Context: an optimization exercise on an open-source flow, tuned for a short achievable clock period and few clock cycles. The choices shown serve that exercise and are no tape-out recipe.
Where RTL was checked, it was by simulation tests only, not by an equivalence proof against the original.
Some runs may be left out. An edit can pass the tests and still lose a function that they never use.
The RTL of run 2 was laid out without a check of its function.

==> design.v <==
`timescale 1ns / 1ps
module adder4(
        input[3:0] A,B,
        input Cin, mode,
        output[3:0] S,
        output CF, OF
    );
    wire[3:0] xb, p, g;
    xor(xb[0], B[0], mode);  
    xor(xb[1], B[1], mode);
    xor(xb[2], B[2], mode);
    xor(xb[3], B[3], mode);
    and(g[0], A[0], xb[0]);     
    and(g[1], A[1], xb[1]);
    and(g[2], A[2], xb[2]);
    and(g[3], A[3], xb[3]);
    or(p[0], A[0], xb[0]);  
    or(p[1], A[1], xb[1]);
    or(p[2], A[2], xb[2]);
    or(p[3], A[3], xb[3]);
    xor(S[0], A[0], xb[0], Cin);  
    wire u1, u2;
    and(u1, p[0], Cin);
    or(u2, g[0], u1);
    xor(S[1], A[1], xb[1], u2);  
    wire v1, v2, v3;
    and(v1, p[1], g[0]);
    and(v2, p[1], p[0], Cin);
    or(v3, g[1], v1, v2);
    xor(S[2], A[2], xb[2], v3);  
    wire w1, w2, w3, w4;
    and(w1, p[2], g[1]);
    and(w2, p[2], p[1], g[0]);
    and(w3, p[2], p[1], p[0], Cin);
    or(w4, g[2], w1, w2, w3);
    xor(S[3], A[3], xb[3], w4);  
    wire x1, x2, x3, x4;
    and(x1, p[3], g[2]);
    and(x2, p[3], p[2], g[1]);
    and(x3, p[3], p[2], p[1], g[0]);
    and(x4, p[3], p[2], p[1], p[0], Cin);
    or(CF, g[3], x1, x2, x3, x4);     
    xor(OF, w4, CF);
endmodule
`timescale 1ns / 1ps
module adder32(
        input[31:0] A, B,
        input Cin, mode,
        output[31:0] S,
        output CF, OF
    );
     wire t1, t2, t3, t4, t5, t6, t7;
     adder4 add1(A[3:0], B[3:0], Cin, mode, S[3:0], t1, w1);
     adder4 add2(A[7:4], B[7:4], t1, mode, S[7:4], t2, w2);
     adder4 add3(A[11:8], B[11:8], t2, mode, S[11:8], t3, w3);
     adder4 add4(A[15:12], B[15:12], t3, mode, S[15:12], t4, w4);
     adder4 add5(A[19:16], B[19:16], t4, mode, S[19:16], t5, w5);
     adder4 add6(A[23:20], B[23:20], t5, mode, S[23:20], t6, w6);
     adder4 add7(A[27:24], B[27:24], t6, mode, S[27:24], t7, w7);
     adder4 add8(A[31:28], B[31:28], t7, mode, S[31:28], CF, OF);
endmodule
`timescale 1ns / 1ps
module and32(result, num1, num2);
    input [31:0]num1, num2;
    output [31:0]result;
    assign result[0] = num1[0] & num2[0];
    assign result[1] = num1[1] & num2[1];
    assign result[2] = num1[2] & num2[2];
    assign result[3] = num1[3] & num2[3];
    assign result[4] = num1[4] & num2[4];
    assign result[5] = num1[5] & num2[5];
    assign result[6] = num1[6] & num2[6];
    assign result[7] = num1[7] & num2[7];
    assign result[8] = num1[8] & num2[8];
    assign result[9] = num1[9] & num2[9];
    assign result[10] = num1[10] & num2[10];
    assign result[11] = num1[11] & num2[11];
    assign result[12] = num1[12] & num2[12];
    assign result[13] = num1[13] & num2[13];
    assign result[14] = num1[14] & num2[14];
    assign result[15] = num1[15] & num2[15];
    assign result[16] = num1[16] & num2[16];
    assign result[17] = num1[17] & num2[17];
    assign result[18] = num1[18] & num2[18];
    assign result[19] = num1[19] & num2[19];
    assign result[20] = num1[20] & num2[20];
    assign result[21] = num1[21] & num2[21];
    assign result[22] = num1[22] & num2[22];
    assign result[23] = num1[23] & num2[23];
    assign result[24] = num1[24] & num2[24];
    assign result[25] = num1[25] & num2[25];
    assign result[26] = num1[26] & num2[26];
    assign result[27] = num1[27] & num2[27];
    assign result[28] = num1[28] & num2[28];
    assign result[29] = num1[29] & num2[29];
    assign result[30] = num1[30] & num2[30];
    assign result[31] = num1[31] & num2[31];
endmodule
`timescale 1ns / 1ps
module or32(result, num1, num2);
    input [31:0]num1, num2;
    output [31:0]result;
    assign result[0] = num1[0] | num2[0];
    assign result[1] = num1[1] | num2[1];
    assign result[2] = num1[2] | num2[2];
    assign result[3] = num1[3] | num2[3];
    assign result[4] = num1[4] | num2[4];
    assign result[5] = num1[5] | num2[5];
    assign result[6] = num1[6] | num2[6];
    assign result[7] = num1[7] | num2[7];
    assign result[8] = num1[8] | num2[8];
    assign result[9] = num1[9] | num2[9];
    assign result[10] = num1[10] | num2[10];
    assign result[11] = num1[11] | num2[11];
    assign result[12] = num1[12] | num2[12];
    assign result[13] = num1[13] | num2[13];
    assign result[14] = num1[14] | num2[14];
    assign result[15] = num1[15] | num2[15];
    assign result[16] = num1[16] | num2[16];
    assign result[17] = num1[17] | num2[17];
    assign result[18] = num1[18] | num2[18];
    assign result[19] = num1[19] | num2[19];
    assign result[20] = num1[20] | num2[20];
    assign result[21] = num1[21] | num2[21];
    assign result[22] = num1[22] | num2[22];
    assign result[23] = num1[23] | num2[23];
    assign result[24] = num1[24] | num2[24];
    assign result[25] = num1[25] | num2[25];
    assign result[26] = num1[26] | num2[26];
    assign result[27] = num1[27] | num2[27];
    assign result[28] = num1[28] | num2[28];
    assign result[29] = num1[29] | num2[29];
    assign result[30] = num1[30] | num2[30];
    assign result[31] = num1[31] | num2[31];
endmodule
`timescale 1ns / 1ps
module mux2x1(A, B, Ctrl, S);
	parameter N=32;
	input wire [N-1:0] A, B;
	input wire Ctrl;
	output wire [N-1:0] S;
	assign S = Ctrl? B : A;
endmodule
`timescale 1ns / 1ps
module mux4x1(        
        input [31:0]A,
        input [31:0]B,
        input [31:0]C,
        input [31:0]D,
        input [1:0]ctrl,
        output [31:0]S
    );
    wire [31:0]ta, tb, tc, td;
    and(ta[0], A[0], ~ctrl[0], ~ctrl[1]);
    and(ta[1], A[1], ~ctrl[0], ~ctrl[1]);
    and(ta[2], A[2], ~ctrl[0], ~ctrl[1]);
    and(ta[3], A[3], ~ctrl[0], ~ctrl[1]);
    and(ta[4], A[4], ~ctrl[0], ~ctrl[1]);
    and(ta[5], A[5], ~ctrl[0], ~ctrl[1]);
    and(ta[6], A[6], ~ctrl[0], ~ctrl[1]);
    and(ta[7], A[7], ~ctrl[0], ~ctrl[1]);
    and(ta[8], A[8], ~ctrl[0], ~ctrl[1]);
    and(ta[9], A[9], ~ctrl[0], ~ctrl[1]);
    and(ta[10], A[10], ~ctrl[0], ~ctrl[1]);
    and(ta[11], A[11], ~ctrl[0], ~ctrl[1]);
    and(ta[12], A[12], ~ctrl[0], ~ctrl[1]);
    and(ta[13], A[13], ~ctrl[0], ~ctrl[1]);
    and(ta[14], A[14], ~ctrl[0], ~ctrl[1]);
    and(ta[15], A[15], ~ctrl[0], ~ctrl[1]);
    and(ta[16], A[16], ~ctrl[0], ~ctrl[1]);
    and(ta[17], A[17], ~ctrl[0], ~ctrl[1]);
    and(ta[18], A[18], ~ctrl[0], ~ctrl[1]);
    and(ta[19], A[19], ~ctrl[0], ~ctrl[1]);
    and(ta[20], A[20], ~ctrl[0], ~ctrl[1]);
    and(ta[21], A[21], ~ctrl[0], ~ctrl[1]);
    and(ta[22], A[22], ~ctrl[0], ~ctrl[1]);
    and(ta[23], A[23], ~ctrl[0], ~ctrl[1]);
    and(ta[24], A[24], ~ctrl[0], ~ctrl[1]);
    and(ta[25], A[25], ~ctrl[0], ~ctrl[1]);
    and(ta[26], A[26], ~ctrl[0], ~ctrl[1]);
    and(ta[27], A[27], ~ctrl[0], ~ctrl[1]);
    and(ta[28], A[28], ~ctrl[0], ~ctrl[1]);
    and(ta[29], A[29], ~ctrl[0], ~ctrl[1]);
    and(ta[30], A[30], ~ctrl[0], ~ctrl[1]);
    and(ta[31], A[31], ~ctrl[0], ~ctrl[1]);
    and(tb[0], B[0], ctrl[0], ~ctrl[1]);
    and(tb[1], B[1], ctrl[0], ~ctrl[1]);
    and(tb[2], B[2], ctrl[0], ~ctrl[1]);
    and(tb[3], B[3], ctrl[0], ~ctrl[1]);
    and(tb[4], B[4], ctrl[0], ~ctrl[1]);
    and(tb[5], B[5], ctrl[0], ~ctrl[1]);
    and(tb[6], B[6], ctrl[0], ~ctrl[1]);
    and(tb[7], B[7], ctrl[0], ~ctrl[1]);
    and(tb[8], B[8], ctrl[0], ~ctrl[1]);
    and(tb[9], B[9], ctrl[0], ~ctrl[1]);
    and(tb[10], B[10], ctrl[0], ~ctrl[1]);
    and(tb[11], B[11], ctrl[0], ~ctrl[1]);
    and(tb[12], B[12], ctrl[0], ~ctrl[1]);
    and(tb[13], B[13], ctrl[0], ~ctrl[1]);
    and(tb[14], B[14], ctrl[0], ~ctrl[1]);
    and(tb[15], B[15], ctrl[0], ~ctrl[1]);
    and(tb[16], B[16], ctrl[0], ~ctrl[1]);
    and(tb[17], B[17], ctrl[0], ~ctrl[1]);
    and(tb[18], B[18], ctrl[0], ~ctrl[1]);
    and(tb[19], B[19], ctrl[0], ~ctrl[1]);
    and(tb[20], B[20], ctrl[0], ~ctrl[1]);
    and(tb[21], B[21], ctrl[0], ~ctrl[1]);
    and(tb[22], B[22], ctrl[0], ~ctrl[1]);
    and(tb[23], B[23], ctrl[0], ~ctrl[1]);
    and(tb[24], B[24], ctrl[0], ~ctrl[1]);
    and(tb[25], B[25], ctrl[0], ~ctrl[1]);
    and(tb[26], B[26], ctrl[0], ~ctrl[1]);
    and(tb[27], B[27], ctrl[0], ~ctrl[1]);
    and(tb[28], B[28], ctrl[0], ~ctrl[1]);
    and(tb[29], B[29], ctrl[0], ~ctrl[1]);
    and(tb[30], B[30], ctrl[0], ~ctrl[1]);
    and(tb[31], B[31], ctrl[0], ~ctrl[1]);
    and(tc[0], C[0], ~ctrl[0], ctrl[1]);
    and(tc[1], C[1], ~ctrl[0], ctrl[1]);
    and(tc[2], C[2], ~ctrl[0], ctrl[1]);
    and(tc[3], C[3], ~ctrl[0], ctrl[1]);
    and(tc[4], C[4], ~ctrl[0], ctrl[1]);
    and(tc[5], C[5], ~ctrl[0], ctrl[1]);
    and(tc[6], C[6], ~ctrl[0], ctrl[1]);
    and(tc[7], C[7], ~ctrl[0], ctrl[1]);
    and(tc[8], C[8], ~ctrl[0], ctrl[1]);
    and(tc[9], C[9], ~ctrl[0], ctrl[1]);
    and(tc[10], C[10], ~ctrl[0], ctrl[1]);
    and(tc[11], C[11], ~ctrl[0], ctrl[1]);
    and(tc[12], C[12], ~ctrl[0], ctrl[1]);
    and(tc[13], C[13], ~ctrl[0], ctrl[1]);
    and(tc[14], C[14], ~ctrl[0], ctrl[1]);
    and(tc[15], C[15], ~ctrl[0], ctrl[1]);
    and(tc[16], C[16], ~ctrl[0], ctrl[1]);
    and(tc[17], C[17], ~ctrl[0], ctrl[1]);
    and(tc[18], C[18], ~ctrl[0], ctrl[1]);
    and(tc[19], C[19], ~ctrl[0], ctrl[1]);
    and(tc[20], C[20], ~ctrl[0], ctrl[1]);
    and(tc[21], C[21], ~ctrl[0], ctrl[1]);
    and(tc[22], C[22], ~ctrl[0], ctrl[1]);
    and(tc[23], C[23], ~ctrl[0], ctrl[1]);
    and(tc[24], C[24], ~ctrl[0], ctrl[1]);
    and(tc[25], C[25], ~ctrl[0], ctrl[1]);
    and(tc[26], C[26], ~ctrl[0], ctrl[1]);
    and(tc[27], C[27], ~ctrl[0], ctrl[1]);
    and(tc[28], C[28], ~ctrl[0], ctrl[1]);
    and(tc[29], C[29], ~ctrl[0], ctrl[1]);
    and(tc[30], C[30], ~ctrl[0], ctrl[1]);
    and(tc[31], C[31], ~ctrl[0], ctrl[1]);
    and(td[0], D[0], ctrl[0], ctrl[1]);
    and(td[1], D[1], ctrl[0], ctrl[1]);
    and(td[2], D[2], ctrl[0], ctrl[1]);
    and(td[3], D[3], ctrl[0], ctrl[1]);
    and(td[4], D[4], ctrl[0], ctrl[1]);
    and(td[5], D[5], ctrl[0], ctrl[1]);
    and(td[6], D[6], ctrl[0], ctrl[1]);
    and(td[7], D[7], ctrl[0], ctrl[1]);
    and(td[8], D[8], ctrl[0], ctrl[1]);
    and(td[9], D[9], ctrl[0], ctrl[1]);
    and(td[10], D[10], ctrl[0], ctrl[1]);
    and(td[11], D[11], ctrl[0], ctrl[1]);
    and(td[12], D[12], ctrl[0], ctrl[1]);
    and(td[13], D[13], ctrl[0], ctrl[1]);
    and(td[14], D[14], ctrl[0], ctrl[1]);
    and(td[15], D[15], ctrl[0], ctrl[1]);
    and(td[16], D[16], ctrl[0], ctrl[1]);
    and(td[17], D[17], ctrl[0], ctrl[1]);
    and(td[18], D[18], ctrl[0], ctrl[1]);
    and(td[19], D[19], ctrl[0], ctrl[1]);
    and(td[20], D[20], ctrl[0], ctrl[1]);
    and(td[21], D[21], ctrl[0], ctrl[1]);
    and(td[22], D[22], ctrl[0], ctrl[1]);
    and(td[23], D[23], ctrl[0], ctrl[1]);
    and(td[24], D[24], ctrl[0], ctrl[1]);
    and(td[25], D[25], ctrl[0], ctrl[1]);
    and(td[26], D[26], ctrl[0], ctrl[1]);
    and(td[27], D[27], ctrl[0], ctrl[1]);
    and(td[28], D[28], ctrl[0], ctrl[1]);
    and(td[29], D[29], ctrl[0], ctrl[1]);
    and(td[30], D[30], ctrl[0], ctrl[1]);
    and(td[31], D[31], ctrl[0], ctrl[1]);
    or(S[0], ta[0], tb[0], tc[0], td[0]);
    or(S[1], ta[1], tb[1], tc[1], td[1]);
    or(S[2], ta[2], tb[2], tc[2], td[2]);
    or(S[3], ta[3], tb[3], tc[3], td[3]);
    or(S[4], ta[4], tb[4], tc[4], td[4]);
    or(S[5], ta[5], tb[5], tc[5], td[5]);
    or(S[6], ta[6], tb[6], tc[6], td[6]);
    or(S[7], ta[7], tb[7], tc[7], td[7]);
    or(S[8], ta[8], tb[8], tc[8], td[8]);
    or(S[9], ta[9], tb[9], tc[9], td[9]);
    or(S[10], ta[10], tb[10], tc[10], td[10]);
    or(S[11], ta[11], tb[11], tc[11], td[11]);
    or(S[12], ta[12], tb[12], tc[12], td[12]);
    or(S[13], ta[13], tb[13], tc[13], td[13]);
    or(S[14], ta[14], tb[14], tc[14], td[14]);
    or(S[15], ta[15], tb[15], tc[15], td[15]);
    or(S[16], ta[16], tb[16], tc[16], td[16]);
    or(S[17], ta[17], tb[17], tc[17], td[17]);
    or(S[18], ta[18], tb[18], tc[18], td[18]);
    or(S[19], ta[19], tb[19], tc[19], td[19]);
    or(S[20], ta[20], tb[20], tc[20], td[20]);
    or(S[21], ta[21], tb[21], tc[21], td[21]);
    or(S[22], ta[22], tb[22], tc[22], td[22]);
    or(S[23], ta[23], tb[23], tc[23], td[23]);
    or(S[24], ta[24], tb[24], tc[24], td[24]);
    or(S[25], ta[25], tb[25], tc[25], td[25]);
    or(S[26], ta[26], tb[26], tc[26], td[26]);
    or(S[27], ta[27], tb[27], tc[27], td[27]);
    or(S[28], ta[28], tb[28], tc[28], td[28]);
    or(S[29], ta[29], tb[29], tc[29], td[29]);
    or(S[30], ta[30], tb[30], tc[30], td[30]);
    or(S[31], ta[31], tb[31], tc[31], td[31]);
endmodule
`timescale 1ns / 1ps
module extend(
        input [15:0]in,
        output [31:0]out
    );
    assign out = {{16{in[15]}}, in[15:0]};
endmodule
`timescale 1ns / 1ps
module ALUctr(
        input[1:0] ALUop,
        input[5:0] Func,
        output[2:0] ALUoper
    );
    wire t1, t2;
    or (t1, Func[0], Func[3]);
    and (t2, Func[1], ALUop[1]);
    or (ALUoper[2], t2, ALUop[0]);
    or (ALUoper[1], ~Func[2], ~ALUop[1]);
    and (ALUoper[0], t1, ALUop[1]);
endmodule
`timescale 1ns / 1ps
module ALUnit(Adat, Bdat, ALUoper, Result, zero, carryout, overflow);
    input [31:0] Adat;
    input [31:0] Bdat;
    output [31:0] Result;
    input [2:0] ALUoper;
    output zero, carryout, overflow;
    wire slt, caryt, overf, cyt;
    wire[31:0] andt, orxt, addsub;  
    and32 an1(andt, Adat, Bdat);  
    or32 or1(orxt, Adat, Bdat);  
    adder32 add32(Adat, Bdat, ALUoper[2], ALUoper[2], addsub, caryt, overf);  
    xor(cyt, caryt, ALUoper[2]);  
    xor(slt, overf, addsub[31]);  
    mux4x1 mx4(andt, orxt, addsub, {31'h0,slt}, {ALUoper[1],ALUoper[0]}, Result);
    and(carryout, ALUoper[1], ~ALUoper[0], cyt);  
    and(overflow, ALUoper[1], ~ALUoper[0], overf);  
    nor(zero, Result[0], Result[ 1], Result[ 2], Result[ 3],
              Result[ 4], Result[ 5], Result[ 6], Result[ 7],
              Result[ 8], Result[ 9], Result[10], Result[11],
              Result[12], Result[13], Result[14], Result[15],
              Result[16], Result[17], Result[18], Result[19],
              Result[20], Result[21], Result[22], Result[23],
              Result[24], Result[25], Result[26], Result[27],
              Result[28], Result[29], Result[30], Result[31]);
endmodule
`timescale 1ns / 1ps
module pc(clk, rst, i_pc, o_pc);
    parameter N = 9;
    input wire clk, rst;
    input wire[N-1:0] i_pc;
    output wire[N-1:0] o_pc;
    reg[N-1:0] t_pc;
    assign o_pc = rst ? {N{1'b1}}: t_pc;
    always @(posedge clk) begin
        t_pc <= i_pc;
    end
endmodule
`timescale 1ns / 1ps
module pc4(i_pc, o_pc);
    parameter N = 9;
    input  wire[N-1:0] i_pc;
    output wire[N-1:0] o_pc;
    assign o_pc = i_pc + 1;
endmodule
`timescale 1ns / 1ps
module regFile(
        input clk,
        input rst,
        input [4:0]regA,
        input [4:0]regB,
        input [4:0]regC,
        input [4:0]regW,
        input [31:0]Wdat,
        input RegWrite,
        output [31:0]Adat,
        output [31:0]Bdat,
        output [31:0]Cdat
    );
    reg [31:0]RegMem[31:0];
    assign Adat = RegMem[regA];
    assign Bdat = RegMem[regB];
    assign Cdat = RegMem[regC];
    always @(posedge clk or posedge rst) begin
		if (rst == 1'b1) begin
			RegMem[0] <= {32{1'b0}};
			RegMem[1] <= {32{1'b0}};
			RegMem[2] <= {32{1'b0}};
			RegMem[3] <= {32{1'b0}};
			RegMem[4] <= {32{1'b0}};
			RegMem[5] <= {32{1'b0}};
			RegMem[6] <= {32{1'b0}};
			RegMem[7] <= {32{1'b0}};
			RegMem[8] <= {32{1'b0}};
			RegMem[9] <= {32{1'b0}};
			RegMem[10] <= {32{1'b0}};
			RegMem[11] <= {32{1'b0}};
			RegMem[12] <= {32{1'b0}};
			RegMem[13] <= {32{1'b0}};
			RegMem[14] <= {32{1'b0}};
			RegMem[15] <= {32{1'b0}};
			RegMem[16] <= {32{1'b0}};
			RegMem[17] <= {32{1'b0}};
			RegMem[18] <= {32{1'b0}};
			RegMem[19] <= {32{1'b0}};
			RegMem[20] <= {32{1'b0}};
			RegMem[21] <= {32{1'b0}};
			RegMem[22] <= {32{1'b0}};
			RegMem[23] <= {32{1'b0}};
			RegMem[24] <= {32{1'b0}};
			RegMem[25] <= {32{1'b0}};
			RegMem[26] <= {32{1'b0}};
			RegMem[27] <= {32{1'b0}};
			RegMem[28] <= {32{1'b0}};
			RegMem[29] <= {32{1'b0}};
			RegMem[30] <= {32{1'b0}};
			RegMem[31] <= {32{1'b0}};
		end
		else if (RegWrite) 
			RegMem[regW] <= (regW == {5{1'b0}})? {32{1'b0}}: Wdat;
    end
endmodule
`timescale 1ns / 1ps
module control(OP, ALUop, RegDst, RegWrite, Branch, Jump, MemtoReg, MemRead, MemWrite, ALUsrc, rst);
    input  wire      rst;
    input  wire[5:0] OP;
    output wire[1:0] ALUop;
    output wire RegDst, RegWrite, ALUsrc, Branch, Jump;
    output wire MemtoReg, MemRead, MemWrite;
    wire R, LW, SW, BEQ;
    assign R  = ~OP[0]&~OP[1]&~OP[2]&~OP[3]&~OP[4]&~OP[5];
    assign LW =  OP[0]& OP[1]&~OP[2]&~OP[3]&~OP[4]& OP[5];
    assign SW =  OP[0]& OP[1]&~OP[2]& OP[3]&~OP[4]& OP[5];
    assign BEQ= ~OP[0]&~OP[1]& OP[2]&~OP[3]&~OP[4]&~OP[5];
    assign J  = ~OP[0]& OP[1]&~OP[2]&~OP[3]&~OP[4]&~OP[5];
    assign ALUop[0] = ~rst & BEQ;
    assign ALUop[1] = ~rst & R;
    assign RegDst   = ~rst & R; 
    assign RegWrite = ~rst & (R | LW); 
    assign Branch   = ~rst & BEQ;
    assign ALUsrc   = ~rst & (SW | LW); 
    assign Jump     = ~rst & J; 
    assign MemtoReg = ~rst & LW; 
    assign MemRead  = ~rst & LW;
    assign MemWrite = ~rst & SW;
endmodule
`timescale 1ns / 1ps
module mips_singlecycle (
        input clk, rst,
        output [8:0]  imem_addr,
        input  [31:0] imem_rdata,
        output [8:0]  dmem_addr,
        output [31:0] dmem_wdata,
        output        dmem_we,
        input  [31:0] dmem_rdata,
        input  [4:0]  dbg_sel,
        output [31:0] dbg_data
    );
    wire [31:0] inst_one;
    wire [31:0] pc_0, pc_4, pc_new;
    wire [1:0] ALUop;
    wire RegDst, RegWrite, ALUsrc, Branch, Jump;
    wire MemtoReg, MemRead, MemWrite;
    wire [4:0] i_wreg;
    wire [31:0] i_wdata, o_rdata1, o_rdata2;
    wire [31:0] reg_display;  
    wire [31:0] alu_op2, alu_result;
    wire zero_flag;
    wire carryout_flag;
    wire overflow_flag;
    wire [2:0] alu_ctrl;
    wire [31:0] out_ext32;
    wire brh_ctr;
    wire [31:0] pc_4_j;
    wire [31:0] j_brh_0;
    wire carray_out_flag_j, overflow_flag_j;
    wire [31:0] Dmdata;
    assign pc_0[31:11] = 21'b0;
    assign pc_0[1:0] = 2'b0;
    assign pc_4[31:11] = 21'b0;
    assign pc_4[1:0] = 2'b0;
    pc p(clk, rst, pc_new[10:2], pc_0[10:2]);
    pc4 p4(pc_0[10:2], pc_4[10:2]);
    assign imem_addr = pc_0[10:2];
    assign inst_one = imem_rdata;
    adder32 add(pc_4, {out_ext32[29:0], 2'b00}, 1'b0, 1'b0, pc_4_j, carray_out_flag_j, overflow_flag_j);
    control sc(inst_one[31:26], ALUop, RegDst, RegWrite, Branch, Jump, MemtoReg, MemRead, MemWrite, ALUsrc, rst);
    regFile sg(clk, rst, inst_one[25:21], inst_one[20:16], dbg_sel, i_wreg, i_wdata, RegWrite, o_rdata1, o_rdata2, reg_display);
    assign dbg_data = reg_display;
    ALUnit sa(o_rdata1, alu_op2, alu_ctrl, alu_result, zero_flag, carryout_flag, overflow_flag);
    ALUctr sac(ALUop, inst_one[5:0], alu_ctrl);
    mux2x1 #(5) sm0(inst_one[20:16], inst_one[15:11], RegDst, i_wreg);  
    mux2x1 sm1(o_rdata2, out_ext32, ALUsrc, alu_op2);  
    mux2x1 sm2(alu_result, Dmdata, MemtoReg, i_wdata);  
    mux2x1 sm3(pc_4, pc_4_j, brh_ctr, j_brh_0);  
    mux2x1 sm4(j_brh_0, {pc_4[31:28], inst_one[25:0], 2'b00}, Jump, pc_new);  
    extend ext(inst_one[15:0], out_ext32);  
    assign dmem_addr = alu_result[10:2];
    assign dmem_wdata = o_rdata2;
    assign dmem_we = MemWrite;
    assign Dmdata = dmem_rdata;
    and (brh_ctr, Branch, zero_flag);  
endmodule
==> constraint.sdc <==
create_clock -name core_clock -period 10.5 [get_ports {clk}]
set_input_delay 2.1000 -clock core_clock [delete_from_list [all_inputs] [get_ports {clk}]]
set_output_delay 2.1000 -clock core_clock [all_outputs]
set_load 0.01 [all_outputs]
==> config.mk <==
export PLATFORM = sky130hd
export DESIGN_NAME = mips_singlecycle
export DESIGN_NICKNAME = mips_singlecycle
export VERILOG_FILES = /design/flow/design.v
export SDC_FILE = /design/flow/constraint.sdc
export NUM_CORES = 8
export LEC_CHECK = 0
export CAP_MARGIN = 20
export CORE_MARGIN = 2
export CORE_UTILIZATION = 30
export SETUP_SLACK_MARGIN = 0.2
export SLEW_MARGIN = 20
==> run.sh <==
#!/bin/bash
# synth_recipe.tcl (not shown) runs the flow's synth.tcl, then flattens the netlist and writes it again
# the make line also repeats each setting of config.mk as NAME=value (left out here)
make -C /OpenROAD-flow-scripts/flow DESIGN_CONFIG=/design/flow/config.mk WORK_HOME=/design/flow/orfs CLKGATE_MAP_FILE= SYNTH_SCRIPT=/design/flow/synth_recipe.tcl finish
Figure 1. Clock wiring as the flow saved it (run 1).
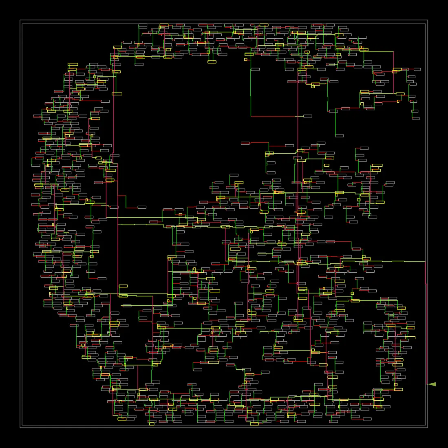
sequential cell count: 1033
number of clock buffers in the layout: 157
number of CTS-inserted buffers: 119
Skew-Pair Late Insertion Delay: 830 ps
total clock sinks: 1033

Figure 2. Supply voltage drop heat map (run 1).
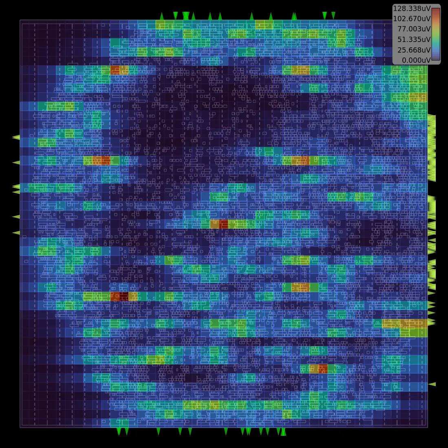

Figure 3. Met3 routing (run 1).
(1.5 px per micron)
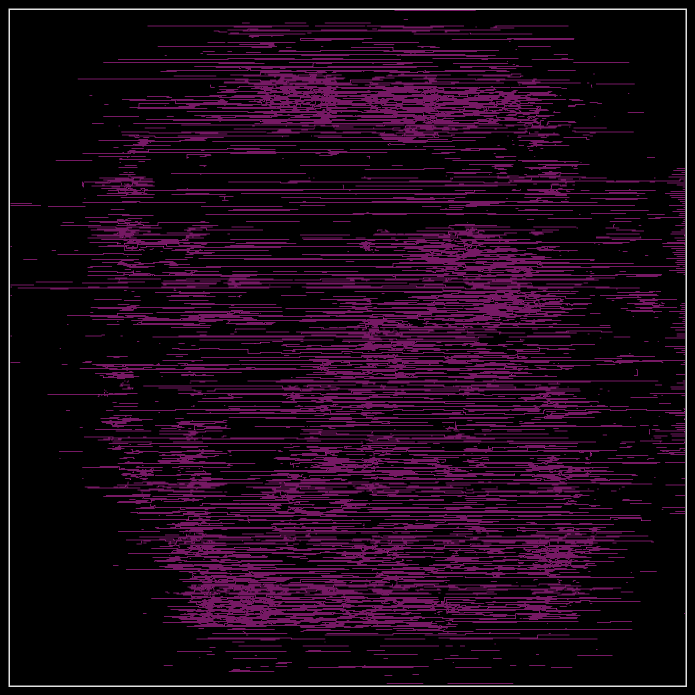
wire length on this layer = 72.1 mm
nets with wire on the layer = 1599
main direction = horizontal
Total Routed Length: 477400 microns
met3 usage: 21.54%

run 1: per-layer routing:
metal,GRT usage (%),up-vias,part of all wire [%]
met5,1.776,-,0.16
met4,31.17,46,8.9
met3,21.54,2424,15
met2,61.30,7277,38
met1,56.54,34880,37
li1,-,26470,-
run 1: stage by stage:
stage                     util (%)  instances  hold slack [ps]   TNS, ps
final                        36.19       9916            542.4         0
after global routing         36.15       9882            562.1         0
after CTS                    36.10       9875            535.1         0
after detailed placement     33.98       9654            522.1    -900.8
after global placement       33.95       9652            516.7     -1541
after floorplan                  -       7031            483.0  -6001710
run 1: what timing repair did:
action | in CTS | in global routing
buffers inserted | 0 | 3
gates resized for setup | 0 | 5
endpoints found under the setup margin | 0 | 5
run 1: worst min path at each step:
stage | depth (start not counted) | to | slack [ps] | startpoint
3_3_place_gp | 2 | sg.RegMem[14][24] | 520 | sg.RegMem[14][24]
2_1_floorplan | 2 | sg.RegMem[15][4] | 480 | sg.RegMem[15][4]
4_1_cts | 2 | sg.RegMem[31][17] | 540 | sg.RegMem[31][17]
5_1_grt | 2 | sg.RegMem[19][31] | 560 | sg.RegMem[19][31]
6_report | 2 | sg.RegMem[31][17] | 540 | sg.RegMem[31][17]
3_5_place_dp | 2 | sg.RegMem[14][24] | 520 | sg.RegMem[14][24]
run 1: cell type report:
class                           count  area, sq um  share of cell area, %
Multi-Input combinational cell   5220        31900                  44.61
Tap cell                         2640         3303                  4.619
Clock buffer                      157         3333                  4.661
Clock inverter                     64        872.1                  1.219
Inverter                          112        424.2                 0.5931
Timing Repair Buffer              652         5782                  8.084
Sequential cell                  1033        25800                  36.08
Antenna cell                       38        95.09                 0.1330
run 1: cell families after synthesis:
logic type | after synthesis | share of synthesized area (%)
xor gates and xnor gates | 57 | 0.8356
adders and majority gates | 110 | 2.339
buffers and inverters | 778 | 5.121
and+or+nand+nor | 2235 | 16.62
muxes | 58 | 1.016
AOI/OAI and AO/OA | 2760 | 30.87
DFF | 1033 | 43.19
==> results.ini, run 1 <==
[worst_setup_path]
cp-endpoint = dmem_addr[7]
cp_top_family = buffers and inverters
path_cells = clkdlybuf4s50_1 > buf_4 > nor2b_2 > a22o_1 > a21oi_1 > o31ai_1 > nor3_1 > buf_4 > nor2_1 > mux2i_1 > xnor2_1 > ha_1 > a21oi_1 > nor2_1 > nor2_1 > nor2_1 > nor2_1 > nand2_1 > fa_1 > xor2_1 > a32oi_1 > o31ai_1 > clkdlybuf4s50_1
path_common_cell = nor2_1
critical_path_buf_inv_count = 4
cp_max_fo = 18
r2r_setup_slack_ps = 2920
crit_path_start = imem_rdata[19]
cp.arrival_ps = 8170
reg2regPathDepth = 28
critical_path_cell_count = 23
timing.rr.end = p.t_pc[2]
critPathMaxStageDelay_ps = 820
cp-start-kind = primary input
end_kind = output port
critPathKind = in -> out
r2r_start = sg.RegMem[12][8]
cpMaxStageDelayCell = nor2b_2
cp.required_ps = 8400

[timing]
max_slew_margin_pct = 12.84
post-route-period-util_pct = 97.79
worst_slew_pin_slew_ps = 1304
worst_slack_ps = 232.5
fmax_mhz = 97.40
finalHoldViolCount = 0
skew_ps = 81.65
rsz0062_at_grt = true
final.min_clock_period_ps = 10270
setup_viol = 0
drv_slew = 0

[detailed_routing]
vias = 71100
drtAntennaViolNets = 0
dr.first_iter.drc_count = 14380
viasPerCell = 7.170
firstDrtPassIters = 14
drcViolationCount = 0
routedWlPerCell_microns = 48.14

[yosys]
ys_ff_latch = 1033
synth_top_area_share_pct = 42.89
yosys.area.top_type = dfrtp_1
syn_avg_cell_area_sq_um = 8.497
synthArstFlopShare_pct = 99.13
ys_warn_count = 11
synth.cell_area_sq_um = 59740
yosysSeqAreaShare_pct = 43.19
netlist_top_cells_count = nand2_1 (1282), dfrtp_1 (1024), o21ai_0 (994)
synthMostInstantiatedCell = nand2_1
synth_edf_count = 0
synthFlopType = dfrtp_1
syn_inst = 7031
ys_types = 91
synth_area_leaders = dfrtp_1 (43%), a22oi_1 (12%), o21ai_0 (8.3%), nand2_1 (8.1%), clkbuf_1 (3.7%)

[floorplanning]
die_w_microns = 450.3
dieArea_sq_um = 202700
rows = 163
die_h_microns = 450.3
initial_core_util_pct = 30.23
ios = 154
core_area_sq_um = 197600

[cells_and_area]
nFillCells = 20150
area_growth_pct = 19.71
fin_area_sq_um = 71520
final_common_cell = nand2_1
nets = 7297
largest_reg_flops = 1024
drive_gt1_share_pct = 12.45
layout_common_cells = nand2_1 (1252), dfrtp_1 (1024), o21ai_0 (990), a22oi_1 (961), buf_4 (458)
top_regs = sg.RegMem x1024, p.t_pc x9
regMostFlops = sg.RegMem

[global_route]
grt-ovfl-total = 0
grtUsageTotal_pct = 45.46
grt_pass1_wl_microns = 626000
grt_max_degree = 160
antenna_found_initial = 55
grt_pass1_vias = 65160

[cts]
htreeDepth = 3
clock_path_buffers = 3
clk_pin_slew_ps = 60
cts_root_buffer = clkbuf_16
cts_tree = yes
ctsHoldBuffers = 0

[place]
dp_slack_ps = -126.8
place_area_sq_um = 67140
dp_hpwl_microns = 324900
io_buffers = 153
place_congestion = 1.109

[run_status]
outcome = finished clean

[worst_hold_path]
hold_class = reg -> reg

[run]
cap_violations = 0

Testbench counts for the RTL of run 1, summed over its fixed seeds: cycles 153,632.
--- run 2 (changed files replaced; the others as in run 1) ---
==> design.v <==
`timescale 1ns / 1ps
module mips_singlecycle (
        input clk, rst,
        output [8:0]  imem_addr,
        input  [31:0] imem_rdata,
        output [8:0]  dmem_addr,
        output [31:0] dmem_wdata,
        output        dmem_we,
        input  [31:0] dmem_rdata,
        input  [4:0]  dbg_sel,
        output [31:0] dbg_data
    );
    reg  [8:0]  pc;
    reg  [31:0] rf [1:31];
    reg         ex_wen;      
    reg  [4:0]  ex_rd;
    reg         ex_ld;       
    reg  [1:0]  ex_sel;      
    reg         ex_sub;      
    reg  [31:0] ex_a, ex_b;
    reg  [8:0]  ma;          
    reg  [31:0] wd;          
    reg         we;          
    wire [31:0] bx  = ex_b ^ {32{ex_sub}};
    wire [32:0] sum = {1'b0, ex_a} + {1'b0, bx} + {32'b0, ex_sub};
    wire        lt  = (ex_a[31] ^ ex_b[31]) ? ex_a[31] : sum[31];
    reg  [31:0] alu;
    always @(*) begin
        case (ex_sel)
            2'd0: alu = sum[31:0];
            2'd1: alu = ex_a & ex_b;
            2'd2: alu = ex_a | ex_b;
            default: alu = {31'b0, lt};
        endcase
    end
    wire [31:0] ex_res = ex_ld ? dmem_rdata : alu;
    integer i;
    always @(posedge clk or posedge rst) begin
        if (rst) begin
            for (i = 1; i < 32; i = i + 1) rf[i] <= 32'b0;
        end else if (ex_wen) begin
            rf[ex_rd] <= ex_res;
        end
    end
    wire [31:0] ins = imem_rdata;
    wire [5:0]  op  = ins[31:26];
    wire [4:0]  rs  = ins[25:21];
    wire [4:0]  rt  = ins[20:16];
    wire [4:0]  rd  = ins[15:11];
    wire [5:0]  fn  = ins[5:0];
    wire is_r   = (op == 6'h00);
    wire is_lw  = (op == 6'h23);
    wire is_sw  = (op == 6'h2B);
    wire is_beq = (op == 6'h04);
    wire is_j   = (op == 6'h02);
    function [31:0] rfread(input [4:0] a);
        rfread = (a == 5'd0) ? 32'b0 : rf[a];
    endfunction
    wire [31:0] rs_rf = rfread(rs);
    wire [31:0] rt_rf = rfread(rt);
    wire [31:0] rs_v  = (ex_wen && ex_rd == rs) ? ex_res : rs_rf;
    wire [31:0] rt_v  = (ex_wen && ex_rd == rt) ? ex_res : rt_rf;
    wire        taken = is_beq && (rs_v == rt_v);
    wire [8:0]  pc1   = pc + 9'd1;
    wire [8:0]  pc_n  = is_j ? ins[8:0] : taken ? pc1 + ins[8:0] : pc1;
    wire [10:0] ea    = rs_v[10:0] + ins[10:0];
    always @(posedge clk or posedge rst) begin
        if (rst) begin
            pc     <= 9'd0;
            ex_wen <= 1'b0;
            we     <= 1'b0;
        end else begin
            pc     <= pc_n;
            ex_wen <= (is_r && rd != 5'd0) || (is_lw && rt != 5'd0);
            we     <= is_sw;
        end
    end
    always @(posedge clk) begin
        ex_rd  <= is_r ? rd : rt;
        ex_ld  <= is_lw;
        ex_sub <= fn[1];
        ex_sel <= fn[3] ? 2'd3 : fn[2] ? (fn[0] ? 2'd2 : 2'd1) : 2'd0;
        ex_a   <= rs_v;
        ex_b   <= rt_v;
        ma     <= ea[10:2];
        wd     <= rt_v;
    end
    assign imem_addr  = pc;
    assign dmem_addr  = ma;
    assign dmem_wdata = wd;
    assign dmem_we    = we;
    assign dbg_data   = rfread(dbg_sel);
endmodule
==> config.mk <==
export PLATFORM = sky130hd
export DESIGN_NAME = mips_singlecycle
export DESIGN_NICKNAME = mips_singlecycle
export VERILOG_FILES = /design/flow/design.v
export SDC_FILE = /design/flow/constraint.sdc
export NUM_CORES = 8
export LEC_CHECK = 0
export ABC_CLOCK_PERIOD_IN_PS = 5000
export CAP_MARGIN = 20
export CORE_MARGIN = 2
export CORE_UTILIZATION = 30
export SETUP_SLACK_MARGIN = 5
export SLEW_MARGIN = 20
Figure 4. Clock wires, drivers and flops (run 2).
(1 px per micron)
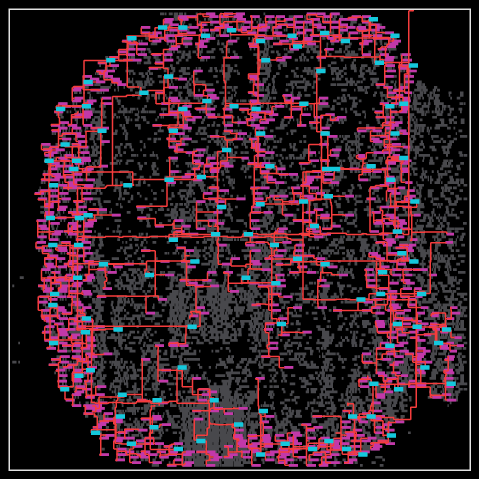
clock drivers -> cyan  # count 120
clock wires -> red  # length 16500 microns
flip-flops -> magenta  # count 1085
routed clock nets = 121
flops lie = spread over the die
Skew-Pair Late Insertion Delay: 910 ps
Final Skew: 52.07 ps

Figure 5. Met3 routing (run 2).
(1.5 px per micron)
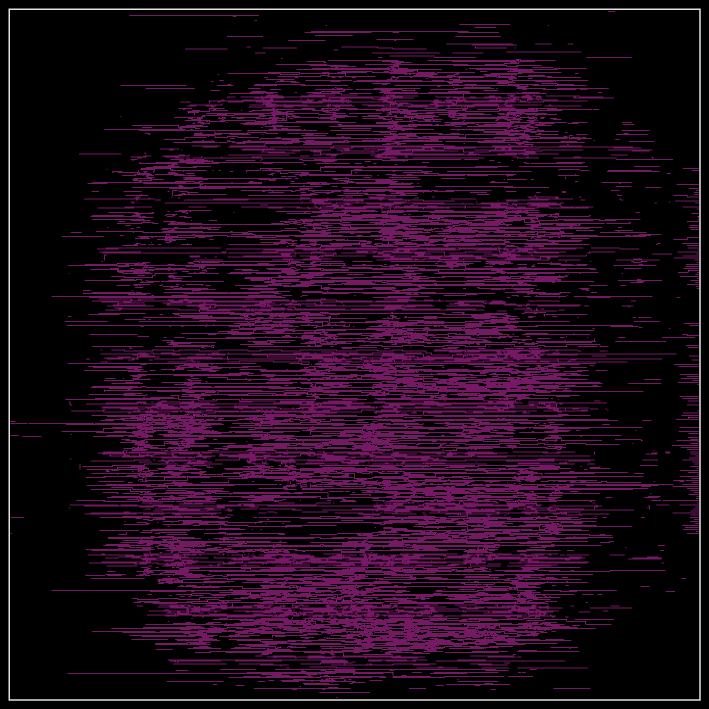
nets with wire on the layer = 2031
main direction = horizontal
longest straight run = 245 microns

==> run 2 against run 1 <==
Still clean on timing, DRC and antenna. Final cell count is 7.1% higher. Utilization is 4.5 points higher. Count of clock-buffer cells in the layout is 3 higher. Hold slack worse by 9.8 ps.
==> results.ini, run 2 <==
[run_status]
outcome = finished clean

[floorplanning]
die_h_microns = 459.5  ; +2.1%
die_w_microns = 459.5  ; +2.1%
rows = 167  ; +2.5%
ios = 154  ; unchanged
initial_core_util_pct = 30.12  ; -0.11 points

[detailed_routing]
drtAntennaViolNets = 0  ; unchanged
drt_wl_total_microns = 533200  ; +12%
viasPerCell = 7.433  ; +3.7%
routedWlPerCell_microns = 50.19  ; +4.2%
firstDrtPassIters = 17  ; +3
drcViolationCount = 0  ; unchanged
vias = 78970  ; +11%

[timing]
rsz0062_at_grt = true
final.min_clock_period_ps = 6585  ; -3682 ps
setup_tns_ps = 0  ; unchanged
post-route-period-util_pct = 62.72  ; -35 points
worst_slew_pin_slew_ps = 1322  ; +17.22 ps
worst_slack_ps = 3915  ; +3682 ps
max_slew_margin_pct = 11.81  ; -1.0 points
fmax_mhz = 151.9  ; +56%

[yosys]
ys_types = 101  ; +11%
syn_inst = 7264  ; +3.3%
ys_warn_count = 2  ; -9
synth.cell_area_sq_um = 62240  ; +4.2%
synthFlopType = dfrtp_1
synthMostInstantiatedCell = nand2_1
muxShareOfSynthArea_pct = 1.841  ; +0.83 points
synth_top_family_by_area = compound AO/OA/AOI/OAI gates
yosys.area_share.xor_xnor_pct = 1.337  ; +0.50 points
yosysSeqAreaShare_pct = 42.96  ; -0.23 points
syn_avg_cell_area_sq_um = 8.568  ; +0.84%
synthArstFlopShare_pct = 92.44  ; -6.7 points
yosys.area.top_type = dfrtp_1
ys_ff_latch = 1085  ; +5.0%
synth_top_area_share_pct = 40.33  ; -2.6 points
synth_area_leaders = dfrtp_1 (40%), a22oi_1 (8.6%), o21ai_0 (8.1%), nand2_1 (7.5%), clkbuf_1 (3.4%)

[cts]
clock_path_buffers = 3  ; unchanged
ctsHoldBuffers = 0  ; unchanged
clock_sinks = 1085  ; +5.0%
cts_tree = yes
clk_pin_slew_ps = 60  ; about the same
cts_root_buffer = clkbuf_16

[worst_setup_path]
cp-start-kind = primary input
cp.arrival_ps = 4490  ; -3680 ps
critPathKind = in -> out
cp_max_fo = 6  ; -12
crit_path_start = dbg_sel[3]
cp-endpoint = dbg_data[0]

[place]
place_congestion = 1.088  ; -1.9%
place_area_sq_um = 68250  ; +1.7%
dpl.cell_count = 9732  ; +0.81%
dp_hpwl_microns = 317900  ; -2.2%
dp_slack_ps = 951.6  ; +1078 ps
io_buffers = 153  ; unchanged

[global_route]
grtUsageTotal_pct = 48.40  ; +2.9 points
grt_max_degree = 152  ; -5.0%
antenna_found_initial = 75  ; +36%

[cells_and_area]
layout_common_cells = nand2_1 (1201), dfrtp_1 (1003), o21ai_0 (991), a22oi_1 (702), buf_4 (509)
nets = 7866  ; +7.8%
regMostFlops = rf
area_growth_pct = 35.13
final_common_cell = nand2_1

[run]
cap_violations = 0  ; unchanged

[worst_hold_path]
hold_class = reg -> reg
hp-start = rf[1][24]

Figure 6. Sequential cells grouped by signal name (run 2).
(1 px per micron) Other sequential cells in the stronger gray, the rest of the logic in the fainter gray.
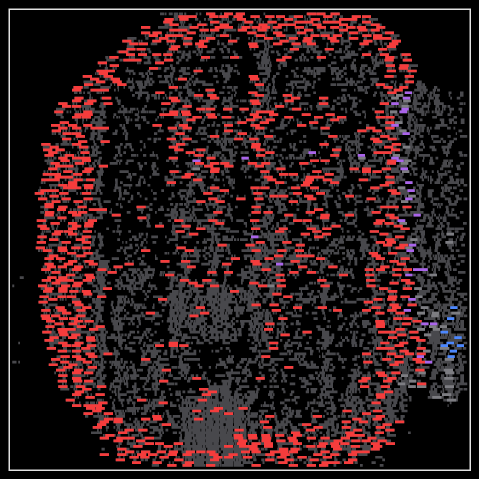
rf -> red  # flops 992, where spread over the die
wd -> purple  # flops 32
ma -> blue  # flops 9, where bottom right

Figure 7. Supply voltage drop heat map (run 2).
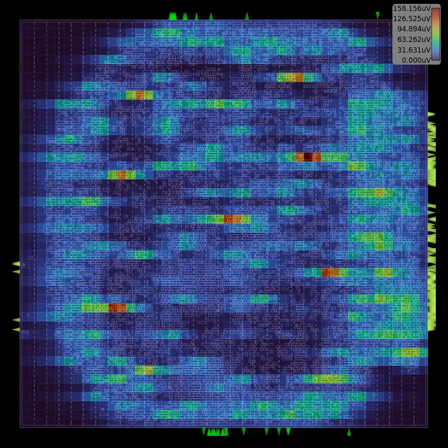

run 2: logic make-up after synthesis:
logic type               after synthesis
buffers and inverters                751
flip-flops                          1085
adder cells (fa/ha/maj)               56
AND/OR/NAND/NOR                     2475
AO/OA/AOI/OAI                       2697
XOR/XNOR                              95
multiplexers                         105
run 2: worst max-delay path: stages:
cell	delay [ps]
buf_12	110
nand3b_1	280
buf_4	210
buf_6	110
nor2_4	210
buf_8	210
buf_4	220
a22o_1	160
a221oi_1	50
nand4_1	200
nor3_2	80
a21oi_4	300
buf_4	200
run 2: repair_timing:
action / CTS / global route
endpoints found under the hold margin: 0 / 0
resized for setup: 993 / 171
gates cloned: 38 / 9
buffers inserted: 479 / 61
pin swaps: 266 / 121
setup endpoints to repair: 69 / 44
run 2: worst min path at each step:
stage,cells past startpoint,slack [ps],to
global route,2,550,rf[8][5]
finish,2,530,rf[1][24]
CTS,2,520,rf[1][22]
floorplan,2,470,rf[10][17]
global placement,2,500,rf[8][5]
detailed placement,2,510,rf[1][22]
run 2: final cells by class:
class | instances | area (sq um) | area share [%]
clock buffer | 160 | 3438 | 4.088
multi-input combinational | 5433 | 36550 | 43.46
clock inverter | 68 | 977.2 | 1.162
inverter | 50 | 191.4 | 0.2276
tap | 2704 | 3383 | 4.023
timing repair buffer | 1049 | 12630 | 15.02
sequential | 1085 | 26740 | 31.80
antenna | 75 | 187.7 | 0.2231
run 2: metal layers:
metal	share of wire [%]	up-vias	GRT usage (%)
li1	-	28430	-
met1	35	38580	56.59
met2	37	8806	62.30
met3	16	3090	26.71
met4	11	58	42.31
met5	0.31	-	4.317
run 2: metrics by stage:
| stage | hold slack (ps) | util (%) |
|---|---|---|
| after global routing | 553.8 | 40.62 |
| after detailed placement | 505.2 | 33.03 |
| final | 532.6 | 40.70 |
| after global placement | 498.1 | 32.98 |
| after CTS | 518.3 | 39.81 |
| after floorplan | 471.7 | - |
==> run 3: a larger rewrite; changed files in full <==
==> design.v <==
`timescale 1ns / 1ps
module rd_dec #(parameter W = 2) (input [W-1:0] s, output [(1<<W)-1:0] o);
    assign o = 1 << s;
endmodule
module rd_or #(parameter N = 4) (input [N-1:0] sel, input [N-1:0] d, output y);
    assign y = |(sel & d);
endmodule
module rd_bit (input [4:0] s, input [31:0] d, output y);
    wire [3:0] lo;
    wire [7:0] hi;
    wire [7:0] grp;
    rd_dec #(2) dlo (s[1:0], lo);
    rd_dec #(3) dhi (s[4:2], hi);
    genvar g;
    generate for (g = 0; g < 8; g = g + 1) begin : grps
        rd_or #(4) m (lo, d[4*g+3:4*g], grp[g]);
    end endgenerate
    rd_or #(8) mo (hi, grp, y);
endmodule
module rd_bitn (input [4:0] s, input [31:0] dn, output y);
    wire [3:0] lo;
    wire [7:0] hi;
    wire [7:0] grp;
    rd_dec #(2) dlo (s[1:0], lo);
    rd_dec #(3) dhi (s[4:2], hi);
    genvar g;
    generate for (g = 0; g < 8; g = g + 1) begin : grps
        rd_orn #(4) m (lo, dn[4*g+3:4*g], grp[g]);
    end endgenerate
    rd_or #(8) mo (hi, grp, y);
endmodule
module rd_orn #(parameter N = 4) (input [N-1:0] sel, input [N-1:0] dn, output y);
    assign y = |(sel & ~dn);
endmodule
module rd_port (input [1023:0] r, input [4:0] s, output [31:0] y);
    genvar b, j;
    generate for (b = 0; b < 32; b = b + 1) begin : bits
        wire [31:0] d;
        for (j = 0; j < 32; j = j + 1) begin : dj
            assign d[j] = r[32*j+b];
        end
        rd_bit m (s, d, y[b]);
    end endgenerate
endmodule
module addr_add (input [10:0] a, input [10:0] b, output [8:0] w);
    wire [10:0] s = a + b;
    assign w = s[10:2];
endmodule
`timescale 1ns / 1ps
module mips_singlecycle (
        input clk, rst,
        output [8:0]  imem_addr,
        input  [31:0] imem_rdata,
        output [8:0]  dmem_addr,
        output [31:0] dmem_wdata,
        output        dmem_we,
        input  [31:0] dmem_rdata,
        input  [4:0]  dbg_sel,
        output [31:0] dbg_data
    );
    localparam NF = 16;          
    localparam NB = 4;           
    reg  [8:0]  pc;
    reg  [31:0] rf [1:31];
    reg         a_wen, b_wen;    
    reg  [4:0]  a_rd, b_rd;
    reg         a_ld, b_ld;      
    reg  [1:0]  a_sel, b_sel;    
    reg         a_sub, b_sub;    
    reg  [31:0] a_x, a_y, b_x, b_y;
    reg  [10:0] m_base, m_imm;   
    reg  [31:0] wd;              
    reg         we;              
    reg         bv;          
    reg         bf;          
    reg         bm;          
    reg         bp;          
    reg  [8:0]  balt;        
    reg  [4:0]  bra, brb;
    reg  [NB-1:0] bent;      
    reg  [NF-1:0] fd_v, fd_c, fd_o, fd_pt;
    reg  [8:0]    fd_tag [0:NF-1];
    reg  [8:0]    fd_tgt [0:NF-1];
    reg  [4:0]    fd_ra  [0:NF-1];
    reg  [4:0]    fd_rb  [0:NF-1];
    reg  [4:0]    fd_rd  [0:NF-1];
    reg  [NF-1:0] fd_wen, fd_ld, fd_st, fd_sub;
    reg  [1:0]    fd_sel [0:NF-1];
    reg  [10:0]   fd_imm [0:NF-1];
    reg           pu_v, pu_t;
    reg  [NB-1:0] pu_e;
    function [31:0] alu(input [31:0] x, input [31:0] y, input [1:0] sel, input sub);
        reg [31:0] yy;
        reg [31:0] s;
        reg        lt;
        begin
            yy = y ^ {32{sub}};
            s  = x + yy + {31'b0, sub};
            lt = (x[31] ^ y[31]) ? x[31] : s[31];
            case (sel)
                2'd0: alu = s;
                2'd1: alu = x & y;
                2'd2: alu = x | y;
                default: alu = {31'b0, lt};
            endcase
        end
    endfunction
    wire [31:0] a_res = a_ld ? dmem_rdata : alu(a_x, a_y, a_sel, a_sub);
    wire [31:0] b_res = b_ld ? dmem_rdata : alu(b_x, b_y, b_sel, b_sub);
    integer i;
    always @(posedge clk or posedge rst) begin
        if (rst) begin
            for (i = 1; i < 32; i = i + 1) rf[i] <= 32'b0;
        end else begin
            for (i = 1; i < 32; i = i + 1)
                if (b_wen && b_rd == i) rf[i] <= b_res;
                else if (a_wen && a_rd == i) rf[i] <= a_res;
        end
    end
    reg         da_wen, db_wen;
    reg  [4:0]  da_rd, db_rd;
    reg  [31:0] da_res, db_res;
    always @(posedge clk or posedge rst) begin
        if (rst) begin
            da_wen <= 1'b0;
            db_wen <= 1'b0;
        end else begin
            da_wen <= a_wen;
            db_wen <= b_wen;
        end
    end
    always @(posedge clk) begin
        da_rd  <= a_rd;
        db_rd  <= b_rd;
        da_res <= a_res;
        db_res <= b_res;
    end
    reg  [31:0] rfn [1:31];
    always @(posedge clk or posedge rst) begin
        if (rst) begin
            for (i = 1; i < 32; i = i + 1) rfn[i] <= 32'hFFFFFFFF;
        end else begin
            for (i = 1; i < 32; i = i + 1)
                if (db_wen && db_rd == i) rfn[i] <= ~db_res;
                else if (da_wen && da_rd == i) rfn[i] <= ~da_res;
        end
    end
    function [31:0] fwd(input [4:0] r, input [31:0] v);
        fwd = (b_wen && b_rd == r) ? b_res : (a_wen && a_rd == r) ? a_res : v;
    endfunction
    wire [1023:0] rflat;
    assign rflat[31:0] = 32'b0;
    genvar gj;
    generate for (gj = 1; gj < 32; gj = gj + 1) begin : rfl
        assign rflat[32*gj+31:32*gj] = rf[gj];
    end endgenerate
    wire [31:0] va    = (b_wen && b_rd == bra) ? b_res : (a_wen && a_rd == bra) ? a_res : bm ? 32'b0 : b_x;
    wire [31:0] vb    = (b_wen && b_rd == brb) ? b_res : (a_wen && a_rd == brb) ? a_res : bm ? 32'b0 : b_y;
    wire        b_eq  = bf ? (va == vb) : (a_x == a_y);
    wire        mp    = bv && (b_eq != bp);
    wire [31:0] ins = imem_rdata;
    wire [5:0]  op  = ins[31:26];
    wire [4:0]  rs  = ins[25:21];
    wire [4:0]  rt  = ins[20:16];
    wire [4:0]  rd  = ins[15:11];
    wire [5:0]  fn  = ins[5:0];
    wire is_r   = (op == 6'h00);
    wire is_lw  = (op == 6'h23);
    wire is_sw  = (op == 6'h2B);
    wire is_beq = (op == 6'h04);
    wire is_j   = (op == 6'h02);
    wire [31:0] rs_rf, rt_rf;
    rd_port prs (rflat, rs, rs_rf);
    rd_port prt (rflat, rt, rt_rf);
    wire [31:0] rs_v  = fwd(rs, rs_rf);
    wire [31:0] rt_v  = fwd(rt, rt_rf);
    wire [4:0]  x_rd  = is_r ? rd : rt;
    wire        x_wen = (is_r && rd != 5'd0) || (is_lw && rt != 5'd0);
    wire [1:0]  x_sel = fn[3] ? 2'd3 : fn[2] ? (fn[0] ? 2'd2 : 2'd1) : 2'd0;
    wire [8:0]  pc1   = pc + 9'd1;
    wire [8:0]  pc2   = pc + 9'd2;
    wire [8:0]  pcm1  = pc - 9'd1;
    wire [8:0]  btgt  = pc1 + ins[8:0];
    wire        b_nop = is_beq && ins[15:0] == 16'd0;      
    wire        b_alw = is_beq && rs == rt && !b_nop;      
    wire        b_cnd = is_beq && rs != rt && !b_nop;      
    wire        redir = is_j || b_alw;
    wire [8:0]  r_tgt = is_j ? ins[8:0] : btgt;
    wire [NB-1:0] i1 = pc[NB-1:0];
    wire [NB-1:0] i2 = pc1[NB-1:0];
    wire [NB-1:0] i0 = pcm1[NB-1:0];
    wire [NF-1:0] r2_v, r2_o, r2_c, r2_pt, r3_v, r3_o, r3_c, r0_v;
    wire [8:0]    r2_tag [0:NF-1];
    wire [8:0]    r2_tgt [0:NF-1];
    wire [4:0]    r2_ra  [0:NF-1];
    wire [4:0]    r2_rb  [0:NF-1];
    wire [8:0]    r3_tag [0:NF-1];
    wire [8:0]    r3_tgt [0:NF-1];
    wire [8:0]    r0_tag [0:NF-1];
    genvar gk;
    generate for (gk = 0; gk < NF; gk = gk + 1) begin : rot
        assign r2_v[gk]   = fd_v[(gk+1)%NF];
        assign r2_o[gk]   = fd_o[(gk+1)%NF];
        assign r2_c[gk]   = fd_c[(gk+1)%NF];
        assign r2_pt[gk]  = fd_pt[(gk+1)%NF];
        assign r2_tag[gk] = fd_tag[(gk+1)%NF];
        assign r2_tgt[gk] = fd_tgt[(gk+1)%NF];
        assign r2_ra[gk]  = fd_ra[(gk+1)%NF];
        assign r2_rb[gk]  = fd_rb[(gk+1)%NF];
        assign r3_v[gk]   = fd_v[(gk+2)%NF];
        assign r3_o[gk]   = fd_o[(gk+2)%NF];
        assign r3_c[gk]   = fd_c[(gk+2)%NF];
        assign r3_tag[gk] = fd_tag[(gk+2)%NF];
        assign r3_tgt[gk] = fd_tgt[(gk+2)%NF];
        assign r0_v[gk]   = fd_v[(gk+NF-1)%NF];
        assign r0_tag[gk] = fd_tag[(gk+NF-1)%NF];
    end endgenerate
    wire        h1    = fd_v[i1] && fd_tag[i1] == pc;
    wire        h1c   = fd_c[i1];
    wire        h1o   = fd_o[i1];
    wire        h1p   = fd_pt[i1];
    wire [8:0]  h1t   = fd_tgt[i1];
    wire [4:0]  h1a   = fd_ra[i1];
    wire [4:0]  h1b   = fd_rb[i1];
    wire [4:0]  h1d   = fd_rd[i1];
    wire        h1w   = fd_wen[i1];
    wire        h1l   = fd_ld[i1];
    wire        h1s   = fd_st[i1];
    wire        h1u   = fd_sub[i1];
    wire [1:0]  h1sel = fd_sel[i1];
    wire [10:0] h1i   = fd_imm[i1];
    wire [NB-1:0] h1e = i1;
    wire        h2    = r2_v[i1] && !r2_o[i1] && r2_tag[i1] == pc1;
    wire        h2c   = r2_c[i1];
    wire        h2p   = r2_pt[i1];
    wire [8:0]  h2t   = r2_tgt[i1];
    wire [4:0]  h2a   = r2_ra[i1];
    wire [4:0]  h2b   = r2_rb[i1];
    wire [NB-1:0] h2e = i2;
    wire        h3    = r3_v[i1] && !r3_o[i1] && !r3_c[i1] && r3_tag[i1] == pc2;
    wire [8:0]  h3t   = r3_tgt[i1];
    wire        known = r0_v[i1] && r0_tag[i1] == pcm1;
    wire [8:0]  pc3   = pc + 9'd3;
    wire        h2u   = h2 && !h2c;
    wire [8:0]  f_nt  = h2u ? h2t : pc2;          
    wire [8:0]  f_nt2 = h3 ? h3t : pc3;           
    wire [31:0] ya_rf, yb_rf;
    rd_port pya (rflat, h1a, ya_rf);
    rd_port pyb (rflat, h1b, yb_rf);
    wire [31:0] ya_v  = fwd(h1a, ya_rf);
    wire [31:0] yb_v  = fwd(h1b, yb_rf);
    wire        x_mem = is_lw || is_sw;
    wire        y_dep = x_wen && (x_rd == h1a || x_rd == h1b);
    wire        nofold = redir || b_cnd;
    wire        use_u = h1 && !h1c && !h1o && !redir;
    wire        use_c = h1 && h1c && !nofold;
    wire        use_o = h1 && h1o && !nofold && !y_dep && !(x_mem && (h1l || h1s));
    wire        h2a_k = h2a == 5'd0 || (x_wen && x_rd == h2a) || (h1w && h1d == h2a);
    wire        h2b_k = h2b == 5'd0 || (x_wen && x_rd == h2b) || (h1w && h1d == h2b);
    wire        use_c2 = h2c && h2a_k && h2b_k;
    reg  [8:0]  pc_n;
    always @(*) begin
        if (mp)                 pc_n = balt;
        else if (redir)         pc_n = r_tgt;
        else if (use_u)         pc_n = h1t;
        else if (use_c)         pc_n = h1p ? h1t : f_nt;
        else if (use_o)         pc_n = use_c2 ? (h2p ? h2t : f_nt2) : h2c ? pc2 : f_nt;
        else                    pc_n = pc1;
    end
    wire        l_unc = is_j || b_alw || b_nop || (is_r && rd == 5'd0) || (is_lw && rt == 5'd0);
    wire        l_op  = !l_unc && (is_r || is_lw || is_sw);
    wire        learn = (l_unc || b_cnd || l_op) && !known;
    always @(posedge clk or posedge rst) begin
        if (rst) begin
            fd_v   <= {NF{1'b0}};
        end else begin
            if (pu_v) fd_pt[pu_e] <= pu_t;
            if (learn) begin
                fd_v[i0]   <= 1'b1;
                fd_c[i0]   <= b_cnd;
                fd_o[i0]   <= l_op;
                fd_pt[i0]  <= 1'b0;
                fd_tag[i0] <= pcm1;
            end
        end
    end
    always @(posedge clk) begin
        if (learn) begin
            fd_tgt[i0] <= is_j ? ins[8:0] : (b_alw || b_cnd) ? btgt : pc1;
            fd_ra[i0]  <= rs;
            fd_rb[i0]  <= rt;
            fd_rd[i0]  <= x_rd;
            fd_wen[i0] <= x_wen;
            fd_ld[i0]  <= is_lw;
            fd_st[i0]  <= is_sw;
            fd_sub[i0] <= fn[1];
            fd_sel[i0] <= x_sel;
            fd_imm[i0] <= ins[10:0];
        end
    end
    always @(posedge clk or posedge rst) begin
        if (rst) pu_v <= 1'b0;
        else     pu_v <= bv && bf;
    end
    always @(posedge clk) begin
        pu_t <= b_eq;
        pu_e <= bent;
    end
    always @(posedge clk or posedge rst) begin
        if (rst) begin
            pc    <= 9'd0;
            a_wen <= 1'b0;
            b_wen <= 1'b0;
            we    <= 1'b0;
            bv    <= 1'b0;
        end else begin
            pc    <= pc_n;
            a_wen <= !mp && x_wen;
            b_wen <= !mp && use_o && h1w;
            we    <= !mp && (is_sw || (use_o && h1s));
            bv    <= !mp && (b_cnd || use_c || (use_o && use_c2));
        end
    end
    always @(posedge clk) begin
        a_rd  <= x_rd;
        a_ld  <= is_lw;
        a_sub <= fn[1];
        a_sel <= x_sel;
        a_x   <= rs_v;
        a_y   <= rt_v;
        b_rd  <= h1d;
        b_ld  <= h1l;
        b_sub <= h1u;
        b_sel <= h1sel;
        b_x   <= ya_v;
        b_y   <= yb_v;
        m_base <= x_mem ? rs_v[10:0] : ya_v[10:0];
        m_imm  <= x_mem ? ins[10:0] : h1i;
        wd    <= x_mem ? rt_v : yb_v;
        bf    <= !b_cnd;
        bm    <= !use_c;
        bp    <= b_cnd ? 1'b0 : use_c ? h1p : h2p;
        balt  <= b_cnd ? btgt : use_c ? (h1p ? f_nt : h1t) : (h2p ? f_nt2 : h2t);
        bra   <= use_c ? h1a : h2a;
        brb   <= use_c ? h1b : h2b;
        bent  <= use_c ? h1e : h2e;
    end
    assign imem_addr  = pc;
    addr_add madd (m_base, m_imm, dmem_addr);
    assign dmem_wdata = wd;
    assign dmem_we    = we;
    genvar gb, gr;
    generate for (gb = 0; gb < 32; gb = gb + 1) begin : dbg
        wire [31:0] d;
        assign d[0] = 1'b1;
        for (gr = 1; gr < 32; gr = gr + 1) begin : r
            assign d[gr] = rfn[gr][gb];
        end
        rd_bitn m (dbg_sel, d, dbg_data[gb]);
    end endgenerate
endmodule
==> config.mk <==
export PLATFORM = sky130hd
export DESIGN_NAME = mips_singlecycle
export DESIGN_NICKNAME = mips_singlecycle
export VERILOG_FILES = /design/flow/design.v
export SDC_FILE = /design/flow/constraint.sdc
export NUM_CORES = 8
export LEC_CHECK = 0
export ABC_CLOCK_PERIOD_IN_PS = 1000
export CAP_MARGIN = 20
export CORE_MARGIN = 2
export CORE_UTILIZATION = 35
export SETUP_SLACK_MARGIN = 5
export SLEW_MARGIN = 20
export SYNTH_HIERARCHICAL = 1
export SYNTH_MINIMUM_KEEP_SIZE = 0
Figure 8. Sequential cells grouped by signal name (run 3).
(1 px per micron) Other sequential cells in the stronger gray, the rest of the logic in the fainter gray.
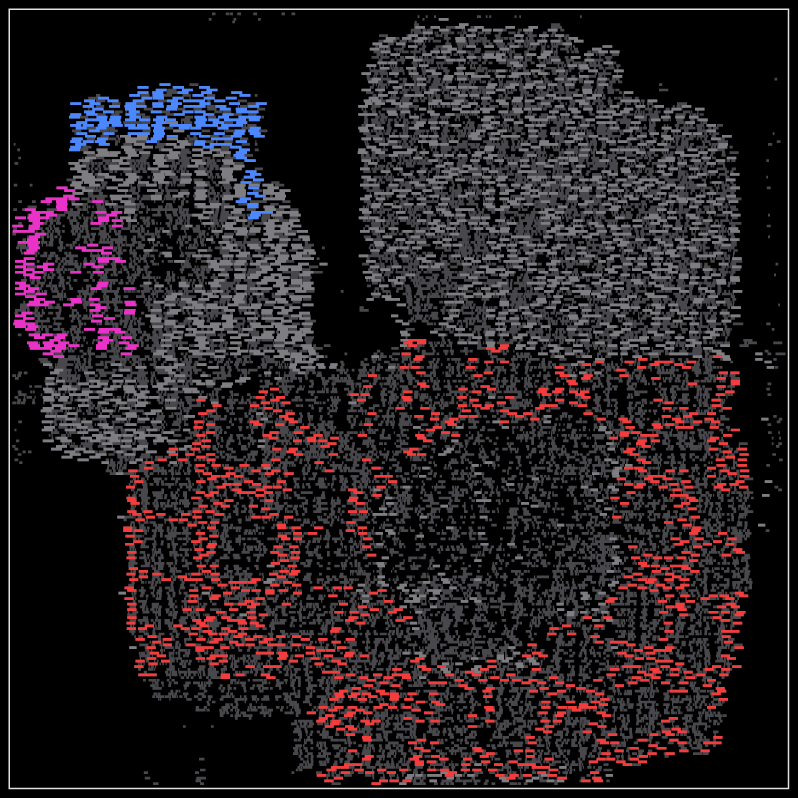
rf -> red  # flops 992
fd_imm -> blue  # flops 176, where top left
fd_tag -> magenta  # flops 144
not colored = 1857

Figure 9. Clock wires, drivers and flops (run 3).
(1 px per micron)
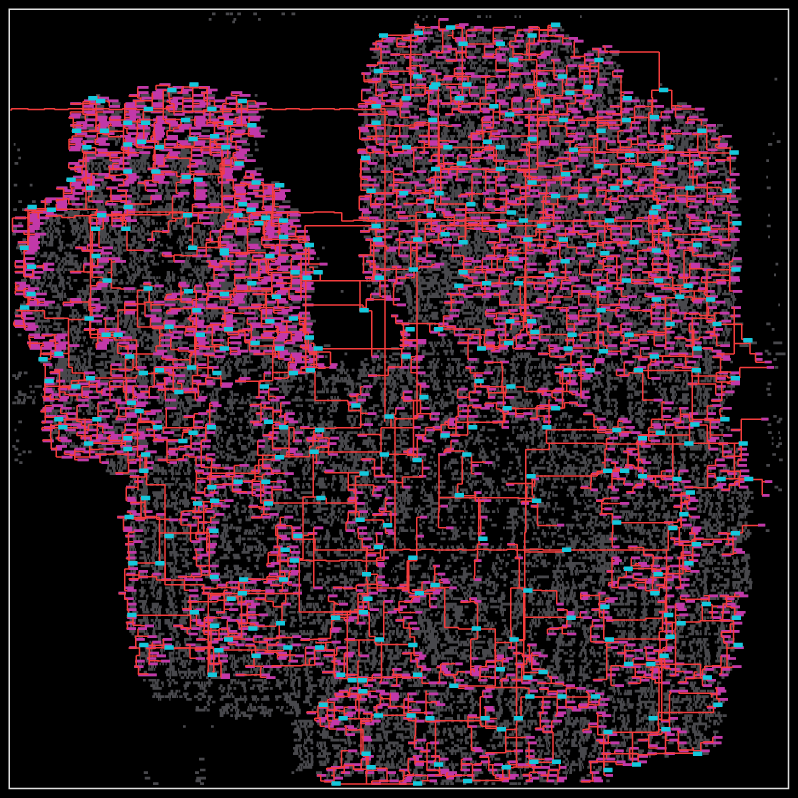
clock wires -> red  # length 49.3 mm
flip-flops -> magenta  # count 3169
clock drivers -> cyan  # count 376
flops lie = spread over the die
routed clock nets = 377
Final Skew: 108.9 ps
Skew-Pair Late Insertion Delay: 1110 ps

==> run 3 against run 2 <==
Die area rose to 2.9 times the previous value. Via count rose to 2.6 times the previous value. Count of clock-buffer cells in the layout increased by 320. Setup slack better by 200 ps. Sequential share of layout area grew 2.5 points. Non-clock buffer count is 77 lower. Clock skew rose by 57 ps. Global-route usage shrank 15 points. Flip-flop and latch count grew 2084. Critical endpoint is now dbg_data[23]. Highest routed layer unchanged.
==> results.ini, run 3 <==
[yosys]
syn_inst = 22770  ; +210%
synthArstFlopShare_pct = 63.62  ; -29 points
syn_avg_cell_area_sq_um = 9.202  ; +7.4%
synthMostInstantiatedCell = a22oi_1
synth_top_area_share_pct = 12.44  ; -28 points
yosys.area.top_type = dfstp_2
ys_ff_latch = 3169  ; +190%
netlist_top_cells_count = a22oi_1 (2916), nand2_1 (2800), nor2_1 (1655)
synth.cell_area_sq_um = 209500  ; +240%
yosysSeqAreaShare_pct = 39.74  ; -3.2 points
synthFlopType = dfrtp_1
synth_edf_count = 848
ys_warn_count = 10  ; +8
ys_types = 116  ; +15%
synth_area_leaders = dfstp_2 (12%), dfrtp_1 (12%), edfxtp_1 (12%), a22oi_1 (10%), mux2_2 (5.8%)

[cells_and_area]
final_common_cell = a22oi_1
top_regs = rf x992, rfn x992, fd_imm x176
area_growth_pct = 15.91
nFillCells = 58350
fin_cells = 31220
drive_gt1_share_pct = 25.13
nets = 22950  ; +190%
layout_common_cells = a22oi_1 (2845), nand2_1 (2724), nor2_1 (1524), o21ai_0 (1477), a21oi_1 (1356)
ff_latch_area_sq_um = 83320  ; +210%
multi_input_area_sq_um = 123900  ; +240%

[global_route]
grt_pass1_vias = 187700
grt_max_degree = 173  ; +14%
grt_pass1_wl_microns = 1473000
antenna_found_initial = 89  ; +19%
grtUsageTotal_pct = 33.53  ; -15 points
grt-ovfl-total = 0

[place]
dp_hpwl_microns = 636600  ; +100%
io_buffers = 153  ; unchanged
place_congestion = 1.000  ; -8.1%
dpl.cell_count = 30060  ; +210%
dp_slack_ps = 2175  ; +1224 ps

[worst_setup_path]
cp-start-kind = primary input
end_kind = output port
r2r_start = a_rd[0]
critical_path_cell_count = 8  ; -5
cp.arrival_ps = 4290  ; -200 ps
cp-endpoint = dbg_data[23]
cpMaxStageDelayCell = nand4_1
path_common_cell = buf_16
timing.rr.end = pc[5]
cp_top_family = simple AND/OR/NAND/NOR gates
critPathMaxStageDelay_ps = 740  ; +440 ps
cp.required_ps = 8400
crit_path_start = dbg_sel[0]
cp_max_fo = 8  ; +2
path_cells = buf_16 > buf_16 > and2_4 > inv_1 > o2111ai_2 > a22oi_2 > nand4_1 > buf_2
critPathKind = in -> out
reg2regPathDepth = 18
r2r_setup_slack_ps = 4730
critical_path_buf_inv_count = 4  ; -2

[cts]
clk_pin_slew_ps = 60  ; about the same
clock_path_buffers = 4  ; +1
htreeDepth = 5
cts_tree = yes
cts_root_buffer = clkbuf_16
ctsHoldBuffers = 0  ; unchanged

[floorplanning]
dieArea_sq_um = 604800
rows = 284  ; +70%
core_area_sq_um = 597300
die_h_microns = 777.7  ; +69%
initial_core_util_pct = 35.07  ; +5.0 points
ios = 154  ; unchanged
die_w_microns = 777.7  ; +69%

[timing]
worst_slack_ps = 4112  ; +197.2 ps
setup_viol = 0
drv_slew = 0
rsz0062_at_grt = true
finalHoldViolCount = 0
fmax_mhz = 156.5  ; +3.1%
max_slew_margin_pct = 15.12  ; +3.3 points
final.min_clock_period_ps = 6388  ; -197.2 ps
setup_tns_ps = 0  ; unchanged
worst_slew_pin_slew_ps = 1273  ; -48.35 ps
post-route-period-util_pct = 60.84  ; -1.9 points

[detailed_routing]
drcViolationCount = 0  ; unchanged
routedWlPerCell_microns = 34.16  ; -32%
vias = 205200  ; +160%
dr.first_iter.drc_count = 32230
firstDrtPassIters = 10  ; -7
viasPerCell = 6.572  ; -12%
drtAntennaViolNets = 0  ; unchanged
drt_wl_total_microns = 1066000  ; +100%

[worst_hold_path]
hold_class = reg -> reg

[run_status]
outcome = finished clean

[run]
cap_violations = 0  ; unchanged

Testbench counts for the RTL of run 3, summed over its fixed seeds: cycles 116,063.
Figure 10. Supply voltage drop heat map (run 3).
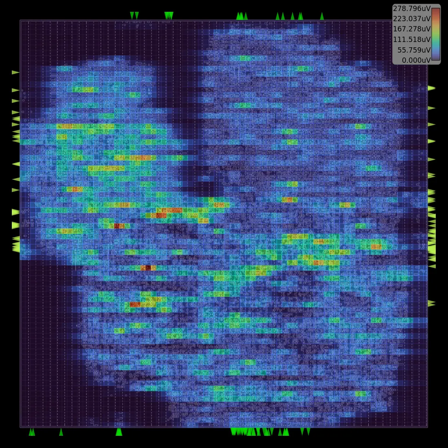

Figure 11. Clock wiring as the flow saved it (run 3).
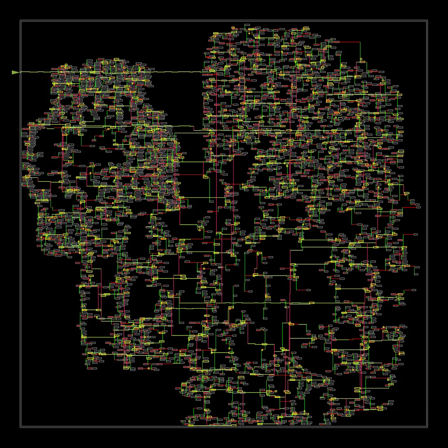
number of clock buffers in the layout: 480
total clock sinks: 3169
number of CTS-inserted buffers: 376
sequential cell count: 3169

## run 3: kinds of logic after synthesis
family                     Yosys count  synth area share (%)
DFF                               3169                 39.74
buffers and inverters             2036                 3.726
other                                2              0.003585
xor gates and xnor gates           261                 1.091
and+or+nand+nor                   7857                 19.49
muxes                             1492                 9.193
adders and majority gates          166                 1.002
AOI/OAI and AO/OA                 7786                 25.75
## run 3: through the flow
| step | area, sq um | utilization [%] | hold slack, ps |
|---|---|---|---|
| after floorplan | 210100 | - | 309.6 |
| after global placement | 222100 | 37.18 | 315.6 |
| after detailed placement | 222300 | 37.21 | 316.0 |
| after CTS | 240300 | 40.23 | 326.9 |
| after global routing | 242800 | 40.64 | 332.3 |
| final | 242900 | 40.66 | 327.4 |
## run 3: metal layers
layer	track usage, %	vias to the layer above	share of wire [%]
li1	-	85910	-
met1	43.34	101200	38
met2	47.53	14640	41
met3	9.921	3418	12
met4	24.09	40	8.6
met5	0	-	0.046
## run 3: worst min path at each step
| stage | from | to | slack, ps | depth (start not counted) |
|---|---|---|---|---|
| floorplan | bent[0] | pu_e[0] | 310 | 0 |
| global placement | bent[1] | pu_e[1] | 320 | 0 |
| detailed placement | bent[1] | pu_e[1] | 320 | 0 |
| CTS | bent[2] | pu_e[2] | 330 | 0 |
| global route | bent[2] | pu_e[2] | 330 | 0 |
| finish | bent[2] | pu_e[2] | 330 | 0 |
## run 3: modules after synthesis, one instance, submodules excluded, a selection
| module | area (sq um) | times used |
|---|---|---|
| addr_add | 365.4 | 1 |
| mips_singlecycle | 159900 | 1 |
## run 3: repair_timing
item / CTS / global route
pin swaps: 111 / 130
setup endpoints to repair: 1121 / 593
gates resized for setup: 673 / 306
cloned: 45 / 9
setup buffers: 163 / 65
## run 3: final cells by class
| class | instances | area share, % |
|---|---|---|
| Antenna cell | 169 | 0.1741 |
| Clock buffer | 480 | 4.264 |
| Clock inverter | 221 | 1.208 |
| Inverter | 463 | 0.7326 |
| Multi-Input combinational cell | 17730 | 51.01 |
| Sequential cell | 3169 | 34.31 |
| Tap cell | 8008 | 4.126 |
| Timing Repair Buffer | 972 | 4.171 |
| Timing Repair inverter | 2 | 0.004122 |
--- run 4 (changed files replaced; the others as in run 3) ---
==> design.v <==
`timescale 1ns / 1ps
module rd_dec #(parameter W = 2) (input [W-1:0] s, output [(1<<W)-1:0] o);
    assign o = 1 << s;
endmodule
module rd_or #(parameter N = 4) (input [N-1:0] sel, input [N-1:0] d, output y);
    assign y = |(sel & d);
endmodule
module rd_bit (input [4:0] s, input [31:0] d, output y);
    wire [3:0] lo;
    wire [7:0] hi;
    wire [7:0] grp;
    rd_dec #(2) dlo (s[1:0], lo);
    rd_dec #(3) dhi (s[4:2], hi);
    genvar g;
    generate for (g = 0; g < 8; g = g + 1) begin : grps
        rd_or #(4) m (lo, d[4*g+3:4*g], grp[g]);
    end endgenerate
    rd_or #(8) mo (hi, grp, y);
endmodule
module rd_orn #(parameter N = 4) (input [N-1:0] sel, input [N-1:0] dn, output y);
    assign y = |(sel & ~dn);
endmodule
module rd_port (input [1023:0] r, input [4:0] s, output [31:0] y);
    genvar b, j;
    generate for (b = 0; b < 32; b = b + 1) begin : bits
        wire [31:0] d;
        for (j = 0; j < 32; j = j + 1) begin : dj
            assign d[j] = r[32*j+b];
        end
        rd_bit m (s, d, y[b]);
    end endgenerate
endmodule
module addr_add (input [10:0] a, input [10:0] b, output [8:0] w);
    wire [10:0] s = a + b;
    assign w = s[10:2];
endmodule
module rd_quadn (input [4:0] s, input [127:0] dn, output [3:0] y);
    wire [3:0] lo;
    wire [7:0] hi;
    rd_dec #(2) dlo (s[1:0], lo);
    rd_dec #(3) dhi (s[4:2], hi);
    genvar b, g;
    generate for (b = 0; b < 4; b = b + 1) begin : bits
        wire [7:0] grp;
        for (g = 0; g < 8; g = g + 1) begin : grps
            rd_orn #(4) m (lo, dn[32*b+4*g+3:32*b+4*g], grp[g]);
        end
        rd_or #(8) mo (hi, grp, y[b]);
    end endgenerate
endmodule
`timescale 1ns / 1ps
module mips_singlecycle (
        input clk, rst,
        output [8:0]  imem_addr,
        input  [31:0] imem_rdata,
        output [8:0]  dmem_addr,
        output [31:0] dmem_wdata,
        output        dmem_we,
        input  [31:0] dmem_rdata,
        input  [4:0]  dbg_sel,
        output [31:0] dbg_data
    );
    localparam NF = 32;          
    localparam NB = 5;           
    localparam PFD = 9'd24;      
    reg  [8:0]  pc;
    reg  [8:0]  pf;              
    reg         tm_r;            
    wire [8:0]  pfm1 = pf - 9'd1;
    reg  [31:0] rf [1:31];
    reg         a_wen, b_wen;    
    reg  [4:0]  a_rd, b_rd;
    reg         a_ld, b_ld;      
    reg  [1:0]  a_sel, b_sel;    
    reg         a_sub, b_sub;    
    reg  [31:0] a_x, a_y, b_x, b_y;
    reg  [10:0] m_base, m_imm;   
    reg  [31:0] wd;              
    reg         we;              
    reg         bv;          
    reg         bf;          
    reg         bm;          
    reg         bp;          
    reg  [8:0]  balt;        
    reg  [4:0]  bra, brb;
    reg  [NB-1:0] bent;      
    reg  [NF-1:0] fd_v, fd_c, fd_o, fd_pt;
    reg  [8-NB:0] fd_tag [0:NF-1];
    reg  [10:0]   fd_val [0:NF-1];
    reg  [4:0]    fd_ra  [0:NF-1];
    reg  [4:0]    fd_rb  [0:NF-1];
    reg  [4:0]    fd_rd  [0:NF-1];
    reg  [NF-1:0] fd_wen, fd_ld, fd_st, fd_sub;
    reg  [1:0]    fd_sel [0:NF-1];
    reg           pu_v, pu_t;
    reg  [NB-1:0] pu_e;
    function [31:0] alu(input [31:0] x, input [31:0] y, input [1:0] sel, input sub);
        reg [31:0] yy;
        reg [31:0] s;
        reg        lt;
        begin
            yy = y ^ {32{sub}};
            s  = x + yy + {31'b0, sub};
            lt = (x[31] ^ y[31]) ? x[31] : s[31];
            case (sel)
                2'd0: alu = s;
                2'd1: alu = x & y;
                2'd2: alu = x | y;
                default: alu = {31'b0, lt};
            endcase
        end
    endfunction
    function eqk(input [31:0] x, input [31:0] y, input [1:0] sel, input sub, input ld, input [31:0] k);
        reg [31:0] yy, z, c;
        reg [31:0] s;
        reg        lt;
        begin
            yy = y ^ {32{sub}};
            z  = x ^ yy ^ k;
            c  = {(x[30:0] & yy[30:0]) | ((x[30:0] ^ yy[30:0]) & ~k[30:0]), sub};
            s  = x + yy + {31'b0, sub};
            lt = (x[31] ^ y[31]) ? x[31] : s[31];
            if (ld)
                eqk = dmem_rdata == k;
            else case (sel)
                2'd0: eqk = z == c;
                2'd1: eqk = (x & y) == k;
                2'd2: eqk = (x | y) == k;
                default: eqk = k == {31'b0, lt};
            endcase
        end
    endfunction
    wire [31:0] a_res = a_ld ? dmem_rdata : alu(a_x, a_y, a_sel, a_sub);
    wire [31:0] b_res = b_ld ? dmem_rdata : alu(b_x, b_y, b_sel, b_sub);
    integer i;
    always @(posedge clk or posedge rst) begin
        if (rst) begin
            for (i = 1; i < 32; i = i + 1) rf[i] <= 32'b0;
        end else begin
            for (i = 1; i < 32; i = i + 1)
                if (b_wen && b_rd == i) rf[i] <= b_res;
                else if (a_wen && a_rd == i) rf[i] <= a_res;
        end
    end
    reg         da_wen, db_wen;
    reg  [4:0]  da_rd, db_rd;
    reg  [31:0] da_res, db_res;
    always @(posedge clk or posedge rst) begin
        if (rst) begin
            da_wen <= 1'b0;
            db_wen <= 1'b0;
        end else begin
            da_wen <= a_wen;
            db_wen <= b_wen;
        end
    end
    always @(posedge clk) begin
        da_rd  <= a_rd;
        db_rd  <= b_rd;
        da_res <= a_res;
        db_res <= b_res;
    end
    reg  [31:0] rfn [1:31];
    integer n;
    always @(posedge clk or posedge rst) begin
        if (rst) begin
            for (n = 1; n < 32; n = n + 1) rfn[n] <= 32'hFFFFFFFF;
        end else begin
            for (n = 1; n < 32; n = n + 1)
                if (db_wen && db_rd == n) rfn[n] <= ~db_res;
                else if (da_wen && da_rd == n) rfn[n] <= ~da_res;
        end
    end
    function [31:0] fwd(input [4:0] r, input [31:0] v);
        fwd = (b_wen && b_rd == r) ? b_res : (a_wen && a_rd == r) ? a_res : v;
    endfunction
    wire [1023:0] rflat;
    assign rflat[31:0] = 32'b0;
    genvar gj;
    generate for (gj = 1; gj < 32; gj = gj + 1) begin : rfl
        assign rflat[32*gj+31:32*gj] = rf[gj];
    end endgenerate
    wire [31:0] ka    = bm ? 32'b0 : b_x;         
    wire [31:0] kb    = bm ? 32'b0 : b_y;
    wire        ra_b  = b_wen && b_rd == bra;
    wire        ra_a  = !ra_b && a_wen && a_rd == bra;
    wire        rb_b  = b_wen && b_rd == brb;
    wire        rb_a  = !rb_b && a_wen && a_rd == brb;
    reg         b_eq;
    always @(*) begin
        if (!bf)        b_eq = a_x == a_y;
        else if (ra_b)  b_eq = eqk(b_x, b_y, b_sel, b_sub, b_ld, kb);
        else if (ra_a)  b_eq = eqk(a_x, a_y, a_sel, a_sub, a_ld, kb);
        else if (rb_b)  b_eq = eqk(b_x, b_y, b_sel, b_sub, b_ld, ka);
        else if (rb_a)  b_eq = eqk(a_x, a_y, a_sel, a_sub, a_ld, ka);
        else            b_eq = ka == kb;
    end
    wire        mp    = bv && (b_eq != bp);
    wire [31:0] ins = imem_rdata;
    wire [5:0]  op  = ins[31:26];
    wire [4:0]  i_rs = ins[25:21];
    wire [4:0]  i_rt = ins[20:16];
    wire [4:0]  i_rd = ins[15:11];
    wire [5:0]  fn   = ins[5:0];
    wire i_r    = (op == 6'h00);
    wire i_lw   = (op == 6'h23);
    wire i_sw   = (op == 6'h2B);
    wire i_beq  = (op == 6'h04);
    wire i_j    = (op == 6'h02);
    wire [4:0]  i_xrd  = i_r ? i_rd : i_rt;
    wire        i_wen  = (i_r && i_rd != 5'd0) || (i_lw && i_rt != 5'd0);
    wire [1:0]  i_sel  = fn[3] ? 2'd3 : fn[2] ? (fn[0] ? 2'd2 : 2'd1) : 2'd0;
    wire [8:0]  pc1   = pc + 9'd1;
    wire [8:0]  pc2   = pc + 9'd2;
    wire [8:0]  pc3   = pc + 9'd3;
    wire [8:0]  pcm1  = pc - 9'd1;
    wire [NB-1:0] i1 = pc[NB-1:0];
    wire [NB-1:0] i2 = pc1[NB-1:0];
    wire [NB-1:0] i0 = pcm1[NB-1:0];
    wire [NF-1:0] r2_v, r2_o, r2_c, r2_pt, r3_v, r3_o, r3_c;
    wire [NF-1:0] r0_v, r0_o, r0_w, r0_l, r0_s, r0_u;
    wire [8-NB:0] r2_tag [0:NF-1];
    wire [8:0]    r2_tgt [0:NF-1];
    wire [4:0]    r2_ra  [0:NF-1];
    wire [4:0]    r2_rb  [0:NF-1];
    wire [8-NB:0] r3_tag [0:NF-1];
    wire [8:0]    r3_tgt [0:NF-1];
    wire [8-NB:0] r0_tag [0:NF-1];
    wire [4:0]    r0_ra  [0:NF-1];
    wire [4:0]    r0_rb  [0:NF-1];
    wire [4:0]    r0_rd  [0:NF-1];
    wire [1:0]    r0_sel [0:NF-1];
    wire [10:0]   r0_val [0:NF-1];
    genvar gk;
    generate for (gk = 0; gk < NF; gk = gk + 1) begin : rot
        assign r2_v[gk]   = fd_v[(gk+1)%NF];
        assign r2_o[gk]   = fd_o[(gk+1)%NF];
        assign r2_c[gk]   = fd_c[(gk+1)%NF];
        assign r2_pt[gk]  = fd_pt[(gk+1)%NF];
        assign r2_tag[gk] = fd_tag[(gk+1)%NF];
        assign r2_tgt[gk] = fd_val[(gk+1)%NF][8:0];
        assign r2_ra[gk]  = fd_ra[(gk+1)%NF];
        assign r2_rb[gk]  = fd_rb[(gk+1)%NF];
        assign r3_v[gk]   = fd_v[(gk+2)%NF];
        assign r3_o[gk]   = fd_o[(gk+2)%NF];
        assign r3_c[gk]   = fd_c[(gk+2)%NF];
        assign r3_tag[gk] = fd_tag[(gk+2)%NF];
        assign r3_tgt[gk] = fd_val[(gk+2)%NF][8:0];
        assign r0_v[gk]   = fd_v[(gk+NF-1)%NF];
        assign r0_o[gk]   = fd_o[(gk+NF-1)%NF];
        assign r0_w[gk]   = fd_wen[(gk+NF-1)%NF];
        assign r0_l[gk]   = fd_ld[(gk+NF-1)%NF];
        assign r0_s[gk]   = fd_st[(gk+NF-1)%NF];
        assign r0_u[gk]   = fd_sub[(gk+NF-1)%NF];
        assign r0_tag[gk] = fd_tag[(gk+NF-1)%NF];
        assign r0_ra[gk]  = fd_ra[(gk+NF-1)%NF];
        assign r0_rb[gk]  = fd_rb[(gk+NF-1)%NF];
        assign r0_rd[gk]  = fd_rd[(gk+NF-1)%NF];
        assign r0_sel[gk] = fd_sel[(gk+NF-1)%NF];
        assign r0_val[gk] = fd_val[(gk+NF-1)%NF];
    end endgenerate
    wire        h0    = r0_v[i1] && r0_tag[i1] == pcm1[8:NB];
    wire        h2o   = r2_v[i1] && r2_o[i1] && r2_tag[i1] == pc1[8:NB];
    wire        h3o   = r3_v[i1] && r3_o[i1] && r3_tag[i1] == pc2[8:NB];
    wire        h1    = fd_v[i1] && fd_tag[i1] == pc[8:NB];
    wire        h1c   = fd_c[i1];
    wire        h1o   = fd_o[i1];
    wire        h1p   = fd_pt[i1];
    wire [8:0]  h1t   = fd_val[i1][8:0];
    wire [4:0]  h1a   = fd_ra[i1];
    wire [4:0]  h1b   = fd_rb[i1];
    wire [4:0]  h1d   = fd_rd[i1];
    wire        h1w   = fd_wen[i1];
    wire        h1l   = fd_ld[i1];
    wire        h1s   = fd_st[i1];
    wire        h1u   = fd_sub[i1];
    wire [1:0]  h1sel = fd_sel[i1];
    wire [10:0] h1i   = fd_val[i1];
    wire [NB-1:0] h1e = i1;
    wire        h2    = r2_v[i1] && !r2_o[i1] && r2_tag[i1] == pc1[8:NB];
    wire        h2c   = h2 && r2_c[i1];
    wire        h2p   = r2_pt[i1];
    wire [8:0]  h2t   = r2_tgt[i1];
    wire [4:0]  h2a   = r2_ra[i1];
    wire [4:0]  h2b   = r2_rb[i1];
    wire [NB-1:0] h2e = i2;
    wire        h3    = r3_v[i1] && !r3_o[i1] && !r3_c[i1] && r3_tag[i1] == pc2[8:NB];
    wire [8:0]  h3t   = r3_tgt[i1];
    wire        h2u   = h2 && !h2c;
    wire [8:0]  f_nt  = h2u ? h2t : pc2;          
    wire [8:0]  f_nt2 = h3 ? h3t : pc3;           
    wire        tm    = tm_r;
    wire [8:0]  pfd   = pf - pc;                  
    wire        pf_ok = pfd != 9'd0 && !pfd[8];
    wire        pf_go = tm && pf_ok && pfd <= PFD;
    wire [8:0]  ia    = pf_go ? pf : pc;
    wire [4:0]  rs    = tm ? r0_ra[i1]  : i_rs;
    wire [4:0]  rt    = tm ? r0_rb[i1]  : i_rt;
    wire [4:0]  x_rd  = tm ? r0_rd[i1]  : i_xrd;
    wire        x_wen = tm ? r0_w[i1]   : i_wen;
    wire        x_ld  = tm ? r0_l[i1]   : i_lw;
    wire        x_st  = tm ? r0_s[i1]   : i_sw;
    wire        x_sub = tm ? r0_u[i1]   : fn[1];
    wire [1:0]  x_sel = tm ? r0_sel[i1] : i_sel;
    wire [10:0] x_imm = tm ? r0_val[i1] : ins[10:0];
    wire        x_mem = x_ld || x_st;
    wire [31:0] rs_rf, rt_rf;
    rd_port prs (rflat, rs, rs_rf);
    rd_port prt (rflat, rt, rt_rf);
    wire [31:0] rs_v  = fwd(rs, rs_rf);
    wire [31:0] rt_v  = fwd(rt, rt_rf);
    wire [8:0]  btgt  = pc1 + ins[8:0];
    wire        b_nop = !tm && i_beq && ins[15:0] == 16'd0;      
    wire        b_alw = !tm && i_beq && i_rs == i_rt && !b_nop;  
    wire        b_cnd = !tm && i_beq && i_rs != i_rt && !b_nop;  
    wire        redir = !tm && (i_j || b_alw);
    wire [8:0]  r_tgt = i_j ? ins[8:0] : btgt;
    wire [31:0] ya_rf, yb_rf;
    rd_port pya (rflat, h1a, ya_rf);
    rd_port pyb (rflat, h1b, yb_rf);
    wire [31:0] ya_v  = fwd(h1a, ya_rf);
    wire [31:0] yb_v  = fwd(h1b, yb_rf);
    wire        y_dep = x_wen && (x_rd == h1a || x_rd == h1b);
    wire        nofold = redir || b_cnd;
    wire        use_u = h1 && !h1c && !h1o && !redir;
    wire        use_c = h1 && h1c && !nofold;
    wire        use_o = h1 && h1o && !nofold && !y_dep && !(x_mem && (h1l || h1s));
    wire        h2a_k = h2a == 5'd0 || (x_wen && x_rd == h2a) || (h1w && h1d == h2a);
    wire        h2b_k = h2b == 5'd0 || (x_wen && x_rd == h2b) || (h1w && h1d == h2b);
    wire        h2a_w = h2a != 5'd0;              
    wire        h2b_w = h2b != 5'd0;
    wire        use_c2 = h2c && h2a_k && h2b_k && !(h2a_w && h2b_w);
    wire [8:0]  pf1   = pf + 9'd1;
    wire [8:0]  ia1   = pf_go ? pf1 : pc1;
    wire [8:0]  iam1  = pf_go ? pfm1 : pcm1;
    wire [NB-1:0] il  = iam1[NB-1:0];
    wire        hp    = r0_v[pf[NB-1:0]] && r0_tag[pf[NB-1:0]] == pfm1[8:NB];
    wire        known = pf_go ? hp : h0;
    wire        l_bnop = i_beq && ins[15:0] == 16'd0;
    wire        l_balw = i_beq && i_rs == i_rt && !l_bnop;
    wire        l_bcnd = i_beq && i_rs != i_rt && !l_bnop;
    wire [8:0]  pf_bt  = pf1 + ins[8:0];
    wire [8:0]  l_btgt = pf_go ? pf_bt : btgt;
    wire        l_unc = i_j || l_balw || l_bnop || (i_r && i_rd == 5'd0) || (i_lw && i_rt == 5'd0);
    wire        l_op  = !l_unc && (i_r || i_lw || i_sw);
    wire        learn = (l_unc || l_bcnd || l_op) && !known && (pf_go || !tm);
    function tgt_o(input [8:0] t);
        reg [NB-1:0] lo;
        reg [8-NB:0] hi;
        begin
            lo = t[NB-1:0] - 1'b1;                
            hi = t[8:NB] - 1'b1;
            tgt_o = r0_v[t[NB-1:0]] && r0_o[t[NB-1:0]] &&
                    r0_tag[t[NB-1:0]] == (t[NB-1:0] == 0 ? hi : t[8:NB]) &&
                    !(learn && il == lo);
        end
    endfunction
    wire        o_h1t = tgt_o(h1t);
    wire        o_h2t = tgt_o(h2t);
    wire        o_h3t = tgt_o(h3t);
    wire        o_rtg = tgt_o(r_tgt);
    wire        o_alt = tgt_o(balt);
    wire        o_pc1 = h1 && h1o && !(learn && il == pc[NB-1:0]);
    wire        o_pc2 = h2o && !(learn && il == pc1[NB-1:0]);
    wire        o_pc3 = h3o && !(learn && il == pc2[NB-1:0]);
    reg  [8:0]  pc_n;
    reg         tm_n;        
    always @(*) begin
        tm_n = 1'b0;
        if (mp)                 begin pc_n = balt; tm_n = o_alt; end
        else if (redir)         begin pc_n = r_tgt; tm_n = o_rtg; end
        else if (use_u)         begin pc_n = h1t; tm_n = o_h1t; end
        else if (use_c)         begin pc_n = h1p ? h1t : f_nt;
                                      tm_n = h1p ? o_h1t : h2u ? o_h2t : o_pc2; end
        else if (use_o)         begin pc_n = use_c2 ? (h2p ? h2t : f_nt2) : h2c ? pc2 : f_nt;
                                      tm_n = use_c2 ? (h2p ? o_h2t : h3 ? o_h3t : o_pc3) :
                                             h2c ? 1'b0 : h2u ? o_h2t : o_pc2; end
        else                    begin pc_n = pc1; tm_n = o_pc1; end
    end
    always @(posedge clk or posedge rst) begin
        if (rst) begin
            fd_v   <= {NF{1'b0}};
        end else begin
            if (pu_v) fd_pt[pu_e] <= pu_t;
            if (learn) begin
                fd_v[il]   <= 1'b1;
                fd_c[il]   <= l_bcnd;
                fd_o[il]   <= l_op;
                fd_pt[il]  <= 1'b0;
                fd_tag[il] <= iam1[8:NB];
            end
        end
    end
    always @(posedge clk) begin
        if (learn) begin
            fd_val[il] <= l_op ? ins[10:0] : {2'b0, i_j ? ins[8:0] : (l_balw || l_bcnd) ? l_btgt : ia1};
            fd_ra[il]  <= i_rs;
            fd_rb[il]  <= i_rt;
            fd_rd[il]  <= i_xrd;
            fd_wen[il] <= i_wen;
            fd_ld[il]  <= i_lw;
            fd_st[il]  <= i_sw;
            fd_sub[il] <= fn[1];
            fd_sel[il] <= i_sel;
        end
    end
    wire [8:0]  pf_jt = i_j ? ins[8:0] : pf_bt;
    wire [8:0]  pf_jd = pf_jt - pf;
    wire        pf_fj = (i_j || l_balw) && pf_jd != 9'd0 && !pf_jd[8];
    always @(posedge clk or posedge rst) begin
        if (rst)         pf <= 9'd1;
        else if (!pf_ok) pf <= pc1;
        else if (pf_go)  pf <= pf_fj ? pf_jt : pf1;
    end
    always @(posedge clk or posedge rst) begin
        if (rst) pu_v <= 1'b0;
        else     pu_v <= bv && bf;
    end
    always @(posedge clk) begin
        pu_t <= b_eq;
        pu_e <= bent;
    end
    always @(posedge clk or posedge rst) begin
        if (rst) tm_r <= 1'b0;
        else     tm_r <= tm_n;
    end
    always @(posedge clk or posedge rst) begin
        if (rst) begin
            pc    <= 9'd0;
            a_wen <= 1'b0;
            b_wen <= 1'b0;
            we    <= 1'b0;
            bv    <= 1'b0;
        end else begin
            pc    <= pc_n;
            a_wen <= !mp && x_wen;
            b_wen <= !mp && use_o && h1w;
            we    <= !mp && (x_st || (use_o && h1s));
            bv    <= !mp && (b_cnd || use_c || (use_o && use_c2));
        end
    end
    always @(posedge clk) begin
        a_rd  <= x_rd;
        a_ld  <= x_ld;
        a_sub <= x_sub;
        a_sel <= x_sel;
        a_x   <= rs_v;
        a_y   <= rt_v;
        b_rd  <= h1d;
        b_ld  <= h1l;
        b_sub <= h1u;
        b_sel <= h1sel;
        b_x   <= ya_v;
        b_y   <= yb_v;
        m_base <= x_mem ? rs_v[10:0] : ya_v[10:0];
        m_imm  <= x_mem ? x_imm : h1i;
        wd    <= x_mem ? rt_v : yb_v;
        bf    <= !b_cnd;
        bm    <= !use_c;
        bp    <= b_cnd ? 1'b0 : use_c ? h1p : h2p;
        balt  <= b_cnd ? btgt : use_c ? (h1p ? f_nt : h1t) : (h2p ? f_nt2 : h2t);
        bra   <= use_c ? h1a : h2a;
        brb   <= use_c ? h1b : h2b;
        bent  <= use_c ? h1e : h2e;
    end
    assign imem_addr  = ia;
    addr_add madd (m_base, m_imm, dmem_addr);
    assign dmem_wdata = wd;
    assign dmem_we    = we;
    genvar gb, gr;
    generate for (gb = 0; gb < 8; gb = gb + 1) begin : dbg
        wire [127:0] d;
        for (gr = 0; gr < 128; gr = gr + 1) begin : r
            if (gr % 32 == 0) begin : z
                assign d[gr] = 1'b1;
            end else begin : v
                assign d[gr] = rfn[gr % 32][4*gb + gr / 32];
            end
        end
        rd_quadn m (dbg_sel, d, dbg_data[4*gb+3:4*gb]);
    end endgenerate
endmodule
Figure 12. Supply voltage drop heat map (run 4).
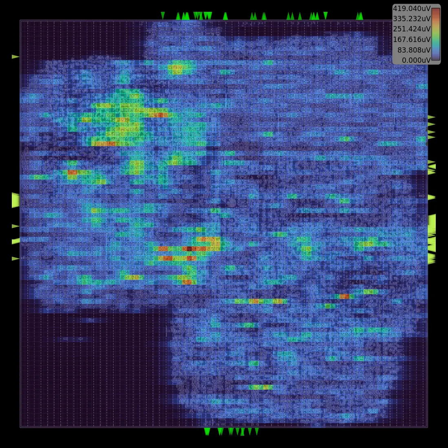

Figure 13. Clock wires, drivers and flops (run 4).
(1 px per micron)
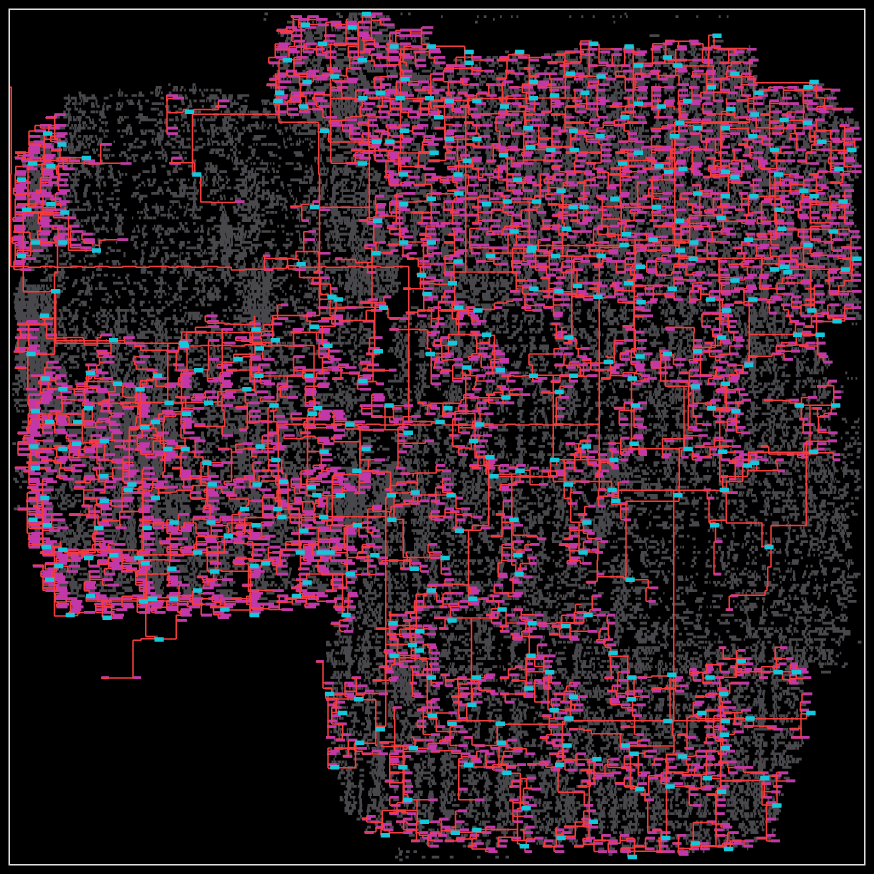
clock wires -> red  # length 55.5 mm
clock drivers -> cyan  # count 419
flip-flops -> magenta  # count 3597
flops lie = spread over the die

==> run 4 against run 3 <==
Largest cell class unchanged. Die area grew 21%. Setup slack lost 140 ps. Still clean. Critical endpoint is now tm_r.
==> results.ini, run 4 <==
[detailed_routing]
viasPerCell = 7.042  ; +7.1%
dr.first_iter.drc_count = 49490  ; +54%
routedWlPerCell_microns = 41.08  ; +20%
drcViolationCount = 0  ; unchanged
firstDrtPassIters = 15  ; +5

[global_route]
grt-ovfl-total = 0  ; unchanged
grt_pass1_vias = 240700  ; +28%
grt_pass1_wl_microns = 2068000  ; +40%
grtUsageTotal_pct = 40.21  ; +6.7 points
antenna_found_initial = 176  ; +98%
grt_max_degree = 167  ; -3.5%

[timing]
final.min_clock_period_ps = 6524  ; +135.4 ps
worst_slew_pin_slew_ps = 1333  ; +60.15 ps
setup_tns_ps = 0  ; unchanged
worst_slack_ps = 3976  ; -135.4 ps
fmax_mhz = 153.3  ; -2.1%
drv_slew = 0  ; unchanged
max_slew_margin_pct = 10.63  ; -4.5 points
skew_ps = 169.0  ; +60.06 ps
finalHoldViolCount = 0  ; unchanged
setup_viol = 0  ; unchanged
fin_hold_ws_ps = 323.7  ; -3.749 ps
post-route-period-util_pct = 62.13  ; +1.3 points

[yosys]
syn_inst = 27090  ; +19%
netlist_top_cells_count = a22oi_1 (3237), nand2_1 (3069), nor2_1 (1798)
synthFlopType = edfxtp_1
synth_top_area_share_pct = 14.82  ; +2.4 points
syn_avg_cell_area_sq_um = 9.333  ; +1.4%
yosys.area.top_type = edfxtp_1
synth_edf_count = 1248  ; +47%
synthMostInstantiatedCell = a22oi_1
synth_area_leaders = edfxtp_1 (15%), dfrtp_1 (10%), dfstp_2 (10%), a22oi_1 (9.6%), mux2_2 (5.3%)
synthArstFlopShare_pct = 56.77  ; -6.8 points
yosysSeqAreaShare_pct = 37.96  ; -1.8 points
ys_ff_latch = 3597  ; +14%
ys_warn_count = 10  ; unchanged
synth.cell_area_sq_um = 252800  ; +21%
ys_types = 121  ; +4.3%

[cells_and_area]
final_core_util_pct = 43.31  ; +2.7 points
nets = 28240  ; +23%
final_common_cell = nand2_1
layout_common_cells = nand2_1 (2964), a22oi_1 (2611), nor2_1 (1571), o21ai_0 (1520), a21oi_1 (1306)
fin_area_sq_um = 312100  ; +29%
drive_gt1_share_pct = 29.70  ; +4.6 points
area_growth_pct = 23.46
top_regs = rf x992, rfn x992, fd_val x352

[floorplanning]
die_w_microns = 853.9  ; +9.8%
rows = 312  ; +9.9%
dieArea_sq_um = 729200  ; +21%
initial_core_util_pct = 35.08  ; about the same
die_h_microns = 853.9  ; +9.8%
core_area_sq_um = 720600  ; +21%

[place]
dpl.cell_count = 35820  ; +19%
dp_hpwl_microns = 910200  ; +43%
dp_slack_ps = 1911  ; -264.0 ps
place_congestion = 1.043  ; +4.3%
io_buffers = 153  ; unchanged
place_area_sq_um = 268900  ; +21%

[worst_setup_path]
cp.arrival_ps = 7580  ; +3290 ps
end_kind = register
r2r_start = pc[4]
crit_path_start = pc[4]

[cts]
htreeDepth = 5  ; unchanged
clock_path_buffers = 4  ; unchanged
cts_root_buffer = clkbuf_16
cts_tree = yes
ctsHoldBuffers = 0  ; unchanged

[worst_hold_path]
hold_class = reg -> reg

[run_status]
outcome = finished clean

Testbench counts for the RTL of run 4, summed over its fixed seeds: cycles 98,478.
Figure 14. Sequential cells grouped by signal name (run 4).
(1 px per micron) Other sequential cells in the stronger gray, the rest of the logic in the fainter gray.
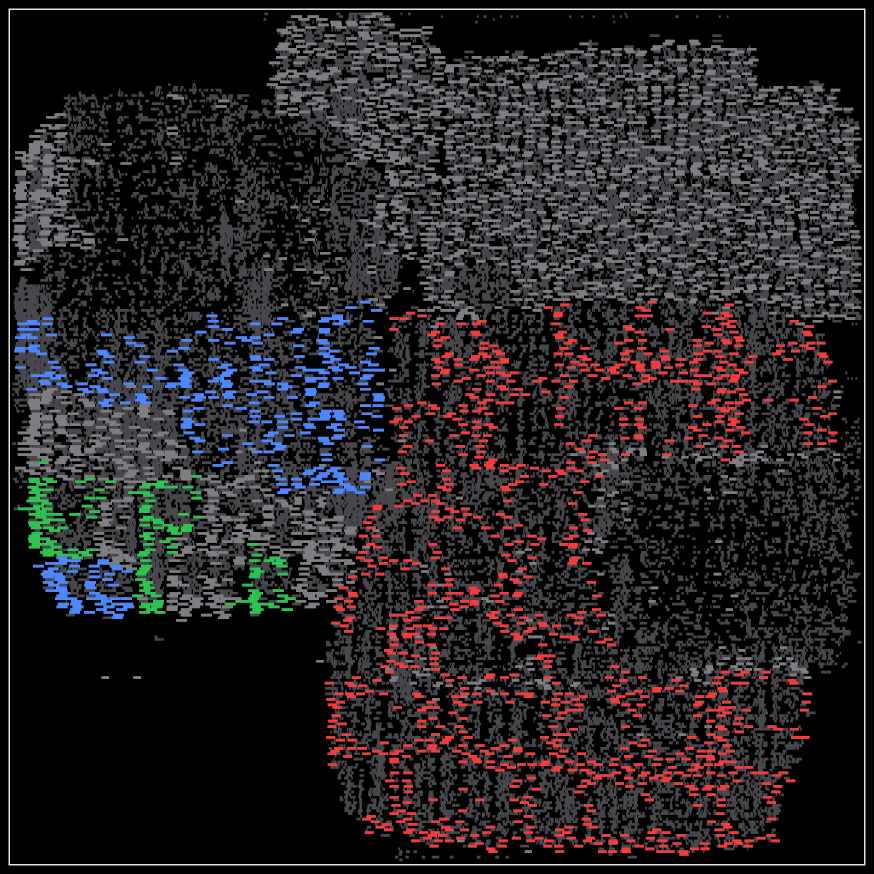
fd_val -> blue  # flops 352
fd_rb -> green  # flops 160
rf -> red  # flops 992
not colored = 2093

Figure 15. Clock wiring as the flow saved it (run 4).
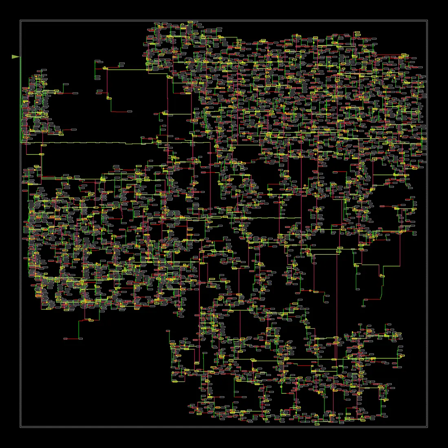
number of clock buffers in the layout: 557
total clock sinks: 3597
sequential cell count: 3597
Skew-Pair Late Insertion Delay: 1230 ps

-- run 4: changes by cell type in the layout (fill, tap and decap cells not counted), sizes merged, moves of 228 or more --
cell,change
a22oi,+321
buf,+1112
edfxtp,+400
inv,+231
mux2i,+284
nand2,+268
o211ai,+228
-- run 4: area by class of cell --
| cell class | instances | area [sq um] |
|---|---|---|
| antenna | 339 | 848.3 |
| clock buffer | 557 | 11850 |
| clock inverter | 231 | 2723 |
| fill | 68580 | 408500 |
| inverter | 690 | 2940 |
| multi-input combinational | 20920 | 158200 |
| sequential | 3597 | 96050 |
| tap | 9577 | 11980 |
| timing repair buffer | 2149 | 27070 |
| timing repair inverter | 24 | 420.4 |
-- run 4: repair_timing --
| action | CTS | global route |
|---|---|---|
| pin swaps | 437 | 669 |
| gates resized for setup | 1959 | 1514 |
| cloned | 196 | 59 |
| endpoints found under the setup margin | 2305 | 1660 |
| buffers inserted | 570 | 302 |
-- run 4: Yosys stat by module, one instance, submodules excluded, excerpt --
module / flip-flops and latches / cell area [sq um]
mips_singlecycle: 3597 / 205400
addr_add: 0 / 365.4
-- run 4: cells by family after synthesis --
group	Yosys count	synth area share, %
flops	3597	37.96
xor+xnor	678	2.365
other cells	2	0.002971
buf+inv	2776	4.285
fa+ha+maj	363	2.177
mux	2065	10.80
compound gates	9019	24.99
simple gates	8590	17.42
-- run 4: path summary, 6_finish.rpt --
path	endpoint	slack, ps	cells after the start
min in group asynchronous	pc[1]	1720	4
max	tm_r	3980	19
min	pu_e[3]	320	0
max reg2reg	tm_r	3980	19
max in group asynchronous	rfn[8][18]	5920	7
min reg2reg	pu_e[3]	320	0
-- run 4: worst max-delay path, stage by stage (launching register included) --
cell,delay (ps)
dfrtp_4,550
inv_12,160
buf_4,350
buf_6,560
nand2_1,610
o21ai_0,530
nor3_4,100
buf_4,150
buf_4,120
a31oi_1,530
xor2_1,150
nor4_1,420
a31oi_2,330
a2111oi_4,420
buf_6,180
o21ai_2,60
or4_4,500
o311ai_4,280
nand3b_1,130
a41oi_2,170
-- run 4: routing by layer --
metal	part of all wire (%)	wire, microns	vias up	track usage [%]
met5	0.24	3712	-	3.207
met4	9.6	149900	135	29.54
met3	15	238200	6894	18.17
met2	39	606800	24340	54.14
met1	36	566000	132100	49.93
li1	-	-	104700	-

[port drivers added, routing unchanged]
The flow's constraints put no driver on any port. The routed layouts listed below were extracted and timed again, unchanged, in two steps. Step 1 (the two cells are an assumption about what drives the block):
set clk [get_ports {clk}]
set_driving_cell -lib_cell sky130_fd_sc_hd__clkbuf_16 $clk
set_driving_cell -lib_cell sky130_fd_sc_hd__buf_2 [delete_from_list [all_inputs] $clk]
Step 2 times the ports against the registers' clock, not the clock port: input delays grow and output delays shrink by t, the midpoint of the rising clock arrivals with the driver on. a / b / c = ideal / step 1 / step 2; a / b = the first two.
| run | shift t [ns] | setup WS [ns] | worst hold slack (ns) | worst setup path after step 2 | worst register clock-pin slew, ns |
|---|---|---|---|---|---|
| run 1 | 0.889 | 0.233 / 0.174 / -0.520 | 0.542 / 0.542 / 0.542 | input to register | 0.08 / 0.08 |
| run 2 | 0.976 | 3.915 / 3.493 / 3.258 | 0.533 / 0.533 / 0.533 | input to register | 0.08 / 0.08 |
| run 3 | 1.186 | 4.112 / 3.744 / 3.667 | 0.327 / 0.327 / 0.327 | input to register | 0.07 / 0.07 |
| run 4 | 1.272 | 3.976 / 3.976 / 3.128 | 0.324 / 0.324 / 0.324 | input to register | 0.09 / 0.09 |
With both steps, setup timing fails in run 1, where it was met with ideal ports. For run 4, which loses most, drivers alone change the setup slack by 0.000 ns; drivers and shift together by -0.848 ns.
